This is an optimization exercise on Yosys and OpenROAD, whose aim is small area, not a production implementation.
RTL that was checked went through simulation tests only; none was proved equivalent to the original.
Not every run is shown, and edits may drop behaviour that the tests do not exercise.
For runs 2 to 4 and 6, only the layout was checked, not whether the RTL still works.

--- flow/design.v ---
module Debounce_Array #(
    parameter WIDTH = 8
)(
    input wire clk,
    input wire rst_n,
    input wire [WIDTH-1:0] btn_in,
    output reg [WIDTH-1:0] btn_out
);
    localparam CNT_MAX = 1000;
    reg [WIDTH-1:0] btn_prev;
    reg [19:0] cnt [WIDTH-1:0]; 
    genvar i;
    generate
        for (i = 0; i < WIDTH; i = i + 1) begin : db_loop
            always @(posedge clk or negedge rst_n) begin
                if (!rst_n) begin
                    cnt[i] <= 0;
                    btn_out[i] <= 0;
                    btn_prev[i] <= 0;
                end else begin
                    if (btn_in[i] != btn_prev[i]) begin
                        cnt[i] <= 0;
                        btn_prev[i] <= btn_in[i];
                    end else if (cnt[i] < CNT_MAX) begin
                        cnt[i] <= cnt[i] + 1;
                    end else begin
                        btn_out[i] <= btn_prev[i];
                    end
                end
            end
        end
    endgenerate
endmodule
module Debounce (
    input wire clk,
    input wire rst_n,
    input wire btn_in,
    output reg btn_out
);
    localparam CNT_MAX = 1000;  
    reg btn_prev;
    reg [19:0] cnt;
    always @(posedge clk or negedge rst_n) begin
        if (!rst_n) begin
            cnt <= 0;
            btn_out <= 0;
            btn_prev <= 0;
        end else begin
            if (btn_in != btn_prev) begin
                cnt <= 0;
                btn_prev <= btn_in;
            end else if (cnt < CNT_MAX) begin
                cnt <= cnt + 1;
            end else begin
                btn_out <= btn_prev;
            end
        end
    end
endmodule
module Reg1_Random_Gen (
    input clk,
    input rst_n,
    input en_gen,
    input [3:0] difficulty_k,
    output reg [31:0] answer_seq,
    output reg seq_ready
);
    reg [15:0] lfsr_reg;
    wire feedback;
    assign feedback = lfsr_reg[15] ^ lfsr_reg[13] ^ lfsr_reg[12] ^ lfsr_reg[10];
    always @(posedge clk or negedge rst_n) begin
        if (!rst_n) lfsr_reg <= 16'hACE1;
        else        lfsr_reg <= {lfsr_reg[14:0], feedback};
    end
    wire [3:0] random_val;
    assign random_val = {1'b0, lfsr_reg[2:0]} + 4'd1;
    reg [3:0] gen_cnt;
    reg [1:0] state;
    reg [3:0] last_val;
    reg [1:0] same_cnt;
    always @(posedge clk or negedge rst_n) begin
        if (!rst_n) begin
            answer_seq <= 32'd0; seq_ready <= 1'b0; gen_cnt <= 4'd0;
            state <= 2'd0; last_val <= 4'd0; same_cnt <= 2'd0;
        end else begin
            case (state)
                2'd0: begin
                    seq_ready <= 1'b0;
                    if (en_gen) begin
                        gen_cnt <= 4'd0; answer_seq <= 32'd0;
                        last_val <= 4'd0; same_cnt <= 2'd0;
                        state <= 2'd1;
                    end
                end
                2'd1: begin
                    if (gen_cnt < difficulty_k) begin
                        if ((gen_cnt > 0) && (random_val == last_val) && (same_cnt >= 2'd2)) begin
                        end else begin
                            if (gen_cnt == 0) same_cnt <= 2'd1;
                            else if (random_val == last_val) same_cnt <= same_cnt + 1;
                            else same_cnt <= 2'd1;
                            last_val <= random_val;
                            case (gen_cnt)
                                4'd0: answer_seq[3:0]   <= random_val;
                                4'd1: answer_seq[7:4]   <= random_val;
                                4'd2: answer_seq[11:8]  <= random_val;
                                4'd3: answer_seq[15:12] <= random_val;
                                4'd4: answer_seq[19:16] <= random_val;
                                4'd5: answer_seq[23:20] <= random_val;
                                4'd6: answer_seq[27:24] <= random_val;
                                4'd7: answer_seq[31:28] <= random_val;
                            endcase
                            gen_cnt <= gen_cnt + 1;
                        end
                    end else begin
                        seq_ready <= 1'b1; state <= 2'd0;
                    end
                end
            endcase
        end
    end
endmodule
module Reg2_Input_Sync (
    input clk,
    input rst_n,
    input [7:0] btn_clean,
    input enable_input,
    input start_clear,
    input [3:0] difficulty_k,
    input time_up,
    output reg [3:0] current_key,
    output reg key_valid,
    output reg [31:0] user_seq,
    output reg input_done,
    output reg [3:0] input_cnt
);
    reg [7:0] btn_prev;
    wire [7:0] btn_posedge;
    assign btn_posedge = btn_clean & ~btn_prev;
    always @(posedge clk or negedge rst_n) begin
        if (!rst_n) btn_prev <= 8'd0;
        else        btn_prev <= btn_clean;
    end
    reg enable_prev;
    wire enable_posedge;
    assign enable_posedge = enable_input & ~enable_prev;
    always @(posedge clk or negedge rst_n) begin
        if (!rst_n) enable_prev <= 1'b0;
        else        enable_prev <= enable_input;
    end
    always @(posedge clk or negedge rst_n) begin
        if (!rst_n) begin
            current_key <= 4'd0; key_valid <= 1'b0;
            user_seq <= 32'd0; input_done <= 1'b0; input_cnt <= 4'd0;
        end else begin
            key_valid <= 1'b0;
            if (start_clear || enable_posedge) begin
                input_cnt <= 4'd0;
                input_done <= 1'b0;
                user_seq <= 32'd0;
                current_key <= 4'd0;
            end
            else if (enable_input && !time_up && !input_done) begin
                if ((btn_posedge != 8'd0) && (input_cnt < difficulty_k)) begin
                    key_valid <= 1'b1;
                    if (btn_posedge[0]) save_sequence(input_cnt, 4'd1);
                    else if (btn_posedge[1]) save_sequence(input_cnt, 4'd2);
                    else if (btn_posedge[2]) save_sequence(input_cnt, 4'd3);
                    else if (btn_posedge[3]) save_sequence(input_cnt, 4'd4);
                    else if (btn_posedge[4]) save_sequence(input_cnt, 4'd5);
                    else if (btn_posedge[5]) save_sequence(input_cnt, 4'd6);
                    else if (btn_posedge[6]) save_sequence(input_cnt, 4'd7);
                    else if (btn_posedge[7]) save_sequence(input_cnt, 4'd8);
                    input_cnt <= input_cnt + 1;
                    if (input_cnt + 1 == difficulty_k) begin
                        input_done <= 1'b1;
                    end
                end
            end
            else if (enable_input && time_up) begin
                input_done <= 1'b1;  
            end
            else if (!enable_input) begin
                 input_done <= 1'b0;
            end
        end
    end
    task save_sequence;
        input [3:0] idx;
        input [3:0] val;
        begin
            case (idx)
                4'd0: user_seq[3:0]   <= val;
                4'd1: user_seq[7:4]   <= val;
                4'd2: user_seq[11:8]  <= val;
                4'd3: user_seq[15:12] <= val;
                4'd4: user_seq[19:16] <= val;
                4'd5: user_seq[23:20] <= val;
                4'd6: user_seq[27:24] <= val;
                4'd7: user_seq[31:28] <= val;
            endcase
        end
    endtask
endmodule
module Reg3_Game_State (
    input wire clk,
    input wire rst_n,
    input wire round_clear,
    input wire game_fail,
    input wire game_reset,
    output reg [2:0] current_round,
    output reg [3:0] difficulty_k,
    output reg [15:0] total_score
);
    reg game_fail_prev;
    wire game_fail_posedge;
    assign game_fail_posedge = game_fail & ~game_fail_prev;
    always @(posedge clk or negedge rst_n) begin
        if (!rst_n) game_fail_prev <= 0;
        else        game_fail_prev <= game_fail;
    end
    always @(posedge clk or negedge rst_n) begin
        if (!rst_n) begin
            current_round <= 3'd1;
            total_score <= 16'd0;
            difficulty_k <= 4'd4;
        end
        else if (game_reset) begin
            current_round <= 3'd1;
            total_score <= 16'd0;
            difficulty_k <= 4'd4;
        end
        else begin
            if (round_clear) begin
                if (current_round <= 5) begin
                    current_round <= current_round + 1;
                    difficulty_k <= difficulty_k + 1;
                end
                case (current_round)
                    3'd1: total_score <= total_score + 16'd10;  
                    3'd2: total_score <= total_score + 16'd15;  
                    3'd3: total_score <= total_score + 16'd20;  
                    3'd4: total_score <= total_score + 16'd25;  
                    3'd5: total_score <= total_score + 16'd30;  
                    default: total_score <= total_score + 16'd10;
                endcase
            end
            else if (game_fail_posedge) begin
                if (current_round <= 5) begin
                    current_round <= current_round + 1;
                    difficulty_k <= difficulty_k + 1;
                end
            end
        end
    end
endmodule
module Reg4_Servo_Timer (
    input wire clk,               
    input wire rst_n,
    input wire timer_run,         
    output reg time_up,          
    output reg pwm_servo          
);
    parameter PWM_PERIOD = 1000;
    parameter MIN_DUTY = 50;    
    parameter MAX_DUTY = 100;   
    parameter GAME_TIME_LIMIT = 500000;
    reg [31:0] main_counter;     
    reg [19:0] pwm_counter;       
    reg [19:0] current_duty;     
    always @(posedge clk or negedge rst_n) begin
        if (!rst_n) begin
            main_counter <= GAME_TIME_LIMIT;
            time_up <= 0;
        end
        else if (timer_run) begin
            if (main_counter > 0) begin
                main_counter <= main_counter - 1;
                time_up <= 0;
            end else begin
                main_counter <= 0;
                time_up <= 1;  
            end
        end
        else begin
            main_counter <= GAME_TIME_LIMIT;
            time_up <= 0;
        end
    end
    wire [31:0] elapsed_time;
    assign elapsed_time = GAME_TIME_LIMIT - main_counter; 
    always @(posedge clk) begin
        current_duty <= MIN_DUTY + (elapsed_time / 10000);
    end
    always @(posedge clk or negedge rst_n) begin
        if (!rst_n) begin
            pwm_counter <= 0;
            pwm_servo <= 0;
        end else begin
            if (pwm_counter < PWM_PERIOD - 1)
                pwm_counter <= pwm_counter + 1;
            else
                pwm_counter <= 0;
            if (pwm_counter < current_duty)
                pwm_servo <= 1;
            else
                pwm_servo <= 0;
        end
    end
endmodule
module Game_FSM (
    input wire clk,
    input wire rst_n,
    input wire seq_ready,
    input wire [31:0] answer_seq,
    input wire input_done,
    input wire [31:0] user_seq,
    input wire play_done,
    input wire time_up,
    input wire [2:0] current_round,
    output reg en_gen,
    output reg start_play,
    output reg enable_input,
    output reg timer_run,
    output wire [2:0] state_out,
    output reg round_clear,
    output reg game_fail,
    output reg game_clear,
    output reg is_correct
);
    localparam S_IDLE       = 3'd0;
    localparam S_GEN_SEQ    = 3'd1;
    localparam S_SHOW_SEQ   = 3'd2;
    localparam S_WAIT_INPUT = 3'd3;
    localparam S_CHECK      = 3'd4;
    localparam S_PASS       = 3'd5;
    localparam S_FAIL       = 3'd6;
    localparam S_DONE       = 3'd7;
    reg [2:0] state, next_state;
    assign state_out = state;
    reg [27:0] auto_timer;
    localparam TIME_3SEC = 150000;       
    localparam TIME_DELAY_CHECK = 25000;  
    always @(posedge clk or negedge rst_n) begin
        if(!rst_n) auto_timer <= 0;
        else begin
            if (state == S_IDLE || state == S_FAIL || state == S_PASS || state == S_CHECK) begin
                if (auto_timer < TIME_3SEC) auto_timer <= auto_timer + 1;
            end else begin
                auto_timer <= 0;
            end
        end
    end
    always @(posedge clk or negedge rst_n) begin
        if (!rst_n) state <= S_IDLE;
        else        state <= next_state;
    end
    always @(*) begin
        next_state = state;
        case (state)
            S_IDLE: begin
                if (auto_timer >= TIME_3SEC) next_state = S_GEN_SEQ;
            end
            S_GEN_SEQ: begin
                if (seq_ready) next_state = S_SHOW_SEQ;
            end
            S_SHOW_SEQ: begin
                if (play_done && !start_play) next_state = S_WAIT_INPUT;
            end
            S_WAIT_INPUT: begin
                if (time_up)         next_state = S_FAIL;
                else if (input_done) next_state = S_CHECK;
            end
            S_CHECK: begin
                if (auto_timer >= TIME_DELAY_CHECK) begin
                    if (answer_seq == user_seq) next_state = S_PASS;
                    else                        next_state = S_FAIL;
                end
            end
            S_PASS: begin
                if (auto_timer >= TIME_3SEC) begin
                    if (current_round >= 6) next_state = S_DONE;
                    else                    next_state = S_GEN_SEQ;
                end
            end
            S_FAIL: begin
                if (auto_timer >= TIME_3SEC) begin
                    if (current_round <= 5) next_state = S_GEN_SEQ;
                    else                    next_state = S_DONE;
                end
            end
            S_DONE: begin
                next_state = S_DONE;
            end
        endcase
    end
    always @(posedge clk or negedge rst_n) begin
        if(!rst_n) begin
            en_gen <= 0; start_play <= 0; enable_input <= 0;
            timer_run <= 0; round_clear <= 0; game_fail <= 0;
            game_clear <= 0; is_correct <= 0;
        end else begin
            en_gen <= 0; start_play <= 0;
            round_clear <= 0;
            game_fail <= 0;
            game_clear <= 0;
            case (next_state)
                S_GEN_SEQ: begin
                    if(state == S_IDLE || state == S_PASS || state == S_FAIL) en_gen <= 1;
                end
                S_SHOW_SEQ: begin
                    if(state == S_GEN_SEQ) start_play <= 1;
                end
                S_WAIT_INPUT: begin
                    enable_input <= 1; timer_run <= 1;
                end
                S_CHECK: begin
                    enable_input <= 0; timer_run <= 0;
                end
                S_PASS: begin
                    is_correct <= 1;
                    if (state == S_CHECK) round_clear <= 1;
                    else                  round_clear <= 0;
                end
                S_FAIL: begin
                    is_correct <= 0;
                    enable_input <= 0; timer_run <= 0;
                    if (state == S_CHECK || state == S_WAIT_INPUT) game_fail <= 1;
                    else                                           game_fail <= 0;
                end
                S_DONE: begin
                    is_correct <= 1;
                    game_clear <= 1;
                end
                S_IDLE: begin
                    game_fail <= 0; game_clear <= 0; is_correct <= 0;
                end
            endcase
        end
    end
endmodule
module LED_Player (
    input clk,
    input rst_n,
    input start_play,
    input [3:0] difficulty_k,
    input [31:0] answer_seq,
    input [2:0] current_round,
    output reg [7:0] led_out,
    output reg play_done
);
    reg [25:0] blink_period;
    reg [25:0] on_duration;
    always @(*) begin
        case (current_round)
            3'd1: blink_period = 26'd50000;  
            3'd2: blink_period = 26'd40000;
            3'd3: blink_period = 26'd30000;
            3'd4: blink_period = 26'd20000;
            3'd5: blink_period = 26'd10000;
            default: blink_period = 26'd50000;
        endcase
        on_duration = blink_period - (blink_period >> 2);  
    end
    reg [25:0] timer;
    reg [3:0] play_cnt;
    reg is_running;
    reg [3:0] target_num;
    always @(*) begin
        case (play_cnt)
            4'd0: target_num = answer_seq[3:0];
            4'd1: target_num = answer_seq[7:4];
            4'd2: target_num = answer_seq[11:8];
            4'd3: target_num = answer_seq[15:12];
            4'd4: target_num = answer_seq[19:16];
            4'd5: target_num = answer_seq[23:20];
            4'd6: target_num = answer_seq[27:24];
            4'd7: target_num = answer_seq[31:28];
            default: target_num = 4'd0;
        endcase
    end
    always @(posedge clk or negedge rst_n) begin
        if (!rst_n) begin
            led_out <= 8'd0;
            play_done <= 1'b0; timer <= 26'd0;
            play_cnt <= 4'd0; is_running <= 1'b0;
        end else begin
            if (start_play) begin
                is_running <= 1'b1; play_cnt <= 4'd0;
                timer <= 26'd0; play_done <= 1'b0;
                led_out <= 8'd0; 
            end
            if (is_running) begin
                if (timer < blink_period) begin
                    timer <= timer + 1;
                    if (timer < on_duration) begin
                        if (target_num != 0) led_out <= (1 << (target_num - 1));
                        else led_out <= 8'd0;
                    end else begin
                        led_out <= 8'd0;
                    end
                end else begin
                    timer <= 26'd0;
                    if (play_cnt < difficulty_k - 1) begin
                        play_cnt <= play_cnt + 1;
                    end else begin
                        is_running <= 1'b0;
                        play_done <= 1'b1;
                        led_out <= 8'd0;  
                    end
                end
            end else begin
                led_out <= 8'd0;
            end
        end
    end
endmodule
module Display_7Seg (
    input clk,
    input rst_n,
    input [31:0] user_seq,
    input [3:0] input_cnt,
    output reg [7:0] seg_data,
    output reg [7:0] seg_sel
);
    reg [19:0] scan_cnt;
    wire [2:0] scan_idx;
    always @(posedge clk or negedge rst_n) begin
        if (!rst_n) scan_cnt <= 20'd0;
        else        scan_cnt <= scan_cnt + 1;
    end
    assign scan_idx = scan_cnt[9:7];
    reg [3:0] display_num;
    always @(*) begin
        seg_sel = 8'hFF;
        display_num = 4'd15;  
        case (scan_idx)
            3'd0: begin
                seg_sel = ~8'b00000001;
                if (input_cnt >= 1) display_num = user_seq[3:0];
            end
            3'd1: begin
                seg_sel = ~8'b00000010;
                if (input_cnt >= 2) display_num = user_seq[7:4];
            end
            3'd2: begin
                seg_sel = ~8'b00000100;
                if (input_cnt >= 3) display_num = user_seq[11:8];
            end
            3'd3: begin
                seg_sel = ~8'b00001000;
                if (input_cnt >= 4) display_num = user_seq[15:12];
            end
            3'd4: begin
                seg_sel = ~8'b00010000;
                if (input_cnt >= 5) display_num = user_seq[19:16];
            end
            3'd5: begin
                seg_sel = ~8'b00100000;
                if (input_cnt >= 6) display_num = user_seq[23:20];
            end
            3'd6: begin
                seg_sel = ~8'b01000000;
                if (input_cnt >= 7) display_num = user_seq[27:24];
            end
            3'd7: begin
                seg_sel = ~8'b10000000;
                if (input_cnt >= 8) display_num = user_seq[31:28];
            end
        endcase
    end
    reg [7:0] decode_out;
    always @(*) begin
        case (display_num)
            4'd0: decode_out = 8'b1100_0000;
            4'd1: decode_out = 8'b1111_1001;
            4'd2: decode_out = 8'b1010_0100;
            4'd3: decode_out = 8'b1011_0000;
            4'd4: decode_out = 8'b1001_1001;
            4'd5: decode_out = 8'b1001_0010;
            4'd6: decode_out = 8'b1000_0010;
            4'd7: decode_out = 8'b1111_1000;
            4'd8: decode_out = 8'b1000_0000;
            4'd9: decode_out = 8'b1001_0000;
            default: decode_out = 8'b1111_1111;  
        endcase
        seg_data = ~decode_out;
    end
endmodule
module LCD_Text_Gen (
    input [2:0] state,             
    input [2:0] current_round,    
    input [15:0] total_score,     
    input is_success,              
    output reg [127:0] line_1,
    output reg [127:0] line_2
);
    wire [7:0] ascii_round;
    wire [7:0] ascii_score_100, ascii_score_10, ascii_score_1;
    assign ascii_round = {5'd0, current_round} + 8'h30;
    assign ascii_score_100 = ((total_score / 100) % 10) + 8'h30;
    assign ascii_score_10  = ((total_score / 10) % 10)  + 8'h30;
    assign ascii_score_1   = (total_score % 10)         + 8'h30;
    localparam S_IDLE       = 3'd0;
    localparam S_GEN_SEQ    = 3'd1;
    localparam S_SHOW_SEQ   = 3'd2;
    localparam S_WAIT_INPUT = 3'd3;
    localparam S_CHECK      = 3'd4;
    localparam S_PASS       = 3'd5;
    localparam S_FAIL       = 3'd6;
    localparam S_DONE       = 3'd7;
    always @(*) begin
        line_1 = "                ";
        line_2 = "                ";
        case (state)
            S_IDLE: begin
                line_1 = "   Game Start   ";
                line_2 = "                ";
            end
            S_GEN_SEQ, S_SHOW_SEQ, S_WAIT_INPUT, S_CHECK: begin
                line_1[127:96] = "Lv. ";
                line_1[95:88]  = ascii_round;
                line_2[127:72] = "Score: ";
                line_2[71:64]  = ascii_score_100;
                line_2[63:56]  = ascii_score_10;
                line_2[55:48]  = ascii_score_1;
            end
            S_PASS, S_FAIL: begin
                if (state == S_FAIL) begin
                    line_1 = "     Fail...    ";
                    line_2 = "  Try Again...  ";
                end else begin
                    line_1 = "    Success!    ";
                    line_2 = " Next Level...  ";
                end
            end
            S_DONE: begin
                line_1 = "  FINAL SCORE   ";
                line_2[127:72] = "    Total: ";
                line_2[71:64]  = ascii_score_100;
                line_2[63:56]  = ascii_score_10;
                line_2[55:48]  = ascii_score_1;
            end
            default: begin
                line_1 = "   System Err   ";
                line_2 = "  Check State   ";
            end
        endcase
    end
endmodule
module LCD_Display_Controller (
    input wire clk,              
    input wire rst_n,
    input wire [127:0] line_1,   
    input wire [127:0] line_2,   
    output reg lcd_rs,           
    output reg lcd_rw,           
    output reg lcd_en,           
    output reg [7:0] lcd_data    
);
    localparam S_IDLE       = 4'd0;
    localparam S_INIT       = 4'd1;  
    localparam S_LINE1      = 4'd2;  
    localparam S_LINE2      = 4'd3;  
    localparam S_DELAY      = 4'd4;  
    reg [3:0] state;
    reg [3:0] next_state;
    reg [2:0] init_idx;      
    reg [3:0] char_idx;       
    reg [19:0] delay_cnt;    
    localparam DELAY_TIME = 100;
    function [7:0] get_init_cmd;
        input [2:0] idx;
        begin
            case (idx)
                3'd0: get_init_cmd = 8'h38;  
                3'd1: get_init_cmd = 8'h0C;  
                3'd2: get_init_cmd = 8'h06;  
                3'd3: get_init_cmd = 8'h01;  
                3'd4: get_init_cmd = 8'h80;  
                default: get_init_cmd = 8'h00;
            endcase
        end
    endfunction
    always @(posedge clk or negedge rst_n) begin
        if (!rst_n) begin
            state <= S_INIT;
            init_idx <= 0;
            char_idx <= 0;
            lcd_en <= 0;
            lcd_rs <= 0;
            lcd_rw <= 0;
            lcd_data <= 0;
            delay_cnt <= 0;
        end else begin
            case (state)
                S_INIT: begin
                    lcd_rs <= 0; 
                    lcd_rw <= 0;
                    lcd_data <= get_init_cmd(init_idx); 
                    if (delay_cnt == 0) lcd_en <= 1;  
                    if (delay_cnt == 5) lcd_en <= 0;  
                    if (delay_cnt < DELAY_TIME) begin
                        delay_cnt <= delay_cnt + 1;
                    end else begin
                        delay_cnt <= 0;
                        if (init_idx < 4) begin
                            init_idx <= init_idx + 1;
                        end else begin
                            state <= S_LINE1;  
                            char_idx <= 0;
                        end
                    end
                end
                S_LINE1: begin
                    lcd_rs <= 1;  
                    lcd_rw <= 0;
                    lcd_data <= line_1[127 - (char_idx * 8) -: 8];
                    if (delay_cnt == 0) lcd_en <= 1;
                    if (delay_cnt == 2) lcd_en <= 0;
                    if (delay_cnt < 5) begin
                        delay_cnt <= delay_cnt + 1;
                    end else begin
                        delay_cnt <= 0;
                        if (char_idx < 15) begin
                            char_idx <= char_idx + 1;
                        end else begin
                            state <= S_DELAY;
                            next_state <= S_LINE2;
                            lcd_rs <= 0; 
                            lcd_data <= 8'hC0;
                        end
                    end
                end
                S_DELAY: begin
                      if (delay_cnt == 0) lcd_en <= 1;
                      if (delay_cnt == 5) lcd_en <= 0;
                      if (delay_cnt < DELAY_TIME) delay_cnt <= delay_cnt + 1;
                      else begin
                          delay_cnt <= 0;
                          state <= next_state;
                          char_idx <= 0;
                      end
                end
                S_LINE2: begin
                    lcd_rs <= 1;
                    lcd_data <= line_2[127 - (char_idx * 8) -: 8];
                    if (delay_cnt == 0) lcd_en <= 1;
                    if (delay_cnt == 2) lcd_en <= 0;
                    if (delay_cnt < 5) begin
                        delay_cnt <= delay_cnt + 1;
                    end else begin
                        delay_cnt <= 0;
                        if (char_idx < 15) begin
                            char_idx <= char_idx + 1;
                        end else begin
                            state <= S_DELAY;
                            next_state <= S_LINE1; 
                            lcd_rs <= 0;
                            lcd_data <= 8'h80;
                        end
                    end
                end
            endcase
        end
    end
endmodule
module Top_Memory_Game (
    input wire clk,
    input wire rst_n,
    input wire [7:0] btn_raw,
    output wire [7:0] led_out,
    output wire [7:0] seg_data,
    output wire [7:0] seg_sel,
    output wire pwm_servo,
    output wire lcd_rs,
    output wire lcd_rw,
    output wire lcd_en,
    output wire [7:0] lcd_data
);
    wire [7:0] btn_clean;
    wire en_gen, start_play, enable_input, timer_run;
    wire [2:0] state;
    wire round_clear, game_fail, game_clear, is_correct;
    wire [31:0] answer_seq, user_seq;
    wire seq_ready, input_done, key_valid, time_up, play_done;
    wire [3:0] input_cnt, current_key, difficulty_k;
    wire [2:0] current_round;
    wire [15:0] total_score;
    wire [127:0] w_line_1, w_line_2;
    Debounce_Array #(.WIDTH(8)) u_Debounce_Keys (
        .clk(clk), .rst_n(rst_n), .btn_in(~btn_raw), .btn_out(btn_clean)
    );
    Game_FSM u_FSM (
        .clk(clk), .rst_n(rst_n),
        .seq_ready(seq_ready), .answer_seq(answer_seq),
        .input_done(input_done), .user_seq(user_seq),
        .play_done(play_done), .time_up(time_up),
        .current_round(current_round),
        .en_gen(en_gen), .start_play(start_play), .enable_input(enable_input),
        .timer_run(timer_run), .state_out(state),
        .round_clear(round_clear), .game_fail(game_fail),
        .game_clear(game_clear), .is_correct(is_correct)
    );
    Reg1_Random_Gen u_Reg1 (
        .clk(clk), .rst_n(rst_n), .en_gen(en_gen),
        .difficulty_k(difficulty_k),
        .answer_seq(answer_seq), .seq_ready(seq_ready)
    );
    Reg2_Input_Sync u_Reg2 (
        .clk(clk), .rst_n(rst_n), .btn_clean(btn_clean),
        .enable_input(enable_input), .start_clear(en_gen),
        .difficulty_k(difficulty_k), .time_up(time_up),
        .user_seq(user_seq), .current_key(current_key),
        .input_done(input_done), .key_valid(key_valid), .input_cnt(input_cnt)
    );
    Reg3_Game_State u_Reg3 (
        .clk(clk), .rst_n(rst_n),
        .round_clear(round_clear),
        .game_fail(game_fail),        
        .game_reset(state == 3'd0),
        .current_round(current_round),
        .difficulty_k(difficulty_k),
        .total_score(total_score)
    );
    Reg4_Servo_Timer u_Reg4 (
        .clk(clk), .rst_n(rst_n), .timer_run(timer_run),
        .time_up(time_up), .pwm_servo(pwm_servo)
    );
    LED_Player u_LED_Player (
        .clk(clk), .rst_n(rst_n), .start_play(start_play),
        .difficulty_k(difficulty_k), .current_round(current_round),
        .answer_seq(answer_seq), .led_out(led_out), .play_done(play_done)
    );
    Display_7Seg u_Disp_7Seg (
        .clk(clk), .rst_n(rst_n), .user_seq(user_seq),
        .input_cnt(input_cnt),
        .seg_data(seg_data), .seg_sel(seg_sel)
    );
    LCD_Text_Gen u_LCD_Gen (
        .state(state), .current_round(current_round),
        .total_score(total_score), .is_success(is_correct),
        .line_1(w_line_1), .line_2(w_line_2)
    );
    LCD_Display_Controller u_LCD_Driver (
        .clk(clk), .rst_n(rst_n), .line_1(w_line_1), .line_2(w_line_2),
        .lcd_rs(lcd_rs), .lcd_rw(lcd_rw), .lcd_en(lcd_en), .lcd_data(lcd_data)
    );
endmodule
--- flow/config.mk ---
export PLATFORM = sky130hd
export DESIGN_NAME = Top_Memory_Game
export DESIGN_NICKNAME = Top_Memory_Game
export VERILOG_FILES = /design/flow/design.v
export SDC_FILE = /design/flow/constraint.sdc
export NUM_CORES = 4
export LEC_CHECK = 0
export CAP_MARGIN = 20
export CORE_MARGIN = 2
export CORE_UTILIZATION = 40
export SLEW_MARGIN = 20
--- flow/constraint.sdc ---
create_clock -name core_clock -period 25.0 [get_ports {clk}]
set_input_delay 5.0000 -clock core_clock [delete_from_list [all_inputs] [get_ports {clk}]]
set_output_delay 5.0000 -clock core_clock [all_outputs]
set_load 0.01 [all_outputs]
--- flow/run.sh ---
#!/bin/bash
# synth_recipe.tcl (not shown) runs the flow's synth.tcl, then flattens the netlist and writes it again
# the make line also repeats each setting of config.mk as NAME=value (left out here)
make -C /OpenROAD-flow-scripts/flow DESIGN_CONFIG=/design/flow/config.mk WORK_HOME=/design/flow/orfs CLKGATE_MAP_FILE= SYNTH_SCRIPT=/design/flow/synth_recipe.tcl finish
==> results by group, run 1 <==
Timing
  • RSZ-0062 raised after global routing: no
  • Normalized max-slew margin: 30.4%
  • Fmax: 48.2 MHz
  • Final Setup Violations: 0
  • Final-report hold violation count: 0

Hold path
  • Hold Crit Depth: 0
  • Tightest Hold Check Type: flip-flop to flip-flop

Yosys
  • Post-Synth XOR/XNOR Area: 8.98%
  • #FFs+latches synth: 507
  • Mux contribution to synthesized area: 2.89%
  • Simple-gate share of the synthesized area: 24.6%
  • Netlist cell types: 137
  • Post-synthesis compound-gate area fraction: 25.2%
  • Post-synthesis sequential area ratio: 30.1%
  • Synth async-reset ratio: 95.9%

GRT
  • Grt total ovfl: 0
  • Initial antenna violation count: 0
  • GR Util met2: 33.9%
  • Met3 usage: 1.77%

Setup path
  • FF-to-FF path depth: 64
  • WS Path Type: flip-flop to flip-flop
  • Critical path required time: 25.46 ns
  • Startpoint types: flip-flop
  • CP max stage cell: a2111oi_0
  • Slowest cell delay on critical path: 0.83 ns

Placed design
  • GPL Wtd Cong: 0.897
  • Pre-CTS WS: 4.67 ns

Clock tree
  • TritonCTS clock tree: done
  • Hold-fix buffer count after cts: 0
  • # resized after CTS: 0
  • CTS H-tree depth: 2

Final layout
  • Final net count: 5324
  • Area grow syn2layout: 9.14%
  • Cell type taking the most area: multi-input combinational cells
  • Count of plain and timing-repair buffers: 88
  • Max FFs per register: 160
  • Most common cell after layout, fill and taps aside: nor2_1
  • Seq_cells: 507
  • Share of cells above drive strength 1: 7.25%
  • Sequential Area: 0.0126 sq mm
  • Number of inserted diodes: 0
  • Area of the multi-input gates: 0.0278 sq mm
  • Commonest non-fill, non-tap cells in the layout: nor2_1, nand2_1, dfrtp_1
  • Non-filler cells, final: 6607

Route
  • Routed wl met3: 4490 um
  • Via Count: 38800
  • Post-route ant nets: 0
  • Routed met1 length: 51800 um
  • Met2 wire len: 52400 um
  • TritonRoute pass-1 iters: 6
  • Routed WL per cell: 16.8 um

Die
  • # IOs: 46
  • Die footprint: 0.107 sq mm

Status
  • Status: complete, no violations
run 1: worst max-delay path, delay by kind of cell, from the launching register on:
kind | cells | cell delay [ns]
xor gates and xnor gates | 2 | 0.38
DFF | 1 | 0.41
AOI/OAI and AO/OA | 41 | 13.92
buffers and inverters | 2 | 0.20
muxes | 3 | 1.04
adders and majority gates | 2 | 0.49
and+or+nand+nor | 14 | 4.18
run 1: cells in the mapped netlist, types with 17 or more instances:
| cell | n | share of area, % |
|---|---|---|
| or3_1 | 52 | 0.78 |
| and3_1 | 68 | 1.0 |
| o22ai_1 | 34 | 0.51 |
| dfxtp_1 | 20 | 0.96 |
| xor2_1 | 184 | 3.8 |
| a21oi_1 | 324 | 3.9 |
| o21ai_0 | 423 | 5.1 |
| mux2i_1 | 51 | 1.2 |
| o221ai_1 | 35 | 0.73 |
| nor3_1 | 140 | 1.7 |
| or4_1 | 21 | 0.38 |
| nor4_1 | 76 | 1.1 |
| o21a_1 | 46 | 0.82 |
| nor2b_1 | 97 | 1.4 |
| a22o_1 | 21 | 0.44 |
| and4_1 | 22 | 0.46 |
| dfrtp_1 | 468 | 28 |
| o211ai_1 | 63 | 1.1 |
| buf_1 | 21 | 0.19 |
| and2_1 | 84 | 1.3 |
| ha_1 | 134 | 4.0 |
| or2_2 | 36 | 0.54 |
| a311oi_1 | 17 | 0.36 |
| nand2b_1 | 63 | 0.94 |
| nand3b_1 | 18 | 0.32 |
| a21o_1 | 41 | 0.73 |
| a22oi_1 | 33 | 0.59 |
| inv_1 | 166 | 1.5 |
| o21ai_1 | 21 | 0.25 |
| nand2_1 | 500 | 4.5 |
| o31ai_1 | 36 | 0.64 |
| maj3_1 | 17 | 0.41 |
| nor2_1 | 594 | 5.3 |
| clkbuf_1 | 191 | 1.7 |
| xnor2_1 | 227 | 4.7 |
| dfstp_2 | 18 | 1.1 |
| a221oi_1 | 21 | 0.44 |
| mux2_2 | 53 | 1.4 |
| a31oi_1 | 67 | 1.0 |
| a211oi_1 | 43 | 0.77 |
| nand3_1 | 200 | 2.4 |
| nand4_1 | 72 | 1.1 |
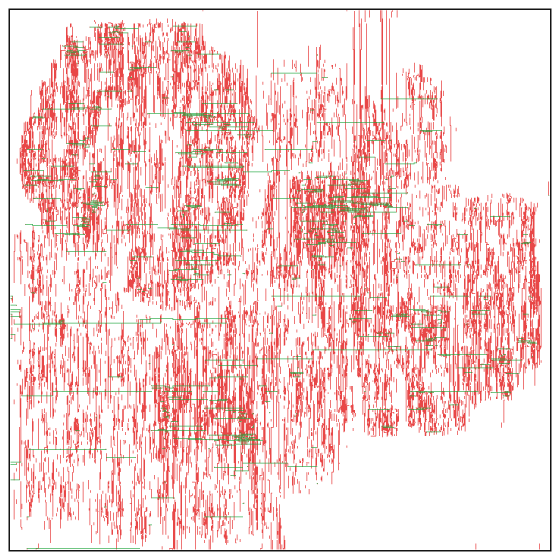
*Wiring by layer, run 1*
Only two layers are drawn.
red -> met2  # wire length 52.4 mm
green -> met3  # wire length 4490 um

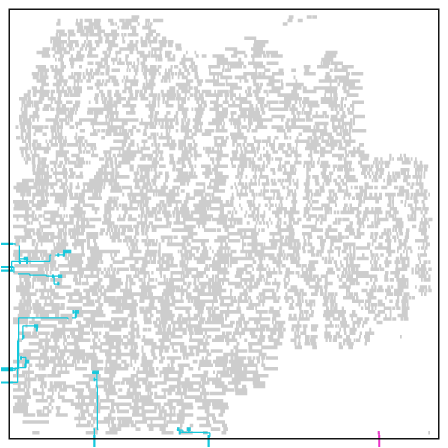
*Port wiring, run 1*
magenta -> `lcd_rw`  # direction output, edge bottom, end cells 1, buffers 0, wire 3.60 um
cyan -> `btn_raw`  # direction input, edge 6 left, 2 bottom, end cells 25, buffers 8, wire 410 um

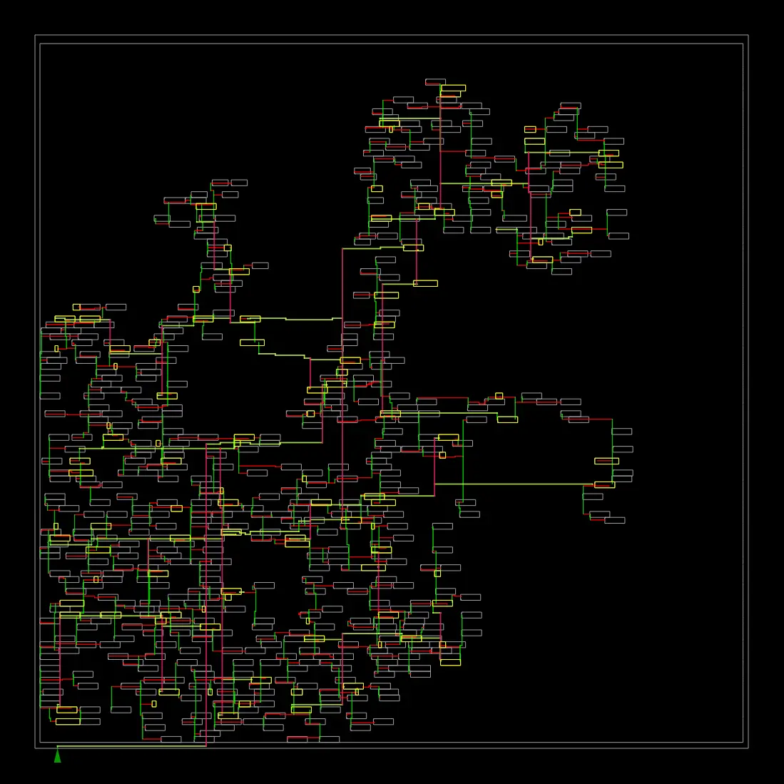
*Clock routing, run 1*
Max Clock Skew: 0.0752 ns
TritonCTS buffer count: 57

### Finished layout with every layer on, run 1

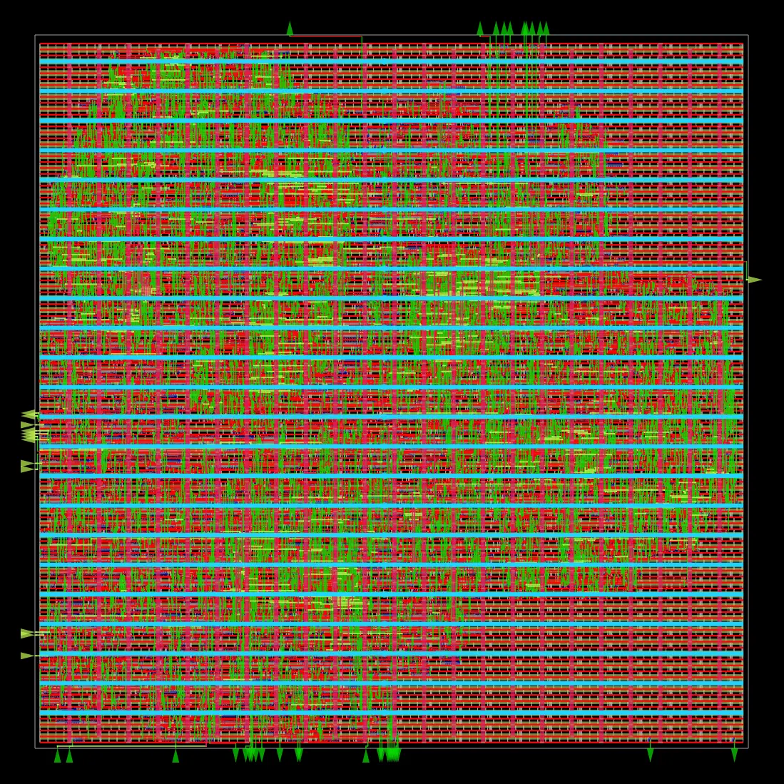

==> run 2: a larger rewrite; changed files in full <==
==> flow/design.v <==
module Top_Memory_Game (
    input wire clk,
    input wire rst_n,
    input wire [7:0] btn_raw,
    output wire [7:0] led_out,
    output wire [7:0] seg_data,
    output wire [7:0] seg_sel,
    output wire pwm_servo,
    output wire lcd_rs,
    output wire lcd_rw,
    output wire lcd_en,
    output wire [7:0] lcd_data
);
    wire       any_key;
    wire [2:0] key;
    wire [2:0] sidx;
    wire [9:0] pcnt;
    wire [5:0] e;
    wire [2:0] cls;
    wire [2:0] round;
    wire [4:0] score;
    mg_debounce u_db (
        .clk(clk), .rst_n(rst_n), .btn_raw(btn_raw),
        .any_key(any_key), .key(key)
    );
    mg_timebase u_tb (
        .clk(clk), .rst_n(rst_n), .e(e),
        .sidx(sidx), .seg_sel(seg_sel), .pwm_servo(pwm_servo)
    );
    mg_core u_core (
        .clk(clk), .rst_n(rst_n), .any_key(any_key), .key(key), .sidx(sidx),
        .led_out(led_out), .seg_data(seg_data), .e(e),
        .cls(cls), .round(round), .score(score)
    );
    mg_lcd u_lcd (
        .clk(clk), .rst_n(rst_n), .cls(cls), .round(round), .score(score),
        .lcd_rs(lcd_rs), .lcd_rw(lcd_rw), .lcd_en(lcd_en), .lcd_data(lcd_data)
    );
endmodule
module mg_debounce (
    input wire clk,
    input wire rst_n,
    input wire [7:0] btn_raw,
    output wire any_key,
    output reg [2:0] key
);
    localparam [9:0] MASK = 10'b1010101010;
    localparam [9:0] HIT  = 10'd712;
    wire [7:0] btn_in = ~btn_raw;
    reg  [7:0] db_prev, db_out;
    wire [7:0] db_hit;
    genvar g;
    generate
        for (g = 0; g < 8; g = g + 1) begin : db
            reg  [9:0] d;            
            wire [9:0] c = d ^ MASK;
            wire       clr = btn_in[g] ^ db_prev[g];
            assign db_hit[g] = (d == (HIT ^ MASK));
            always @(posedge clk)
                d <= (clr ? 10'd0 : {c[8:0], ~(c[9] ^ c[6])}) ^ MASK;
        end
    endgenerate
    always @(posedge clk or negedge rst_n) begin
        if (!rst_n) begin
            db_prev <= 8'd0;
            db_out  <= 8'd0;
        end else begin
            db_prev <= btn_in;
            db_out  <= (db_hit & db_prev) | (~db_hit & db_out);
        end
    end
    wire [7:0] btn_pos = db_hit & db_prev & ~db_out;
    assign any_key = |btn_pos;
    always @(*) begin
        casez (btn_pos)
            8'b???????1: key = 3'd0;
            8'b??????10: key = 3'd1;
            8'b?????100: key = 3'd2;
            8'b????1000: key = 3'd3;
            8'b???10000: key = 3'd4;
            8'b??100000: key = 3'd5;
            8'b?1000000: key = 3'd6;
            default:     key = 3'd7;
        endcase
    end
endmodule
module mg_timebase (
    input wire clk,
    input wire rst_n,
    input wire [5:0] e,
    output wire [2:0] sidx,
    output wire [7:0] seg_sel,
    output reg pwm_servo
);
    reg [2:0] lo;
    reg [6:0] ph7;       
    reg [6:0] sh7;       
    reg       pre;
    wire [9:0] pcnt = {ph7, lo};
    wire p999 = (ph7 == 7'd124) && (lo == 3'd7);
    always @(posedge clk or negedge rst_n) begin
        if (!rst_n) begin
            lo <= 3'd0; ph7 <= 7'd0; sh7 <= 7'd0; pwm_servo <= 1'b0;
        end else begin
            lo <= lo + 3'd1;
            if (lo == 3'd7) begin
                ph7 <= (ph7 == 7'd124) ? 7'd0 : ph7 + 7'd1;
                sh7 <= sh7 + 7'd1;
            end
            pwm_servo <= pre;
        end
    end
    always @(posedge clk)
        pre <= p999 || (pcnt < {4'd0, e} + 10'd49);
    assign sidx = sh7[6:4];
    assign seg_sel = ~(8'd1 << sidx);
endmodule
module mg_core (
    input wire clk,
    input wire rst_n,
    input wire any_key,
    input wire [2:0] key,
    input wire [2:0] sidx,
    output wire [7:0] led_out,
    output wire [7:0] seg_data,
    output wire [5:0] e,
    output wire [2:0] cls,           
    output reg [2:0] round,
    output reg [4:0] score
);
    localparam S_IDLE = 4'd0;
    localparam S_GA   = 4'd1;    
    localparam S_GB   = 4'd2;    
    localparam S_GC   = 4'd3;    
    localparam S_SA   = 4'd4;    
    localparam S_SB   = 4'd5;    
    localparam S_SC   = 4'd6;    
    localparam S_WT   = 4'd7;    
    localparam S_XC   = 4'd8;    
    localparam S_XF   = 4'd9;    
    localparam S_CK   = 4'd10;
    localparam S_PS   = 4'd11;
    localparam S_FL   = 4'd12;
    localparam S_DN   = 4'd13;
    localparam [11:0] PH0 = 12'd0;
    localparam [11:0] PH1 = 12'd1;
    localparam [11:0] PHL = 12'd3386;    
    reg [3:0]  st;
    reg [11:0] ph;
    reg [7:0]  cq;
    reg [3:0]  idx;
    reg [2:0]  A [0:7];
    reg        rep;
    reg        match;
    wire ph0    = (ph == PH0);
    wire phlast = (ph == PHL);
    wire [11:0] ph_step = phlast ? PH0 : {ph[10:0], ~(ph[11] ^ ph[10] ^ ph[9] ^ ph[3])};
    wire [7:0]  cq_step = cq + {7'd0, phlast};
    wire [3:0] k     = {1'b0, round} + 4'd3;
    wire [2:0] a_cur = A[idx[2:0]];
    reg [4:0] per_q, on_q;
    always @(*) begin
        case (round)
            3'd2: begin per_q = 5'd16; on_q = 5'd12; end
            3'd3: begin per_q = 5'd12; on_q = 5'd9;  end
            3'd4: begin per_q = 5'd8;  on_q = 5'd6;  end
            3'd5: begin per_q = 5'd4;  on_q = 5'd3;  end
            default: begin per_q = 5'd20; on_q = 5'd15; end
        endcase
    end
    wire first   = (cq == 8'd0) && ph0;
    wire t_idle  = (cq == 8'd60) && ph0;             
    wire t_check = (cq == 8'd9) && phlast;           
    wire t_end   = (cq == 8'd59) && phlast;          
    wire t_per   = (cq == {3'd0, per_q}) && ph0;
    wire t_up    = (cq == 8'd200) && (ph == PH1);    
    wire g_first = (idx == 4'd15);
    wire rv_eq;
    wire skip    = !g_first && rv_eq && rep;
    reg [15:0] lfsr;
    always @(posedge clk or negedge rst_n) begin
        if (!rst_n) lfsr <= 16'hACE1;
        else        lfsr <= {lfsr[14:0], lfsr[15] ^ lfsr[13] ^ lfsr[12] ^ lfsr[10]};
    end
    wire [2:0] rv = lfsr[2:0];
    assign rv_eq = (rv == a_cur);
    wire gen_wr = (st == S_GB) && (idx != k - 4'd1) && !skip;
    wire key_wr = (st == S_WT) && !t_up && (idx != k) && !first && any_key;
    always @(posedge clk or negedge rst_n) begin
        if (!rst_n) begin
            st <= S_IDLE; ph <= PH0; cq <= 8'd0; idx <= 4'd0;
            round <= 3'd1; score <= 5'd0;
        end else begin
            ph <= ph_step; cq <= cq_step;
            case (st)
                S_IDLE: if (t_idle) st <= S_GA;
                S_GA: begin idx <= 4'd15; st <= S_GB; end
                S_GB: begin
                    if (idx == k - 4'd1) st <= S_GC;
                    else if (!skip) idx <= idx + 4'd1;
                end
                S_GC: st <= S_SA;
                S_SA: begin ph <= PH0; cq <= 8'd0; idx <= 4'd0; st <= S_SB; end
                S_SB: begin
                    if (t_per) begin
                        ph <= PH0; cq <= 8'd0;
                        if (idx == k - 4'd1) st <= S_SC;
                        else idx <= idx + 4'd1;
                    end
                end
                S_SC: begin ph <= PH0; cq <= 8'd0; idx <= 4'd0; st <= S_WT; end
                S_WT: begin
                    if (t_up) st <= S_XF;
                    else if (idx == k) st <= S_XC;
                    else if (key_wr) idx <= idx + 4'd1;
                end
                S_XC: begin ph <= PH0; cq <= 8'd0; st <= S_CK; end
                S_XF: begin ph <= PH0; cq <= 8'd0; round <= round + 3'd1; st <= S_FL; end
                S_CK: if (t_check) begin
                    round <= round + 3'd1;
                    if (match) begin
                        score <= score + {2'd0, round} + 5'd1;
                        st <= S_PS;
                    end else st <= S_FL;
                end
                S_PS, S_FL: if (t_end) st <= (round == 3'd6) ? S_DN : S_GA;
                default: st <= S_DN;
            endcase
        end
    end
    integer j;
    always @(posedge clk) begin
        for (j = 0; j < 8; j = j + 1) begin
            if (gen_wr && idx[2:0] == j[2:0] - 3'd1) A[j] <= rv;
            if (key_wr && idx[2:0] == j[2:0])        A[j] <= key;
        end
        if (gen_wr) rep <= !g_first && rv_eq;
        if (st == S_SC) match <= 1'b1;
        if (key_wr) match <= match & (key == a_cur);
    end
    wire led_on = (st == S_SB) && !first &&
                  ((cq < {3'd0, on_q}) || ((cq == {3'd0, on_q}) && ph0));
    assign led_out = led_on ? (8'd1 << a_cur) : 8'd0;
    assign e = (st == S_WT || st == S_XC || st == S_XF) ? cq[7:2] : 6'd0;
    wire blank_st = (st == S_GB) || (st == S_GC) || (st == S_SA) ||
                    (st == S_SB) || (st == S_SC);
    wire show = !blank_st && (idx > {1'b0, sidx});
    reg [7:0] seg;
    always @(*) begin
        case (A[sidx])
            3'd0: seg = 8'h06;
            3'd1: seg = 8'h5B;
            3'd2: seg = 8'h4F;
            3'd3: seg = 8'h66;
            3'd4: seg = 8'h6D;
            3'd5: seg = 8'h7D;
            3'd6: seg = 8'h07;
            default: seg = 8'h7F;
        endcase
    end
    assign seg_data = show ? seg : 8'h00;
    assign cls = (st == S_IDLE) ? 3'd1 :
                 (st == S_PS)   ? 3'd2 :
                 (st == S_FL || st == S_XF) ? 3'd3 :
                 (st == S_DN)   ? 3'd4 : 3'd0;
endmodule
module mg_lcd (
    input wire clk,
    input wire rst_n,
    input wire [2:0] cls,
    input wire [2:0] round,
    input wire [4:0] score,
    output wire lcd_rs,
    output wire lcd_rw,
    output wire lcd_en,
    output reg [7:0] lcd_data
);
    wire [7:0] d_h = (score >= 5'd20) ? "1" : "0";
    wire [3:0] tens = (score >= 5'd20) ? 4'd0 : score[4:1];
    wire [7:0] d_t = {4'h3, tens};
    wire [7:0] d_o = score[0] ? "5" : "0";
    reg [1:0]  lph;              
    reg        lln;              
    reg [2:0]  sub;
    reg [3:0]  ci;
    wire [7:0] rch = {5'd6, round};
    reg [7:0] txt;
    always @(*) begin
        case ({cls, lln, ci})
            {3'd0, 1'b0, 4'd0}: txt = 8'h4C;
            {3'd0, 1'b0, 4'd1}: txt = 8'h76;
            {3'd0, 1'b0, 4'd2}: txt = 8'h2E;
            {3'd0, 1'b0, 4'd3}: txt = 8'h20;
            {3'd0, 1'b0, 4'd4}: txt = rch;
            {3'd0, 1'b0, 4'd5}: txt = 8'h20;
            {3'd0, 1'b0, 4'd6}: txt = 8'h20;
            {3'd0, 1'b0, 4'd7}: txt = 8'h20;
            {3'd0, 1'b0, 4'd8}: txt = 8'h20;
            {3'd0, 1'b0, 4'd9}: txt = 8'h20;
            {3'd0, 1'b0, 4'd10}: txt = 8'h20;
            {3'd0, 1'b0, 4'd11}: txt = 8'h20;
            {3'd0, 1'b0, 4'd12}: txt = 8'h20;
            {3'd0, 1'b0, 4'd13}: txt = 8'h20;
            {3'd0, 1'b0, 4'd14}: txt = 8'h20;
            {3'd0, 1'b0, 4'd15}: txt = 8'h20;
            {3'd0, 1'b1, 4'd0}: txt = 8'h53;
            {3'd0, 1'b1, 4'd1}: txt = 8'h63;
            {3'd0, 1'b1, 4'd2}: txt = 8'h6F;
            {3'd0, 1'b1, 4'd3}: txt = 8'h72;
            {3'd0, 1'b1, 4'd4}: txt = 8'h65;
            {3'd0, 1'b1, 4'd5}: txt = 8'h3A;
            {3'd0, 1'b1, 4'd6}: txt = 8'h20;
            {3'd0, 1'b1, 4'd7}: txt = d_h;
            {3'd0, 1'b1, 4'd8}: txt = d_t;
            {3'd0, 1'b1, 4'd9}: txt = d_o;
            {3'd0, 1'b1, 4'd10}: txt = 8'h20;
            {3'd0, 1'b1, 4'd11}: txt = 8'h20;
            {3'd0, 1'b1, 4'd12}: txt = 8'h20;
            {3'd0, 1'b1, 4'd13}: txt = 8'h20;
            {3'd0, 1'b1, 4'd14}: txt = 8'h20;
            {3'd0, 1'b1, 4'd15}: txt = 8'h20;
            {3'd1, 1'b0, 4'd0}: txt = 8'h20;
            {3'd1, 1'b0, 4'd1}: txt = 8'h20;
            {3'd1, 1'b0, 4'd2}: txt = 8'h20;
            {3'd1, 1'b0, 4'd3}: txt = 8'h47;
            {3'd1, 1'b0, 4'd4}: txt = 8'h61;
            {3'd1, 1'b0, 4'd5}: txt = 8'h6D;
            {3'd1, 1'b0, 4'd6}: txt = 8'h65;
            {3'd1, 1'b0, 4'd7}: txt = 8'h20;
            {3'd1, 1'b0, 4'd8}: txt = 8'h53;
            {3'd1, 1'b0, 4'd9}: txt = 8'h74;
            {3'd1, 1'b0, 4'd10}: txt = 8'h61;
            {3'd1, 1'b0, 4'd11}: txt = 8'h72;
            {3'd1, 1'b0, 4'd12}: txt = 8'h74;
            {3'd1, 1'b0, 4'd13}: txt = 8'h20;
            {3'd1, 1'b0, 4'd14}: txt = 8'h20;
            {3'd1, 1'b0, 4'd15}: txt = 8'h20;
            {3'd1, 1'b1, 4'd0}: txt = 8'h20;
            {3'd1, 1'b1, 4'd1}: txt = 8'h20;
            {3'd1, 1'b1, 4'd2}: txt = 8'h20;
            {3'd1, 1'b1, 4'd3}: txt = 8'h20;
            {3'd1, 1'b1, 4'd4}: txt = 8'h20;
            {3'd1, 1'b1, 4'd5}: txt = 8'h20;
            {3'd1, 1'b1, 4'd6}: txt = 8'h20;
            {3'd1, 1'b1, 4'd7}: txt = 8'h20;
            {3'd1, 1'b1, 4'd8}: txt = 8'h20;
            {3'd1, 1'b1, 4'd9}: txt = 8'h20;
            {3'd1, 1'b1, 4'd10}: txt = 8'h20;
            {3'd1, 1'b1, 4'd11}: txt = 8'h20;
            {3'd1, 1'b1, 4'd12}: txt = 8'h20;
            {3'd1, 1'b1, 4'd13}: txt = 8'h20;
            {3'd1, 1'b1, 4'd14}: txt = 8'h20;
            {3'd1, 1'b1, 4'd15}: txt = 8'h20;
            {3'd2, 1'b0, 4'd0}: txt = 8'h20;
            {3'd2, 1'b0, 4'd1}: txt = 8'h20;
            {3'd2, 1'b0, 4'd2}: txt = 8'h20;
            {3'd2, 1'b0, 4'd3}: txt = 8'h20;
            {3'd2, 1'b0, 4'd4}: txt = 8'h53;
            {3'd2, 1'b0, 4'd5}: txt = 8'h75;
            {3'd2, 1'b0, 4'd6}: txt = 8'h63;
            {3'd2, 1'b0, 4'd7}: txt = 8'h63;
            {3'd2, 1'b0, 4'd8}: txt = 8'h65;
            {3'd2, 1'b0, 4'd9}: txt = 8'h73;
            {3'd2, 1'b0, 4'd10}: txt = 8'h73;
            {3'd2, 1'b0, 4'd11}: txt = 8'h21;
            {3'd2, 1'b0, 4'd12}: txt = 8'h20;
            {3'd2, 1'b0, 4'd13}: txt = 8'h20;
            {3'd2, 1'b0, 4'd14}: txt = 8'h20;
            {3'd2, 1'b0, 4'd15}: txt = 8'h20;
            {3'd2, 1'b1, 4'd0}: txt = 8'h20;
            {3'd2, 1'b1, 4'd1}: txt = 8'h4E;
            {3'd2, 1'b1, 4'd2}: txt = 8'h65;
            {3'd2, 1'b1, 4'd3}: txt = 8'h78;
            {3'd2, 1'b1, 4'd4}: txt = 8'h74;
            {3'd2, 1'b1, 4'd5}: txt = 8'h20;
            {3'd2, 1'b1, 4'd6}: txt = 8'h4C;
            {3'd2, 1'b1, 4'd7}: txt = 8'h65;
            {3'd2, 1'b1, 4'd8}: txt = 8'h76;
            {3'd2, 1'b1, 4'd9}: txt = 8'h65;
            {3'd2, 1'b1, 4'd10}: txt = 8'h6C;
            {3'd2, 1'b1, 4'd11}: txt = 8'h2E;
            {3'd2, 1'b1, 4'd12}: txt = 8'h2E;
            {3'd2, 1'b1, 4'd13}: txt = 8'h2E;
            {3'd2, 1'b1, 4'd14}: txt = 8'h20;
            {3'd2, 1'b1, 4'd15}: txt = 8'h20;
            {3'd3, 1'b0, 4'd0}: txt = 8'h20;
            {3'd3, 1'b0, 4'd1}: txt = 8'h20;
            {3'd3, 1'b0, 4'd2}: txt = 8'h20;
            {3'd3, 1'b0, 4'd3}: txt = 8'h20;
            {3'd3, 1'b0, 4'd4}: txt = 8'h20;
            {3'd3, 1'b0, 4'd5}: txt = 8'h46;
            {3'd3, 1'b0, 4'd6}: txt = 8'h61;
            {3'd3, 1'b0, 4'd7}: txt = 8'h69;
            {3'd3, 1'b0, 4'd8}: txt = 8'h6C;
            {3'd3, 1'b0, 4'd9}: txt = 8'h2E;
            {3'd3, 1'b0, 4'd10}: txt = 8'h2E;
            {3'd3, 1'b0, 4'd11}: txt = 8'h2E;
            {3'd3, 1'b0, 4'd12}: txt = 8'h20;
            {3'd3, 1'b0, 4'd13}: txt = 8'h20;
            {3'd3, 1'b0, 4'd14}: txt = 8'h20;
            {3'd3, 1'b0, 4'd15}: txt = 8'h20;
            {3'd3, 1'b1, 4'd0}: txt = 8'h20;
            {3'd3, 1'b1, 4'd1}: txt = 8'h20;
            {3'd3, 1'b1, 4'd2}: txt = 8'h54;
            {3'd3, 1'b1, 4'd3}: txt = 8'h72;
            {3'd3, 1'b1, 4'd4}: txt = 8'h79;
            {3'd3, 1'b1, 4'd5}: txt = 8'h20;
            {3'd3, 1'b1, 4'd6}: txt = 8'h41;
            {3'd3, 1'b1, 4'd7}: txt = 8'h67;
            {3'd3, 1'b1, 4'd8}: txt = 8'h61;
            {3'd3, 1'b1, 4'd9}: txt = 8'h69;
            {3'd3, 1'b1, 4'd10}: txt = 8'h6E;
            {3'd3, 1'b1, 4'd11}: txt = 8'h2E;
            {3'd3, 1'b1, 4'd12}: txt = 8'h2E;
            {3'd3, 1'b1, 4'd13}: txt = 8'h2E;
            {3'd3, 1'b1, 4'd14}: txt = 8'h20;
            {3'd3, 1'b1, 4'd15}: txt = 8'h20;
            {3'd4, 1'b0, 4'd0}: txt = 8'h20;
            {3'd4, 1'b0, 4'd1}: txt = 8'h20;
            {3'd4, 1'b0, 4'd2}: txt = 8'h46;
            {3'd4, 1'b0, 4'd3}: txt = 8'h49;
            {3'd4, 1'b0, 4'd4}: txt = 8'h4E;
            {3'd4, 1'b0, 4'd5}: txt = 8'h41;
            {3'd4, 1'b0, 4'd6}: txt = 8'h4C;
            {3'd4, 1'b0, 4'd7}: txt = 8'h20;
            {3'd4, 1'b0, 4'd8}: txt = 8'h53;
            {3'd4, 1'b0, 4'd9}: txt = 8'h43;
            {3'd4, 1'b0, 4'd10}: txt = 8'h4F;
            {3'd4, 1'b0, 4'd11}: txt = 8'h52;
            {3'd4, 1'b0, 4'd12}: txt = 8'h45;
            {3'd4, 1'b0, 4'd13}: txt = 8'h20;
            {3'd4, 1'b0, 4'd14}: txt = 8'h20;
            {3'd4, 1'b0, 4'd15}: txt = 8'h20;
            {3'd4, 1'b1, 4'd0}: txt = 8'h54;
            {3'd4, 1'b1, 4'd1}: txt = 8'h6F;
            {3'd4, 1'b1, 4'd2}: txt = 8'h74;
            {3'd4, 1'b1, 4'd3}: txt = 8'h61;
            {3'd4, 1'b1, 4'd4}: txt = 8'h6C;
            {3'd4, 1'b1, 4'd5}: txt = 8'h3A;
            {3'd4, 1'b1, 4'd6}: txt = 8'h20;
            {3'd4, 1'b1, 4'd7}: txt = d_h;
            {3'd4, 1'b1, 4'd8}: txt = d_t;
            {3'd4, 1'b1, 4'd9}: txt = d_o;
            {3'd4, 1'b1, 4'd10}: txt = 8'h20;
            {3'd4, 1'b1, 4'd11}: txt = 8'h20;
            {3'd4, 1'b1, 4'd12}: txt = 8'h20;
            {3'd4, 1'b1, 4'd13}: txt = 8'h20;
            {3'd4, 1'b1, 4'd14}: txt = 8'h20;
            {3'd4, 1'b1, 4'd15}: txt = 8'h20;
            default: txt = 8'h20;
        endcase
    end
    reg [7:0] icmd;
    always @(*) begin
        casez (lcd_data)
            8'b??1?????: icmd = 8'h0C;
            8'b????1???: icmd = 8'h06;
            8'b??????1?: icmd = 8'h01;
            8'b???????1: icmd = 8'h80;
            default:     icmd = 8'h38;
        endcase
    end
    wire is_line = (lph == 2'd1);
    wire lwrap = (sub == 3'd5);
    wire dend  = (ci == 4'd12) && (sub == 3'd4);
    wire pos0  = (ci == 4'd0) && (sub == 3'd0);
    always @(posedge clk or negedge rst_n) begin
        if (!rst_n) begin
            lph <= 2'd0; lln <= 1'b0; sub <= 3'd0; ci <= 4'd0; lcd_data <= 8'd0;
        end else begin
            case (lph)
                2'd1: begin
                    if (lwrap) begin
                        sub <= 3'd0; ci <= ci + 4'd1;
                        if (ci == 4'd15) lph <= 2'd2;
                    end else sub <= sub + 3'd1;
                    if (lwrap && ci == 4'd15) lcd_data <= lln ? 8'h80 : 8'hC0;
                    else lcd_data <= txt;
                end
                default: begin
                    if (lph == 2'd0 && pos0) lcd_data <= icmd;
                    if (dend) begin
                        sub <= 3'd0; ci <= 4'd0;
                        if (lph == 2'd2) begin lph <= 2'd1; lln <= ~lln; end
                        else if (lcd_data[7]) lph <= 2'd1;
                    end else begin
                        sub <= sub + 3'd1;
                        if (sub == 3'd7) ci <= ci + 4'd1;
                    end
                end
            endcase
        end
    end
    assign lcd_en = is_line ? (sub == 3'd1 || sub == 3'd2)
                            : (ci == 4'd0 && sub != 3'd0 && sub <= 3'd5);
    assign lcd_rs = is_line && !pos0;
    assign lcd_rw = 1'b0;
endmodule
==> flow/config.mk <==
export PLATFORM = sky130hd
export DESIGN_NAME = Top_Memory_Game
export DESIGN_NICKNAME = Top_Memory_Game
export VERILOG_FILES = /design/flow/design.v
export SDC_FILE = /design/flow/constraint.sdc
export NUM_CORES = 4
export LEC_CHECK = 0
export CAP_MARGIN = 20
export CORE_MARGIN = 2
export CORE_UTILIZATION = 60
export CTS_BUF_LIST = sky130_fd_sc_hd__clkbuf_2 sky130_fd_sc_hd__clkbuf_4
export CTS_CLUSTER_SIZE = 20
export SLEW_MARGIN = 20
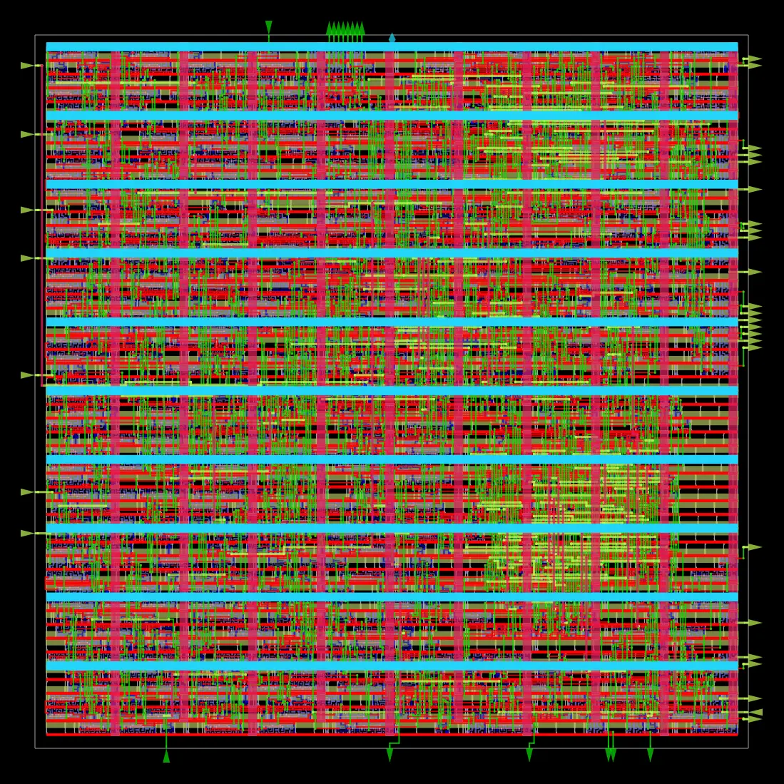
*Finished layout with every layer on, run 2*
# IOs: 46
die extent in x: 141 um
Final Cell Area: 0.0125 sq mm
Die Span Y: 141 um

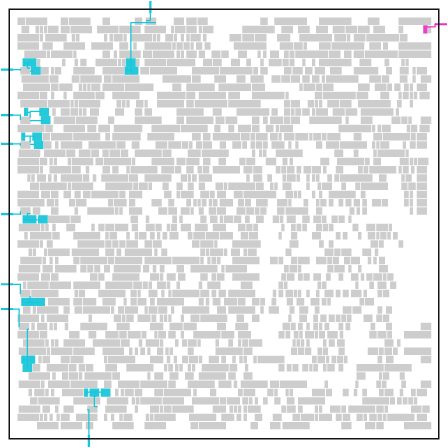
*Port wiring, run 2*
port bufs: 43

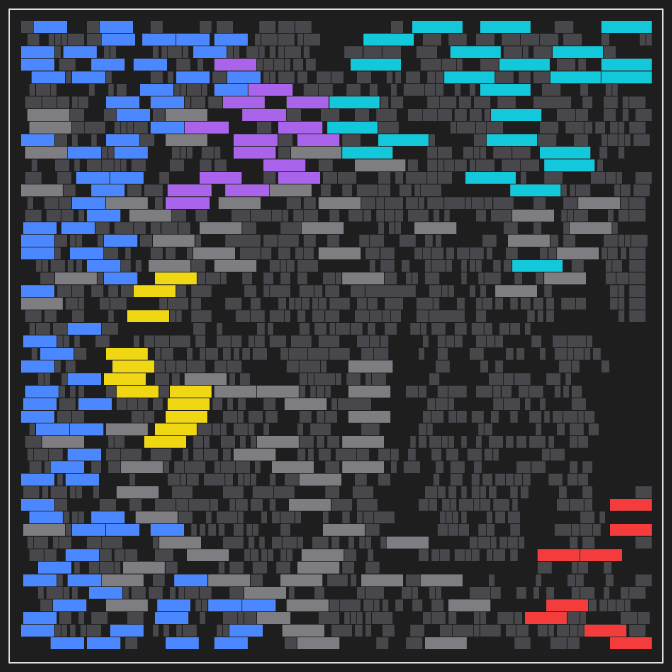
*Sequential cells colored by netlist name, run 2*
Other sequential cells in the stronger gray, the rest of the logic in the fainter gray.
yellow -> `u_core.ph`  # placed flops 12, where left middle
red -> `u_lcd.lcd_data`  # placed flops 8, where bottom right
blue -> `u_db.db.d`  # placed flops 80, where a vertical strip on the left
cyan -> `u_core.A`  # placed flops 24
purple -> `u_core.lfsr`  # placed flops 16

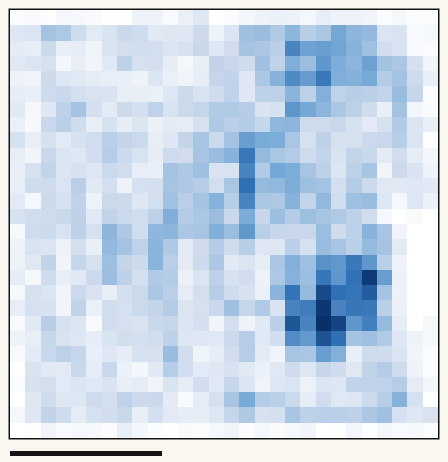
*Wire density map, run 2*
Scale bar: 50 um. The die is cut into 28 by 28 equal tiles; white is low, dark blue is high, scaled to the fullest tile. Values are wire area over tile area, all layers added.
tiles over half the peak = 6.6%
fullest tile = 0.90
nearly empty tiles = 4.2%
densest ninth of the die = middle
mean over tiles = 0.21

==> results by group, run 2 <==
Clock tree
  • Clock slew at reported path FFs: 0.07 ns
  • # resized after CTS: 0
  • TritonCTS buffer count: 53
  • CTS Root Cell: clkbuf_4
  • Hold-fix buffer count after cts: 0
  • CTS H-tree depth: 2
  • TritonCTS clock tree: done

Route
  • Routed WL per cell: 16.8 um
  • TritonRoute pass-1 iters: 6
  • Via Count: 9130
  • Post-route ant nets: 0

Timing
  • Max Clock Skew: 0.0532 ns
  • Final-report hold violation count: 0
  • RSZ-0062 raised after global routing: no
  • Slew Viols, Final: 0
  • Normalized max-slew margin: 38.5%
  • Fmax: 110 MHz
  • Final Setup Violations: 0

Setup path
  • WS Path Type: flip-flop to primary output
  • Slowest cell delay on critical path: 0.68 ns
  • Family with the most delay on the worst path: simple AND/OR/NAND/NOR gates
  • Buf/Inv on CP: 2
  • FF-to-FF path depth: 10
  • Critical path depth: 14
  • Startpoint types: flip-flop
  • Critical Path Fanout Max: 15
  • CP max stage cell: dfstp_2

Yosys
  • Netlist cell types: 86
  • Post-synthesis sequential area ratio: 44.5%
  • Commonest cells post-synth: nor2_1, nand2_1, dfrtp_1
  • Synth async-reset ratio: 49.3%
  • Top cell type's share of synthesized area: 21.1%
  • Post-synthesis average cell area: 9.46 sq um
  • Cell taking the most area after synthesis: dfrtp_1
  • Most common cell in the synthesized netlist: nor2_1
  • Top FF cell, synth: dfrtp_1

Final layout
  • Commonest non-fill, non-tap cells in the layout: nor2_1, nand2_1, dfrtp_1
  • Final net count: 1308
  • Area grow syn2layout: 11.3%
  • Most common cell after layout, fill and taps aside: nor2_1
  • Share of cells above drive strength 1: 10.4%

Die
  • Die footprint: 0.0199 sq mm

GRT
  • Grt total ovfl: 0
  • Initial antenna violation count: 1

Placed design
  • GPL Wtd Cong: 0.936

Status
  • Status: complete, no violations
run 2: cell types whose count changed after synthesis, moves of 70 or more:
cell / previous run / this run
nor2_1: 594 / 142
nand2_1: 500 / 116
o21ai_0: 423 / 47
dfrtp_1: 468 / 95
a21oi_1: 324 / 40
xnor2_1: 227 / 47
nand3_1: 200 / 29
xor2_1: 184 / 24
clkbuf_1: 191 / 34
nor3_1: 140 / 24
inv_1: 166 / 52
ha_1: 134 / 50
nor2b_1: 97 / 27
run 2: worst min-delay path by stage:
stage                     end  slack (ns)  cells past startpoint
6_report       u_tb.pwm_servo        0.32                      0
5_1_grt        u_tb.pwm_servo        0.33                      0
4_1_cts        u_tb.pwm_servo        0.32                      0
3_5_place_dp   u_tb.pwm_servo        0.32                      0
3_3_place_gp   u_tb.pwm_servo        0.32                      0
2_1_floorplan  u_tb.pwm_servo        0.32                      0
run 2: cell type report:
cell class	count	area [sq um]
multi-input combinational	881	5860
antenna	2	5.00
tap	234	293
sequential	211	5020
inverter	52	195
fill	1551	6040
clock buffer	76	571
clock inverter	24	129
timing repair buffer	48	465
run 2: metrics by stage:
step                std cells  setup WS [ns]  hold WS [ns]
CTS                      1526          15.87         0.323
global route             1528          15.57         0.325
floorplan                1192          17.30         0.316
finish                   1528          15.91         0.320
global placement         1426          16.69         0.324
detailed placement       1426          16.61         0.320
run 2: metal layers:
layer / global-route usage (%) / vias up / share of wire, %
li1: - / 4422 / -
met1: 37.3 / 4321 / 46
met4: 9.32 / 0 / 2.3
met5: 0 / - / 0
met2: 40.8 / 328 / 45
met3: 5.71 / 59 / 6.8
run 2: kinds of logic after synthesis:
group | count (synthesis) | share of synthesized area, %
AND/OR/NAND/NOR | 498 | 23.2
AO/OA/AOI/OAI | 213 | 12.9
flip-flops | 211 | 44.5
buffers and inverters | 100 | 3.48
XOR/XNOR | 71 | 5.52
adder cells (fa/ha/maj) | 51 | 5.73
multiplexers | 46 | 4.64
other | 1 | 0.0333
### Clock routing, run 2

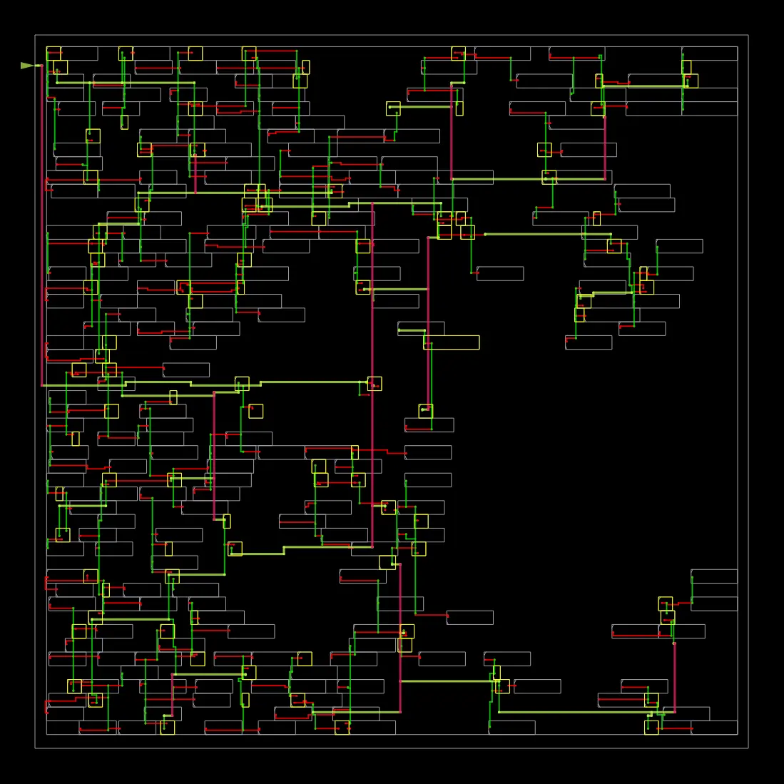

==> run 3: changes to the inputs <==
--- a/flow/config.mk
+++ b/flow/config.mk
@@ -9,5 +9,5 @@
 export CORE_MARGIN = 2
 export CORE_UTILIZATION = 60
-export CTS_BUF_LIST = sky130_fd_sc_hd__clkbuf_2 sky130_fd_sc_hd__clkbuf_4
-export CTS_CLUSTER_SIZE = 20
+export CTS_BUF_LIST = sky130_fd_sc_hd__clkbuf_8 sky130_fd_sc_hd__clkbuf_16
+export CTS_CLUSTER_SIZE = 30
 export SLEW_MARGIN = 20
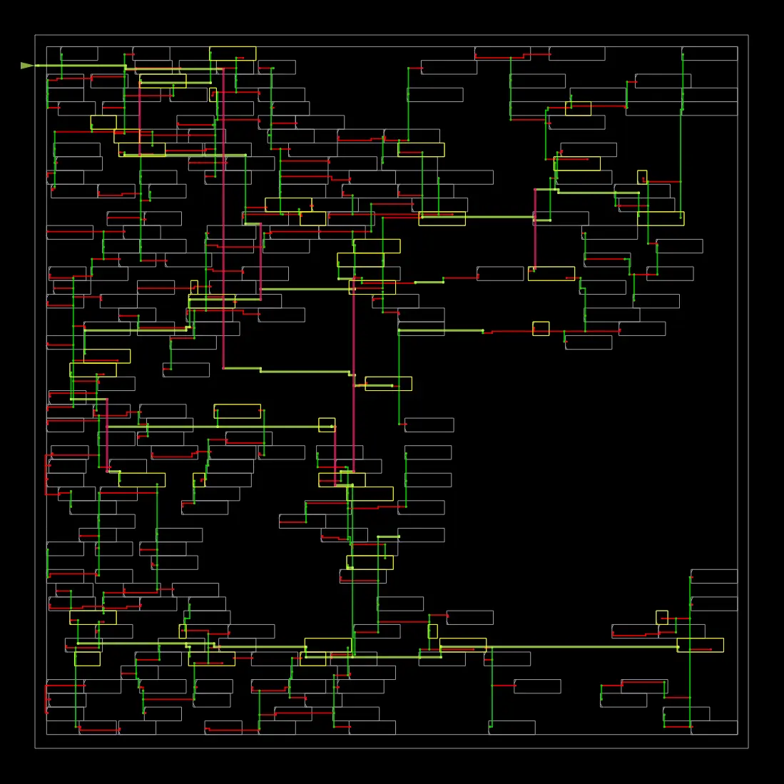
*Clock routing, run 3*
TritonCTS buffer count: 23
Clock Latency Late Sink: 0.51 ns
Max Clock Skew: 0.0116 ns

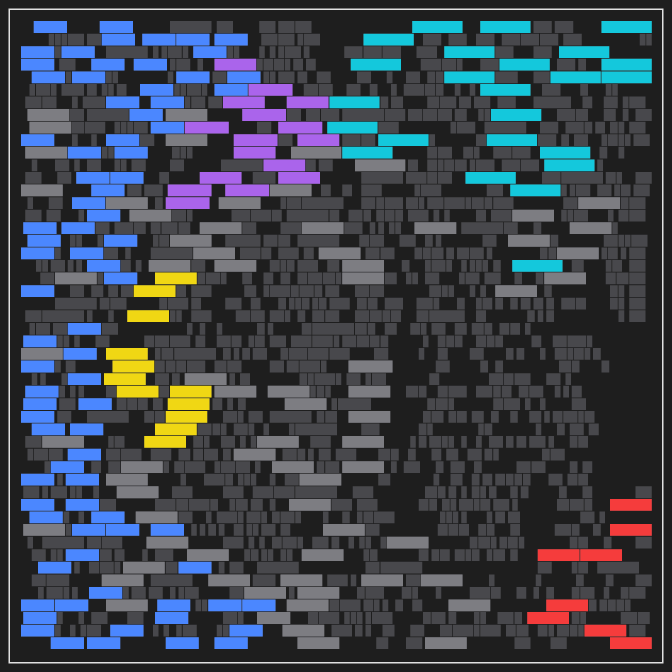
*Sequential cells colored by netlist name, run 3*
Other sequential cells in the stronger gray, the rest of the logic in the fainter gray.
sequential fraction of total cell area: 39.8%
Sequential Area: 0.00502 sq mm
Util after Layout: 67.9%

==> results by group, run 3 <==
Yosys
  • Top FF cell, synth: dfrtp_1
  • Top cell type's share of synthesized area: 21.1%
  • Post-synthesis sequential area ratio: 44.5%
  • Synth async-reset ratio: 49.3%
  • Netlist cell types: 86
  • Cell taking the most area after synthesis: dfrtp_1
  • Post-synthesis average cell area: 9.46 sq um
  • #FFs+latches synth: 211
  • Commonest cells post-synth: nor2_1, nand2_1, dfrtp_1
  • Most common cell in the synthesized netlist: nor2_1
  • Synth area leaders: dfrtp_1, dfxtp_1, edfxtp_1

Die
  • # IOs: 46
  • Die Span Y: 141 um
  • Die extent in x: 141 um

Final layout
  • Max FFs per register: 80
  • Non-filler cells, final: 1467
  • Area of the multi-input gates: 0.00586 sq mm
  • Area grow syn2layout: 12.0%
  • Layout filler cell count: 1519
  • Most common cell after layout, fill and taps aside: nor2_1

Setup path
  • WS Path Type: flip-flop to primary output
  • FF-to-FF path depth: 10
  • Slowest cell delay on critical path: 0.68 ns
  • Startpoint types: flip-flop
  • Critical path required time: 20.00 ns

Route
  • TritonRoute pass-1 iters: 6
  • Via Count: 8992
  • Routed WL per cell: 17.5 um
  • Post-route ant nets: 0

Timing
  • Final Setup Violations: 0
  • PnR worst setup slack: 16.06 ns
  • Hold slack: 0.327 ns
  • Fmax: 112 MHz

Placed design
  • Port bufs: 43
  • Pre-CTS WS: 16.61 ns
  • Placed cell count: 1426

GRT
  • Met1 usage: 37.2%
  • Met3 usage: 4.96%
  • Initial antenna violation count: 0
  • Grt total ovfl: 0

Clock tree
  • CTS H-tree depth: 1
  • CTS Root Cell: clkbuf_16
  • Hold-fix buffer count after cts: 0
  • Clock slew at reported path FFs: 0.06 ns
  • TritonCTS clock tree: done
  • # resized after CTS: 0

Status
  • Status: complete, no violations

Hold path
  • Hold worst-path end: u_tb.pwm_servo
  • Tightest Hold Check Type: flip-flop to flip-flop
  • Hold Crit Depth: 0
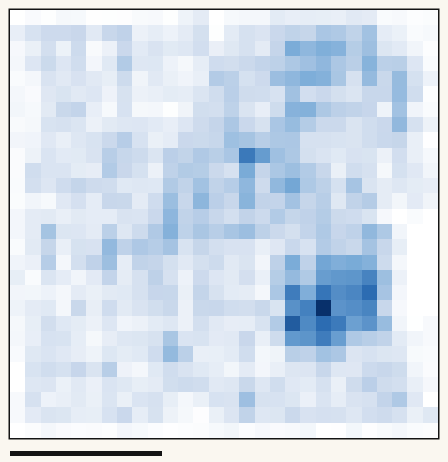
*Wire density map, run 3*
Scale bar: 50 um. The die is cut into 28 by 28 equal tiles; white is low, dark blue is high, scaled to the fullest tile. Values are wire area over tile area, all layers added.
fullest tile = 1.1
mean over tiles = 0.21
densest ninth of the die = middle

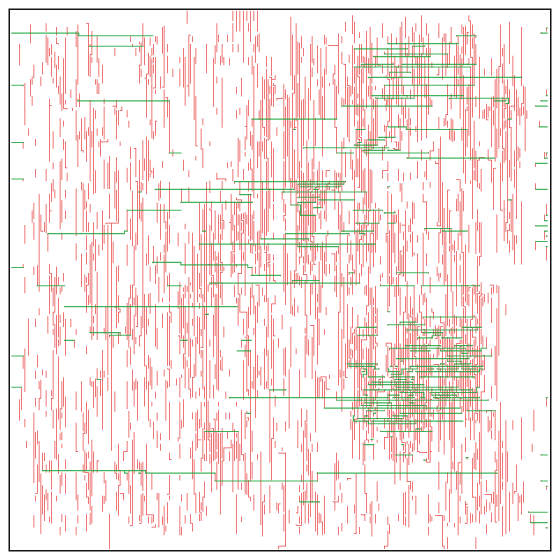
*Wiring by layer, run 3*
Only two layers are drawn.
red -> met2  # wire length 11500 um
green -> met3  # wire length 1860 um

## run 3: area by class of cell
class                      count  share of cell area, %
sequential                   211                   39.8
timing repair buffer          48                   3.69
multi-input combinational    881                   46.5
inverter                      52                   1.55
clock buffer                  32                   5.81
clock inverter                 9                  0.407
tap                          234                   2.32
## run 3: worst max-delay path: cells and delay by family, from the launching register on
family                   cells  cell delay [ns]
AO/OA/AOI/OAI                4             0.62
adder cells (fa/ha/maj)      2             0.54
buffers and inverters        2             0.66
flip-flops                   1             0.68
AND/OR/NAND/NOR              6             0.93
## run 3: worst max-delay path by stage
stage	start	endpoint	slack, ns	depth (start not counted)
6_report	u_core.round[0]	led_out[3]	16.06	14
3_5_place_dp	u_core.round[0]	led_out[3]	16.61	14
5_1_grt	u_core.round[0]	led_out[3]	15.75	14
2_1_floorplan	u_core.round[0]	led_out[3]	17.30	14
3_3_place_gp	u_core.round[0]	led_out[3]	16.69	14
4_1_cts	u_core.round[0]	led_out[3]	16.02	14
## run 3: cells by family after synthesis
family                     synth area share [%]
AOI/OAI and AO/OA                          12.9
xor gates and xnor gates                   5.52
adders and majority gates                  5.73
buffers and inverters                      3.48
DFF                                        44.5
muxes                                      4.64
other                                    0.0333
and+or+nand+nor                            23.2
## run 3: metrics by stage
stage               area [sq um]
finish                     12600
global route               12600
CTS                        12600
detailed placement         11800
global placement           11800
floorplan                  11300
## run 3: layer usage
metal  routed length [um]  vias to the layer above  part of all wire (%)
met5                    0                        -                     0
met4                  661                        0                   2.6
met3                 1860                       74                   7.2
met2                11500                      342                    45
met1                11700                     4262                    45
li1                     -                     4314                     -
### Finished layout with every layer on, run 3

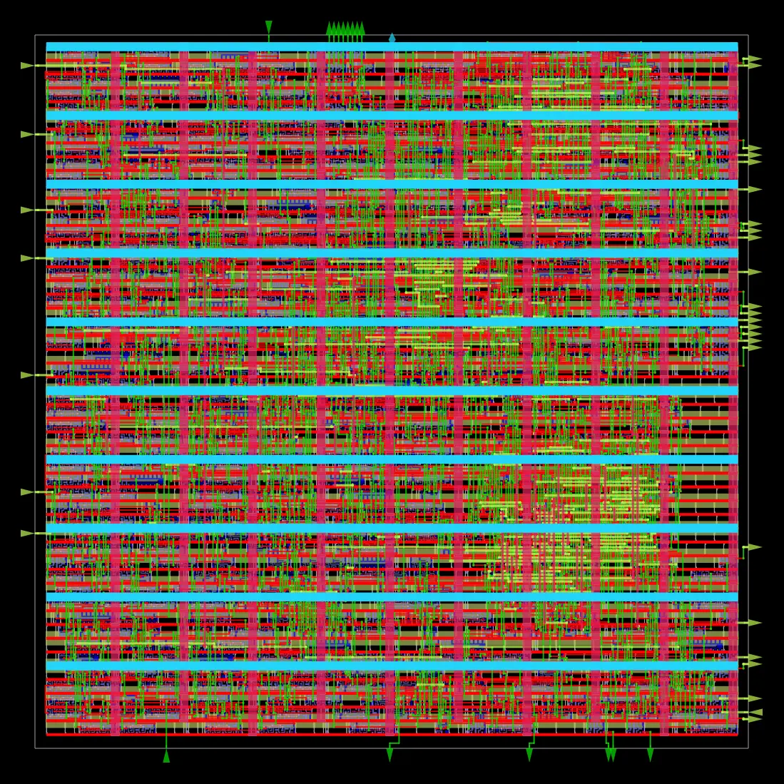

==> run 4: changes to the inputs <==
--- a/flow/config.mk
+++ b/flow/config.mk
@@ -9,5 +9,5 @@
 export CORE_MARGIN = 2
 export CORE_UTILIZATION = 60
-export CTS_BUF_LIST = sky130_fd_sc_hd__clkbuf_8 sky130_fd_sc_hd__clkbuf_16
-export CTS_CLUSTER_SIZE = 30
+export CTS_BUF_LIST = sky130_fd_sc_hd__clkbuf_4 sky130_fd_sc_hd__clkbuf_8
+export CTS_CLUSTER_SIZE = 12
 export SLEW_MARGIN = 20
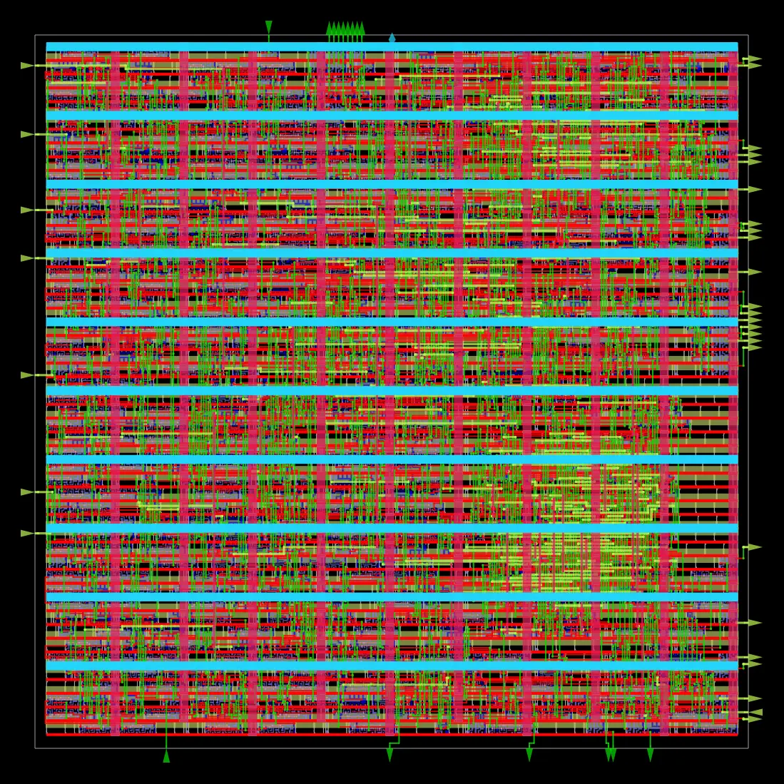
*Finished layout with every layer on, run 4*
final WL: 25900 um
Util after Layout: 67.8%

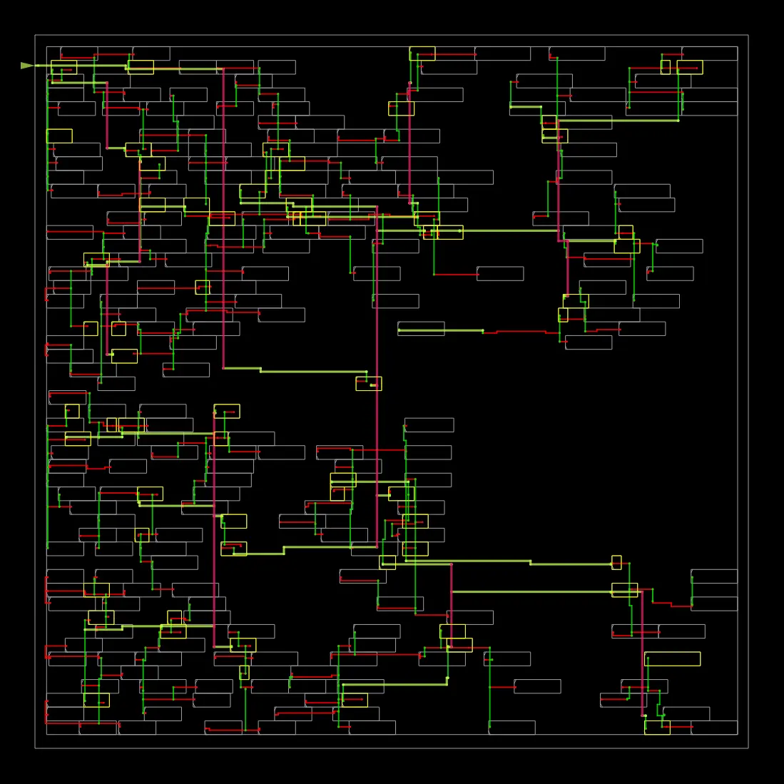
*Clock routing, run 4*
Max Clock Skew: 0.0273 ns
seq_cells: 211
Clock Latency Late Sink: 0.53 ns
Sink Count: 211

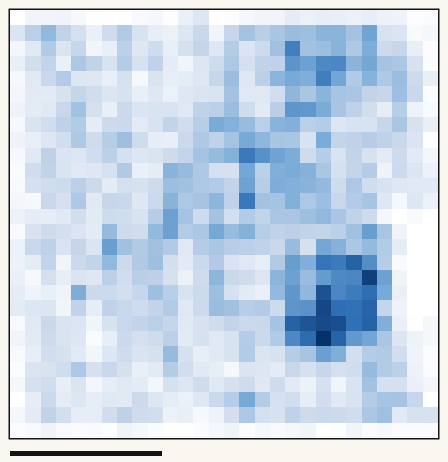
*Wire density map, run 4*
Scale bar: 50 um. The die is cut into 28 by 28 equal tiles; white is low, dark blue is high, scaled to the fullest tile. Values are wire area over tile area, all layers added.
mean over tiles = 0.21
nearly empty tiles = 4.7%
tiles over half the peak = 7.7%
fullest tile = 0.88
emptiest ninth of the die = bottom left
densest ninth of the die = middle

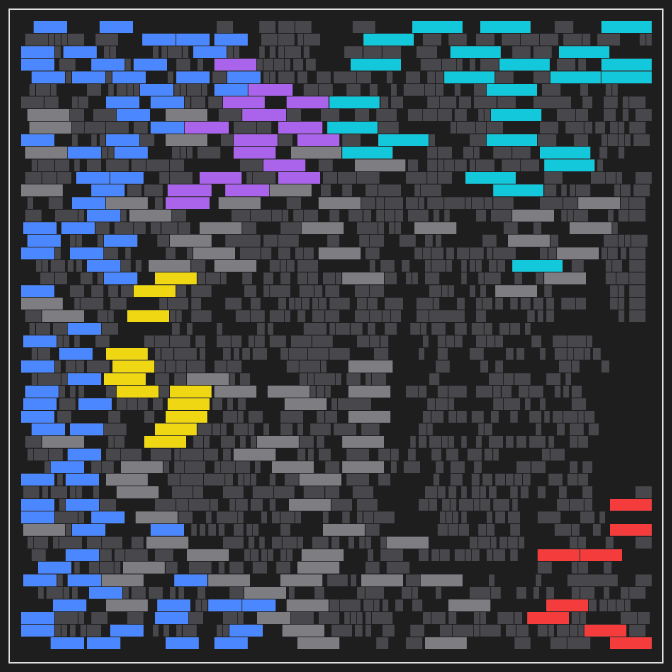
*Sequential cells colored by netlist name, run 4*
Other sequential cells in the stronger gray, the rest of the logic in the fainter gray.
yellow -> `u_core.ph`  # placed flops 12, where left middle
blue -> `u_db.db.d`  # placed flops 80, where a vertical strip on the left
purple -> `u_core.lfsr`  # placed flops 16
cyan -> `u_core.A`  # placed flops 24
red -> `u_lcd.lcd_data`  # placed flops 8, where bottom right

==> results by group, run 4 <==
Status
  • Status: complete, no violations

Yosys
  • Largest family of logic cells by synthesized area: simple AND/OR/NAND/NOR gates
  • Post-Synth XOR/XNOR Area: 5.52%
  • Top FF cell, synth: dfrtp_1
  • Top cell type's share of synthesized area: 21.1%
  • Most common cell in the synthesized netlist: nor2_1
  • Adder-cell share of the synthesized area: 5.73%
  • Cell taking the most area after synthesis: dfrtp_1
  • Simple-gate share of the synthesized area: 23.2%
  • Post-synthesis sequential area ratio: 44.5%

Setup path
  • Critical Path Fanout Max: 15

GRT
  • Grt total ovfl: 0

Clock tree
  • CTS Root Cell: clkbuf_8
  • CTS H-tree depth: 2
  • Hold-fix buffer count after cts: 0

Final layout
  • Layout filler cell count: 1539
  • Commonest non-fill, non-tap cells in the layout: nor2_1, nand2_1, dfrtp_1
  • Share of cells above drive strength 1: 9.08%
  • Sequential Area: 0.00502 sq mm
  • Final Cell Area: 0.0126 sq mm
  • Area of the multi-input gates: 0.00586 sq mm
  • Max FFs per register: 80
  • Number of inserted diodes: 0
  • Most common cell after layout, fill and taps aside: nor2_1

Timing
  • Final-report hold violation count: 0
  • Final Setup Violations: 0
  • Normalized max-slew margin: 34.6%

Hold path
  • Hold Crit Depth: 0

Placed design
  • GPL Wtd Cong: 0.936
  • Port bufs: 43
-- run 4: worst max path at each step --
stage                               start          to  slack (ns)  cells after the start
after floorplan           u_core.round[0]  led_out[3]       17.30                     14
after global placement    u_core.round[0]  led_out[3]       16.69                     14
after detailed placement  u_core.round[0]  led_out[3]       16.61                     14
after CTS                 u_core.round[0]  led_out[3]       16.01                     14
after global routing      u_core.round[0]  led_out[3]       15.70                     14
final                     u_core.round[0]  led_out[3]       16.05                     14
-- run 4: logic make-up after synthesis --
group,count (synthesis)
DFF,211
xor gates and xnor gates,71
AOI/OAI and AO/OA,213
adders and majority gates,51
muxes,46
other,1
and+or+nand+nor,498
buffers and inverters,100
-- run 4: layout make-up --
type / count / share of cell area [%]
clock buffers: 55 / 5.46
flip-flops and latches: 211 / 39.8
inverters: 52 / 1.55
repair buffers: 48 / 3.70
clock inverters: 9 / 0.596
well taps: 234 / 2.32
multi-input cells: 881 / 46.5
-- run 4: critical path, stage by stage (launching register included) --
cell and delay [ns]:
dfstp_2 0.69, inv_1 0.13, ha_1 0.26, nor2b_1 0.19
a21oi_1 0.16, nor2_1 0.06, ha_1 0.29, nor2b_1 0.13
o21ai_0 0.15, nand2b_1 0.07, a21oi_1 0.14, o211ai_1 0.15
or2_2 0.36, nor2_1 0.11, clkdlybuf4s50_1 0.54
-- run 4: metal layers --
layer  track usage, %  part of all wire, %  up-vias  routed length [um]
li1                 -                    -     4349                   -
met1             37.7                   45     4329               11700
met2             41.6                   45      341               11600
met3             5.23                  7.4       69                1920
met4             8.47                  2.4        0                 625
met5                0                    0        -                   0
-- run 4: per-stage QoR --
| step | cells | hold slack [ns] | setup slack, ns |
|---|---|---|---|
| floorplan | 1192 | 0.316 | 17.30 |
| global placement | 1426 | 0.324 | 16.69 |
| detailed placement | 1426 | 0.320 | 16.61 |
| CTS | 1490 | 0.328 | 16.01 |
| global route | 1490 | 0.341 | 15.70 |
| finish | 1490 | 0.326 | 16.05 |
### Port wiring, run 4

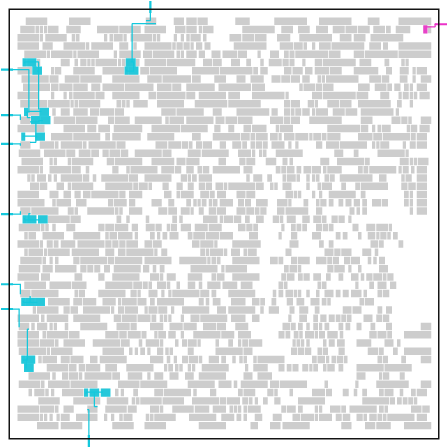

--- run 5 (changed files replaced; the others as in run 4) ---
==> flow/design.v <==
module Top_Memory_Game (
    input wire clk,
    input wire rst_n,
    input wire [7:0] btn_raw,
    output wire [7:0] led_out,
    output wire [7:0] seg_data,
    output wire [7:0] seg_sel,
    output reg pwm_servo,
    output wire lcd_rs,
    output wire lcd_rw,
    output wire lcd_en,
    output reg [7:0] lcd_data
);
    integer i;
    wire [7:0] btn_in = ~btn_raw;
    reg  [7:0] db_prev, db_out;
    reg  [9:0] db_cnt [0:7];
    wire [7:0] db_hit;
    genvar g;
    generate
        for (g = 0; g < 8; g = g + 1) begin : db
            assign db_hit[g] = (db_cnt[g] == 10'd712);
            always @(posedge clk)
                db_cnt[g] <= (btn_in[g] ^ db_prev[g]) ? 10'd0
                           : {db_cnt[g][8:0], ~(db_cnt[g][9] ^ db_cnt[g][6])};
        end
    endgenerate
    always @(posedge clk or negedge rst_n) begin
        if (!rst_n) begin
            db_prev <= 8'd0;
            db_out  <= 8'd0;
        end else begin
            db_prev <= btn_in;
            db_out  <= (db_hit & db_prev) | (~db_hit & db_out);
        end
    end
    wire [7:0] btn_pos = db_hit & db_prev & ~db_out;
    wire       any_key = |btn_pos;
    reg  [2:0] key;
    always @(*) begin
        casez (btn_pos)
            8'b???????1: key = 3'd0;
            8'b??????10: key = 3'd1;
            8'b?????100: key = 3'd2;
            8'b????1000: key = 3'd3;
            8'b???10000: key = 3'd4;
            8'b??100000: key = 3'd5;
            8'b?1000000: key = 3'd6;
            default:     key = 3'd7;
        endcase
    end
    reg [15:0] lfsr;
    always @(posedge clk or negedge rst_n) begin
        if (!rst_n) lfsr <= 16'hACE1;
        else        lfsr <= {lfsr[14:0], lfsr[15] ^ lfsr[13] ^ lfsr[12] ^ lfsr[10]};
    end
    wire [2:0] rv = lfsr[2:0];
    localparam S_IDLE = 4'd0;
    localparam S_GA   = 4'd1;    
    localparam S_GB   = 4'd2;    
    localparam S_GC   = 4'd3;    
    localparam S_SA   = 4'd4;    
    localparam S_SB   = 4'd5;    
    localparam S_SC   = 4'd6;    
    localparam S_WT   = 4'd7;    
    localparam S_CK   = 4'd8;
    localparam S_PS   = 4'd9;
    localparam S_FL   = 4'd10;
    localparam S_DN   = 4'd11;
    reg [3:0]  st;
    reg [11:0] ph;               
    reg [7:0]  cq;               
    reg [3:0]  idx;              
    reg [2:0]  round;            
    reg [4:0]  score;            
    reg [2:0]  ans [0:7];
    reg [2:0]  usr [0:7];
    reg [2:0]  last;
    reg        rep;
    reg        match;
    wire ph0    = (ph == 12'd0);
    wire phlast = (ph == 12'd2499);
    wire [11:0] ph_inc = phlast ? 12'd0 : ph + 12'd1;
    wire [7:0]  cq_inc = cq + {7'd0, phlast};
    wire [3:0] k     = {1'b0, round} + 4'd3;
    wire [2:0] a_cur = ans[idx[2:0]];
    reg [4:0] per_q, on_q;
    always @(*) begin
        case (round)
            3'd2: begin per_q = 5'd16; on_q = 5'd12; end
            3'd3: begin per_q = 5'd12; on_q = 5'd9;  end
            3'd4: begin per_q = 5'd8;  on_q = 5'd6;  end
            3'd5: begin per_q = 5'd4;  on_q = 5'd3;  end
            default: begin per_q = 5'd20; on_q = 5'd15; end
        endcase
    end
    wire t150  = (cq == 8'd60) && ph0;
    wire t25   = (cq == 8'd10) && ph0;
    wire tper  = (cq == {3'd0, per_q}) && ph0;
    wire tup   = (cq == 8'd200) && (ph == 12'd1);
    wire first = (cq == 8'd0) && ph0;
    wire skip  = (idx != 4'd0) && (rv == last) && rep;
    always @(posedge clk or negedge rst_n) begin
        if (!rst_n) begin
            st <= S_IDLE; ph <= 12'd0; cq <= 8'd0; idx <= 4'd0;
            round <= 3'd1; score <= 5'd0;
        end else begin
            ph <= ph_inc; cq <= cq_inc;
            case (st)
                S_IDLE: if (t150) st <= S_GA;
                S_GA: begin idx <= 4'd0; st <= S_GB; end
                S_GB: begin
                    if (idx == k) st <= S_GC;
                    else if (!skip) idx <= idx + 4'd1;
                end
                S_GC: st <= S_SA;
                S_SA: begin ph <= 12'd0; cq <= 8'd0; idx <= 4'd0; st <= S_SB; end
                S_SB: begin
                    if (tper) begin
                        ph <= 12'd0; cq <= 8'd0;
                        if (idx == k - 4'd1) st <= S_SC;
                        else idx <= idx + 4'd1;
                    end
                end
                S_SC: begin ph <= 12'd0; cq <= 8'd0; idx <= 4'd0; st <= S_WT; end
                S_WT: begin
                    if (tup) begin
                        ph <= 12'd0; cq <= 8'd0; round <= round + 3'd1; st <= S_FL;
                    end else if (idx == k) begin
                        ph <= 12'd0; cq <= 8'd0; st <= S_CK;
                    end else if (!first && any_key) begin
                        idx <= idx + 4'd1;
                    end
                end
                S_CK: if (t25) begin
                    round <= round + 3'd1;
                    if (match) begin
                        score <= score + {2'd0, round} + 5'd1;
                        st <= S_PS;
                    end else st <= S_FL;
                end
                S_PS, S_FL: if (t150) st <= (round == 3'd6) ? S_DN : S_GA;
                default: st <= S_DN;
            endcase
        end
    end
    always @(posedge clk) begin
        if (st == S_GB && idx != k && !skip) begin
            ans[idx[2:0]] <= rv;
            last <= rv;
            rep  <= (idx != 4'd0) && (rv == last);
        end
        if (st == S_SC) match <= 1'b1;
        if (st == S_WT && !tup && idx != k && !first && any_key) begin
            usr[idx[2:0]] <= key;
            match <= match & (key == a_cur);
        end
    end
    wire led_on = (st == S_SB) && !first &&
                  ((cq < {3'd0, on_q}) || ((cq == {3'd0, on_q}) && ph0));
    assign led_out = led_on ? (8'd1 << a_cur) : 8'd0;
    reg [9:0] pcnt;
    reg [5:0] e;
    reg       pre;
    always @(posedge clk or negedge rst_n) begin
        if (!rst_n) begin
            pcnt <= 10'd0;
            pwm_servo <= 1'b0;
        end else begin
            pcnt <= (pcnt == 10'd999) ? 10'd0 : pcnt + 10'd1;
            pwm_servo <= pre;
        end
    end
    always @(posedge clk) begin
        e   <= (st == S_WT) ? cq_inc[7:2] : 6'd0;
        pre <= (pcnt == 10'd999) || (pcnt < {4'd0, e} + 10'd49);
    end
    reg [9:0] scan;
    always @(posedge clk or negedge rst_n) begin
        if (!rst_n) scan <= 10'd0;
        else        scan <= scan + 10'd1;
    end
    wire [2:0] sidx = scan[9:7];
    assign seg_sel = ~(8'd1 << sidx);
    wire blank_st = (st == S_GB) || (st == S_GC) || (st == S_SA) ||
                    (st == S_SB) || (st == S_SC);
    wire show = !blank_st && (idx > {1'b0, sidx});
    reg [7:0] seg;
    always @(*) begin
        case (usr[sidx])
            3'd0: seg = 8'h06;
            3'd1: seg = 8'h5B;
            3'd2: seg = 8'h4F;
            3'd3: seg = 8'h66;
            3'd4: seg = 8'h6D;
            3'd5: seg = 8'h7D;
            3'd6: seg = 8'h07;
            default: seg = 8'h7F;
        endcase
    end
    assign seg_data = show ? seg : 8'h00;
    wire c_idle = (st == S_IDLE);
    wire c_ps   = (st == S_PS);
    wire c_fl   = (st == S_FL);
    wire c_dn   = (st == S_DN);
    wire [7:0] d_h = (score >= 5'd20) ? "1" : "0";
    wire [3:0] tens = (score >= 5'd20) ? 4'd0 : score[4:1];
    wire [7:0] d_t = {4'h3, tens};
    wire [7:0] d_o = score[0] ? "5" : "0";
    reg [1:0]  lph;              
    reg        lln;              
    reg [6:0]  dcnt;
    reg [3:0]  ci;
    reg [127:0] l1, l2;
    always @(*) begin
        if (c_idle) begin
            l1 = "   Game Start   ";
            l2 = "                ";
        end else if (c_ps) begin
            l1 = "    Success!    ";
            l2 = " Next Level...  ";
        end else if (c_fl) begin
            l1 = "     Fail...    ";
            l2 = "  Try Again...  ";
        end else if (c_dn) begin
            l1 = "  FINAL SCORE   ";
            l2 = {"Total: ", d_h, d_t, d_o, "      "};
        end else begin
            l1 = {"Lv. ", 5'd6, round, "           "};
            l2 = {"Score: ", d_h, d_t, d_o, "      "};
        end
    end
    wire [127:0] lsel = lln ? l2 : l1;
    wire [7:0] txt = lsel[127 - ci*8 -: 8];
    reg [7:0] icmd;
    always @(*) begin
        case (ci[2:0])
            3'd0: icmd = 8'h38;
            3'd1: icmd = 8'h0C;
            3'd2: icmd = 8'h06;
            3'd3: icmd = 8'h01;
            default: icmd = 8'h80;
        endcase
    end
    wire l_line = (lph == 2'd1);
    wire dend = l_line ? (dcnt == 7'd5) : (dcnt == 7'd100);
    always @(posedge clk or negedge rst_n) begin
        if (!rst_n) begin
            lph <= 2'd0; lln <= 1'b0; dcnt <= 7'd0; ci <= 4'd0; lcd_data <= 8'd0;
        end else begin
            dcnt <= dend ? 7'd0 : dcnt + 7'd1;
            case (lph)
                2'd0: begin
                    lcd_data <= icmd;
                    if (dend) begin
                        if (ci == 4'd4) begin ci <= 4'd0; lph <= 2'd1; end
                        else ci <= ci + 4'd1;
                    end
                end
                2'd1: begin
                    if (dend && ci == 4'd15) begin
                        lcd_data <= lln ? 8'h80 : 8'hC0;
                        lph <= 2'd2;
                    end else lcd_data <= txt;
                    if (dend) ci <= ci + 4'd1;
                end
                default: begin
                    if (dend) begin lph <= 2'd1; lln <= ~lln; end
                end
            endcase
        end
    end
    assign lcd_en = (dcnt != 7'd0) && (dcnt <= (l_line ? 7'd2 : 7'd5));
    assign lcd_rs = l_line && !(dcnt == 7'd0 && ci == 4'd0);
    assign lcd_rw = 1'b0;
endmodule
==> flow/config.mk <==
export PLATFORM = sky130hd
export DESIGN_NAME = Top_Memory_Game
export DESIGN_NICKNAME = Top_Memory_Game
export VERILOG_FILES = /design/flow/design.v
export SDC_FILE = /design/flow/constraint.sdc
export NUM_CORES = 4
export LEC_CHECK = 0
export CAP_MARGIN = 20
export CORE_MARGIN = 2
export CORE_UTILIZATION = 40
export SLEW_MARGIN = 20
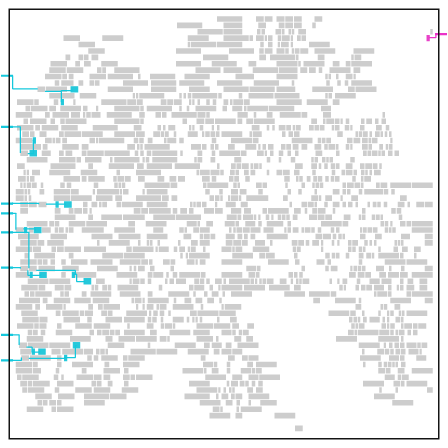
*Port wiring, run 5*
cyan -> `btn_raw`  # direction input, edge left, end cells 16, buffers 8, wire 202 um
magenta -> `lcd_rw`  # direction output, edge right, end cells 1, buffers 0, wire 5.00 um

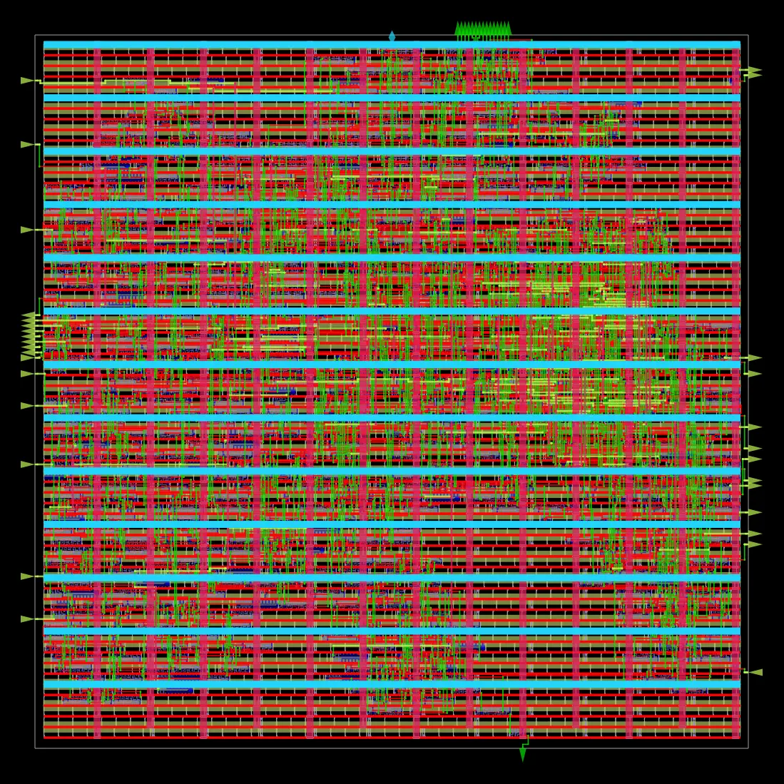
*Finished layout with every layer on, run 5*
Final Cell Area: 0.0145 sq mm
Die Span Y: 182 um

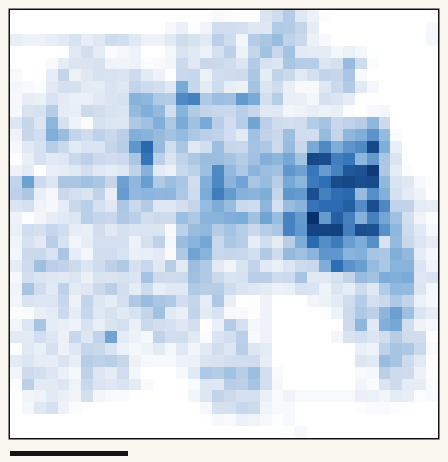
*Wire density map, run 5*
Scale bar: 50 um. The die is cut into 36 by 36 equal tiles; white is low, dark blue is high, scaled to the fullest tile. Values are wire area over tile area, all layers added.
Via Count: 9502
Routed WL per cell: 16.6 um
final WL: 28800 um
GRT Total Usage: 17.6%

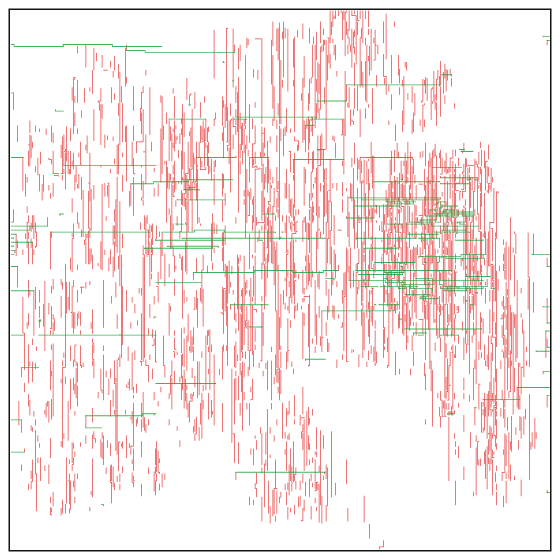
*Wiring by layer, run 5*
Only two layers are drawn.
green -> met3  # wire length 1540 um
red -> met2  # wire length 13000 um

==> results by group, run 5 <==
Status
  • Status: complete, no violations

Final layout
  • Most common cell after layout, fill and taps aside: nor2_1
  • Number of inserted diodes: 0
  • Final net count: 1371
  • Util after Layout: 46.2%
  • Commonest non-fill, non-tap cells in the layout: nor2_1, dfrtp_1, and2_1, dfxtp_1, nand2_1
  • Max FFs per register: 80

Timing
  • RSZ-0062 raised after global routing: no
  • Max Clock Skew: 0.0210 ns
  • Hold slack: 0.328 ns
  • Fmax: 108 MHz
  • Slew Viols, Final: 0

Clock tree
  • Sink Count: 251
  • Clock Latency Late Sink: 0.57 ns
  • Hold-fix buffer count after cts: 0
  • # resized after CTS: 0

Yosys
  • Netlist cell types: 83
  • Synth area leaders: dfrtp_1, dfxtp_1, edfxtp_1
  • Synth async-reset ratio: 44.2%
  • Post-synthesis average cell area: 9.82 sq um
  • #FFs+latches synth: 251

Placed design
  • GPL Wtd Cong: 0.939
  • Port bufs: 43
  • Dpl cell area: 0.0134 sq mm

Die
  • # IOs: 46

Setup path
  • Critical path required time: 20.00 ns
  • Crit path capture: led_out[3]
  • Critical path depth: 11

Route
  • TritonRoute pass-1 iters: 5

GRT
  • Initial antenna violation count: 0
## run 5: how the worst min path moves through the flow
| stage | start | to | slack [ns] | depth (start not counted) |
|---|---|---|---|---|
| after floorplan | pre | pwm_servo | 0.32 | 0 |
| after global placement | pre | pwm_servo | 0.32 | 0 |
| after detailed placement | pre | pwm_servo | 0.32 | 0 |
| after CTS | pre | pwm_servo | 0.33 | 0 |
| after global routing | pre | pwm_servo | 0.34 | 0 |
| final | pre | pwm_servo | 0.33 | 0 |
## run 5: kinds of logic after synthesis
kind of cell / Yosys count
flops: 251
buf+inv: 110
other cells: 1
compound gates: 238
fa+ha+maj: 46
mux: 31
xor+xnor: 85
simple gates: 528
## run 5: layout make-up
type	instances	area, sq um
well taps	402	503
repair buffers	56	526
inverters	47	176
multi-input cells	930	6120
clock buffers	40	818
clock inverters	13	230
flip-flops and latches	251	6120
fillers	2990	16900
## run 5: per-stage QoR
stage / setup slack (ns) / std cells
global placement: 16.46 / 1686
detailed placement: 16.38 / 1686
CTS: 15.77 / 1739
floorplan: 17.26 / 1291
global route: 15.47 / 1739
finish: 15.78 / 1739
## run 5: per-layer routing
metal	track usage [%]	wire length, um	vias up
li1	-	-	4650
met1	24.0	13200	4516
met2	28.3	13000	260
met3	2.95	1540	76
met4	6.48	1090	0
met5	0	0	-
### Sequential cells colored by netlist name, run 5

Other sequential cells in the stronger gray, the rest of the logic in the fainter gray.
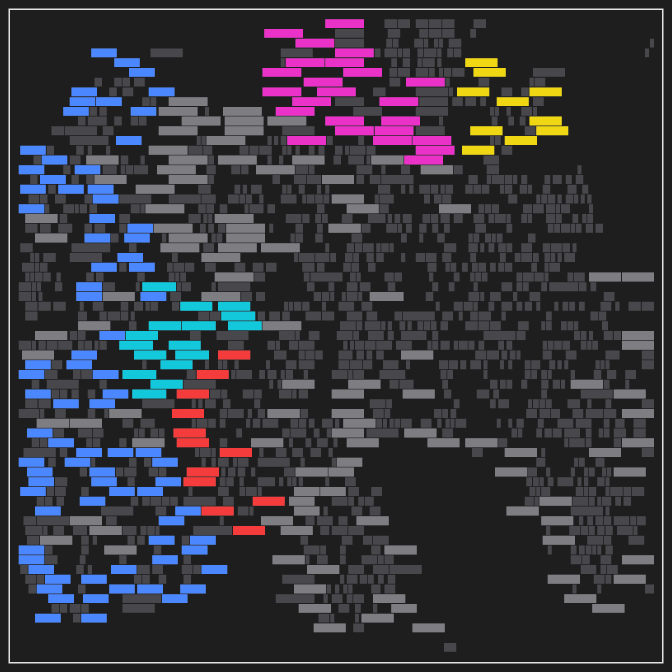

## Run 6: large edit since run 5, in outline
flow/design.v: 276 -> 508 lines; modules unchanged: 0
  Top_Memory_Game: edited, 276 -> 39 lines
  mg_debounce: new, 47 lines
  mg_timebase: new, 29 lines
  mg_core: new, 153 lines
  mg_lcd: new, 240 lines
==> module mg_debounce as of run 6 <==
module mg_debounce (
    input wire clk,
    input wire rst_n,
    input wire [7:0] btn_raw,
    output wire any_key,
    output reg [2:0] key
);
    localparam [9:0] MASK = 10'b1010101010;
    localparam [9:0] HIT  = 10'd712;
    wire [7:0] btn_in = ~btn_raw;
    reg  [7:0] db_prev, db_out;
    wire [7:0] db_hit;
    genvar g;
    generate
        for (g = 0; g < 8; g = g + 1) begin : db
            reg  [9:0] d;            
            wire [9:0] c = d ^ MASK;
            wire       clr = btn_in[g] ^ db_prev[g];
            assign db_hit[g] = (d == (HIT ^ MASK));
            always @(posedge clk)
                d <= (clr ? 10'd0 : {c[8:0], ~(c[9] ^ c[6])}) ^ MASK;
        end
    endgenerate
    always @(posedge clk or negedge rst_n) begin
        if (!rst_n) begin
            db_prev <= 8'd0;
            db_out  <= 8'd0;
        end else begin
            db_prev <= btn_in;
            db_out  <= (db_hit & db_prev) | (~db_hit & db_out);
        end
    end
    wire [7:0] btn_pos = db_hit & db_prev & ~db_out;
    assign any_key = |btn_pos;
    always @(*) begin
        casez (btn_pos)
            8'b???????1: key = 3'd0;
            8'b??????10: key = 3'd1;
            8'b?????100: key = 3'd2;
            8'b????1000: key = 3'd3;
            8'b???10000: key = 3'd4;
            8'b??100000: key = 3'd5;
            8'b?1000000: key = 3'd6;
            default:     key = 3'd7;
        endcase
    end
endmodule
==> module Top_Memory_Game as of run 6 <==
module Top_Memory_Game (
    input wire clk,
    input wire rst_n,
    input wire [7:0] btn_raw,
    output wire [7:0] led_out,
    output wire [7:0] seg_data,
    output wire [7:0] seg_sel,
    output wire pwm_servo,
    output wire lcd_rs,
    output wire lcd_rw,
    output wire lcd_en,
    output wire [7:0] lcd_data
);
    wire       any_key;
    wire [2:0] key;
    wire [7:0] sdec;
    wire [5:0] e;
    wire [3:0] st;
    wire [2:0] round;
    wire [4:0] score;
    mg_debounce u_db (
        .clk(clk), .rst_n(rst_n), .btn_raw(btn_raw),
        .any_key(any_key), .key(key)
    );
    mg_timebase u_tb (
        .clk(clk), .rst_n(rst_n), .e(e),
        .sdec(sdec), .pwm_servo(pwm_servo)
    );
    assign seg_sel = ~sdec;
    mg_core u_core (
        .clk(clk), .rst_n(rst_n), .any_key(any_key), .key(key), .sdec(sdec),
        .led_out(led_out), .seg_data(seg_data), .e(e),
        .st(st), .round(round), .score(score)
    );
    mg_lcd u_lcd (
        .clk(clk), .rst_n(rst_n), .st(st), .round(round), .score(score),
        .lcd_rs(lcd_rs), .lcd_rw(lcd_rw), .lcd_en(lcd_en), .lcd_data(lcd_data)
    );
endmodule
==> module mg_timebase as of run 6 <==
module mg_timebase (
    input wire clk,
    input wire rst_n,
    input wire [5:0] e,
    output wire [7:0] sdec,      
    output reg pwm_servo
);
    reg [2:0] lo;
    reg [6:0] ph7;       
    reg [6:0] sh7;       
    reg       pre;
    wire [9:0] pcnt = {ph7, lo};
    wire p999 = (ph7 == 7'd124) && (lo == 3'd7);
    always @(posedge clk or negedge rst_n) begin
        if (!rst_n) begin
            lo <= 3'd0; ph7 <= 7'd0; sh7 <= 7'd0; pwm_servo <= 1'b0;
        end else begin
            lo <= lo + 3'd1;
            if (lo == 3'd7) begin
                ph7 <= (ph7 == 7'd124) ? 7'd0 : ph7 + 7'd1;
                sh7 <= sh7 + 7'd1;
            end
            pwm_servo <= pre;
        end
    end
    always @(posedge clk)
        pre <= p999 || (pcnt < {4'd0, e} + 10'd49);
    assign sdec = 8'd1 << sh7[6:4];
endmodule
--- a/flow/config.mk
+++ b/flow/config.mk
@@ -8,4 +8,7 @@
 export CAP_MARGIN = 20
 export CORE_MARGIN = 2
-export CORE_UTILIZATION = 40
+export CORE_UTILIZATION = 60
+export CTS_BUF_LIST = sky130_fd_sc_hd__clkbuf_8
+export CTS_CLUSTER_DIAMETER = 40
+export CTS_CLUSTER_SIZE = 20
 export SLEW_MARGIN = 20
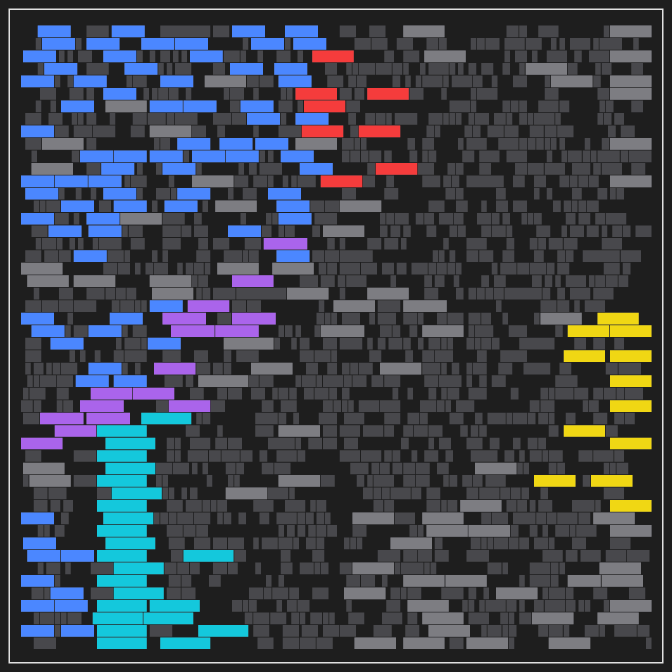
*Sequential cells colored by netlist name, run 6*
Other sequential cells in the stronger gray, the rest of the logic in the fainter gray.
red -> `u_lcd.lcd_data`  # placed flops 8, where top middle
cyan -> `u_core.A`  # placed flops 24, where bottom left
yellow -> `u_core.ph`  # placed flops 12, where right middle
purple -> `u_core.lfsr`  # placed flops 16, where left middle
blue -> `u_db.db.d`  # placed flops 80
not colored = 71

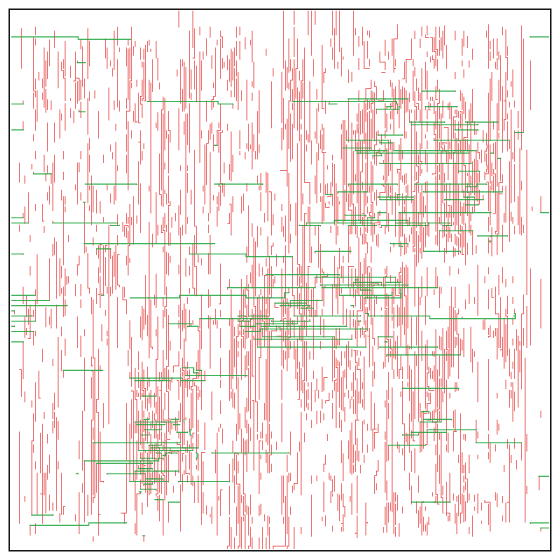
*Wiring by layer, run 6*
Only two layers are drawn.
GRT Total Usage: 25.2%
Via Count: 9056
final WL: 25300 um
Routed WL per cell: 17.0 um

==> results by group, run 6 <==
Die
  • Die Span Y: 142 um

Setup path
  • Most frequent CP cell: ha_1
  • Critical path required time: 20.00 ns
  • WS Path Type: flip-flop to primary output
  • CP max stage cell: dfstp_2

Final layout
  • Util after Layout: 67.5%
  • Final net count: 1303

Timing
  • Slew Viols, Final: 0
  • Hold slack: 0.328 ns
  • Final-report hold violation count: 0
  • PnR worst setup slack: 15.81 ns

Yosys
  • Largest family of logic cells by synthesized area: simple AND/OR/NAND/NOR gates
  • Synth async-reset ratio: 49.3%
  • Post-Synth XOR/XNOR Area: 5.44%
  • Simple-gate share of the synthesized area: 21.6%
  • #FFs+latches synth: 211
  • Adder-cell share of the synthesized area: 6.96%
  • Post-synthesis sequential area ratio: 43.9%

Status
  • Status: complete, no violations

Route
  • TritonRoute pass-1 iters: 6

Clock tree
  • Clock slew at reported path FFs: 0.08 ns
  • CTS Root Cell: clkbuf_8
  • TritonCTS clock tree: done

Placed design
  • GPL Wtd Cong: 0.904
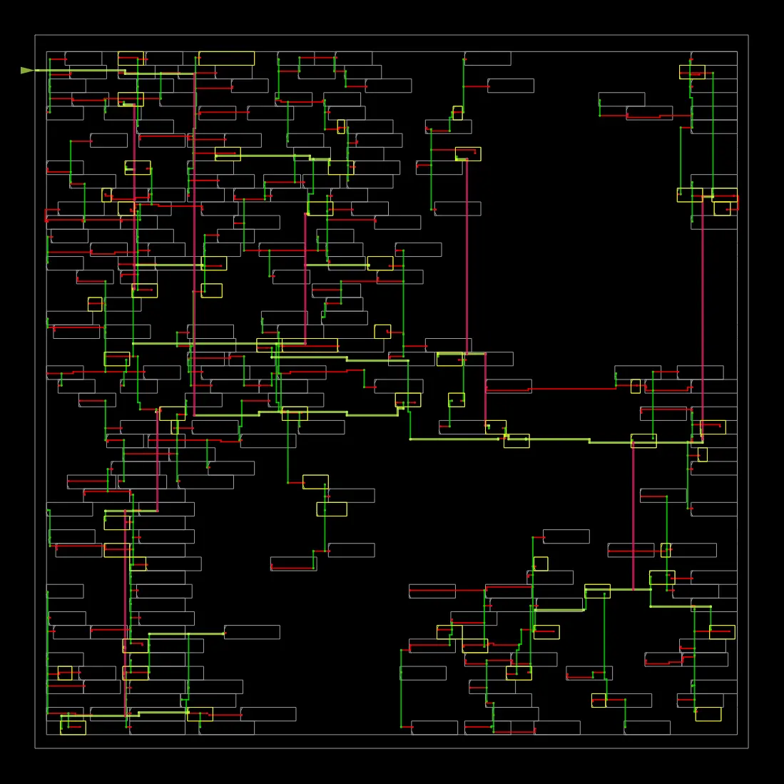
*Clock routing, run 6*
Clock Latency Late Sink: 0.58 ns
clock buf count: 37
Max Clock Skew: 0.0325 ns

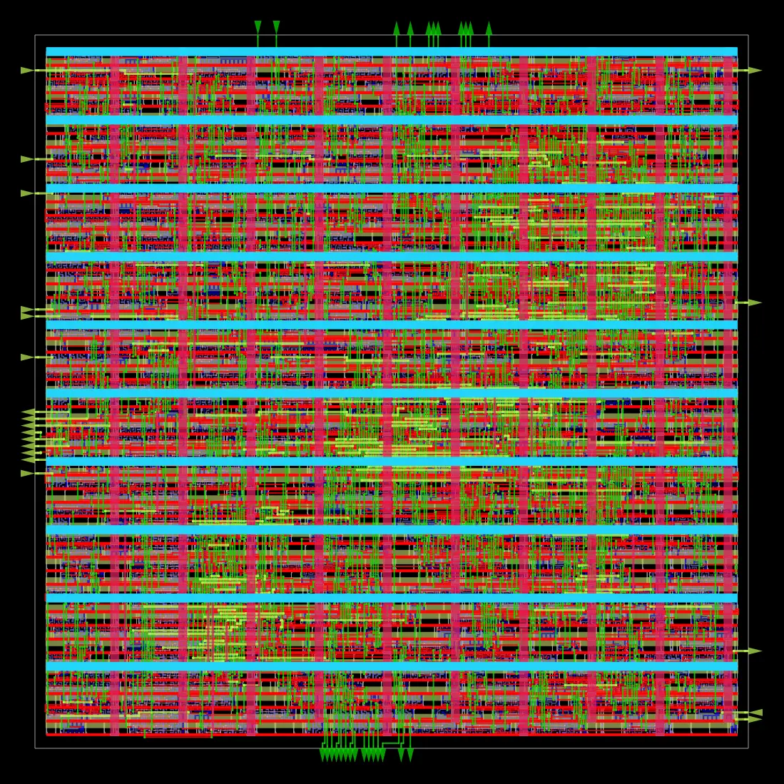
*Finished layout with every layer on, run 6*
non-filler cells, final: 1489
Final Cell Area: 0.0126 sq mm

## run 6: cell count changes in the layout (fill, tap and decap cells not counted), moves of 11 or more
cell | previous run | this run
and2_1 | 87 | 11
nand2_1 | 80 | 118
clkbuf_8 | 3 | 37
clkbuf_16 | 30 | 0
edfxtp_1 | 53 | 26
nand3_1 | 59 | 33
ha_1 | 45 | 62
a31oi_1 | 16 | 5
xor2_1 | 41 | 30
## run 6: layer usage
layer	GRT usage (%)	vias up	share of wire, %
met2	39.5	327	45
met3	3.73	44	6.7
met4	6.68	0	1.9
li1	-	4372	-
met5	0	-	0
met1	36.6	4313	46
## run 6: worst reg2reg max path: cells and delay by family (launching register included)
kind / cells / cell delay [ns]
buf+inv: 1 / 0.18
fa+ha+maj: 1 / 0.36
simple gates: 2 / 0.25
xor+xnor: 1 / 0.20
flops: 1 / 0.46
compound gates: 4 / 2.05
## run 6: area by class of cell
type                    count  area [sq um]
clock buffers              37           509
clock inverters            21           205
fillers                  1482          6080
inverters                  54           203
multi-input cells         880          5910
flip-flops and latches    211          5020
well taps                 234           293
repair buffers             52           493
## run 6: logic make-up (layout without fill, tap and decap cells)
family / after synthesis / count (layout)
compound gates: 243 / 243
xor+xnor: 71 / 71
fa+ha+maj: 63 / 63
buf+inv: 111 / 164
flops: 211 / 211
mux: 28 / 28
other cells: 1 / 2
simple gates: 473 / 473
## run 6: path summary, 6_finish.rpt
check,start,endpoint,slack [ns]
max reg2reg,u_core.idx[0],u_core.A[7][2],21.16
max,u_core.round[0],led_out[1],15.81
min in group asynchronous,rst_n,u_core.idx[3],4.40
min reg2reg,u_tb.pre,u_tb.pwm_servo,0.33
max in group asynchronous,rst_n,u_lcd.lph[0],19.35
min,u_tb.pre,u_tb.pwm_servo,0.33

static timing again, ports no longer ideal:
How much do the figures lean on ideal ports? The routed layouts below were timed once more, with nothing changed but the port constraints.
Step 1, drivers: a clkbuf_16 drives clk and a buf_2 each remaining input, both assumed.
Step 2 times the ports against the registers' clock, not the clock port: input delays grow and output delays shrink by t, the midpoint of the rising clock arrivals with the driver on.
Slacks: ideal ports / drivers / drivers and shift; pairs: ideal ports / drivers.
| run | shift t [ns] | slack for setup (ns) | hold WS [ns] | worst setup path after step 2 | slew at the worst register clock pin (ns) |
|---|---|---|---|---|---|
| run 1 | 0.684 | 4.254 / 4.254 / 4.254 | 0.349 / 0.349 / 0.349 | register to register | 0.07 / 0.07 |
| run 2 | 0.681 | 15.911 / 15.873 / 16.554 | 0.320 / 0.320 / 0.320 | register to output | 0.08 / 0.08 |
| run 3 | 0.544 | 16.062 / 16.017 / 16.561 | 0.327 / 0.327 / 0.327 | register to output | 0.06 / 0.06 |
| run 4 | 0.551 | 16.049 / 16.009 / 16.560 | 0.326 / 0.326 / 0.326 | register to output | 0.07 / 0.07 |
| run 5 | 0.605 | 15.778 / 15.730 / 16.335 | 0.328 / 0.328 / 0.328 | register to output | 0.07 / 0.07 |
| run 6 | 0.607 | 15.815 / 15.769 / 16.375 | 0.328 / 0.328 / 0.328 | register to output | 0.08 / 0.08 |
After both steps every run listed still meets setup and hold.
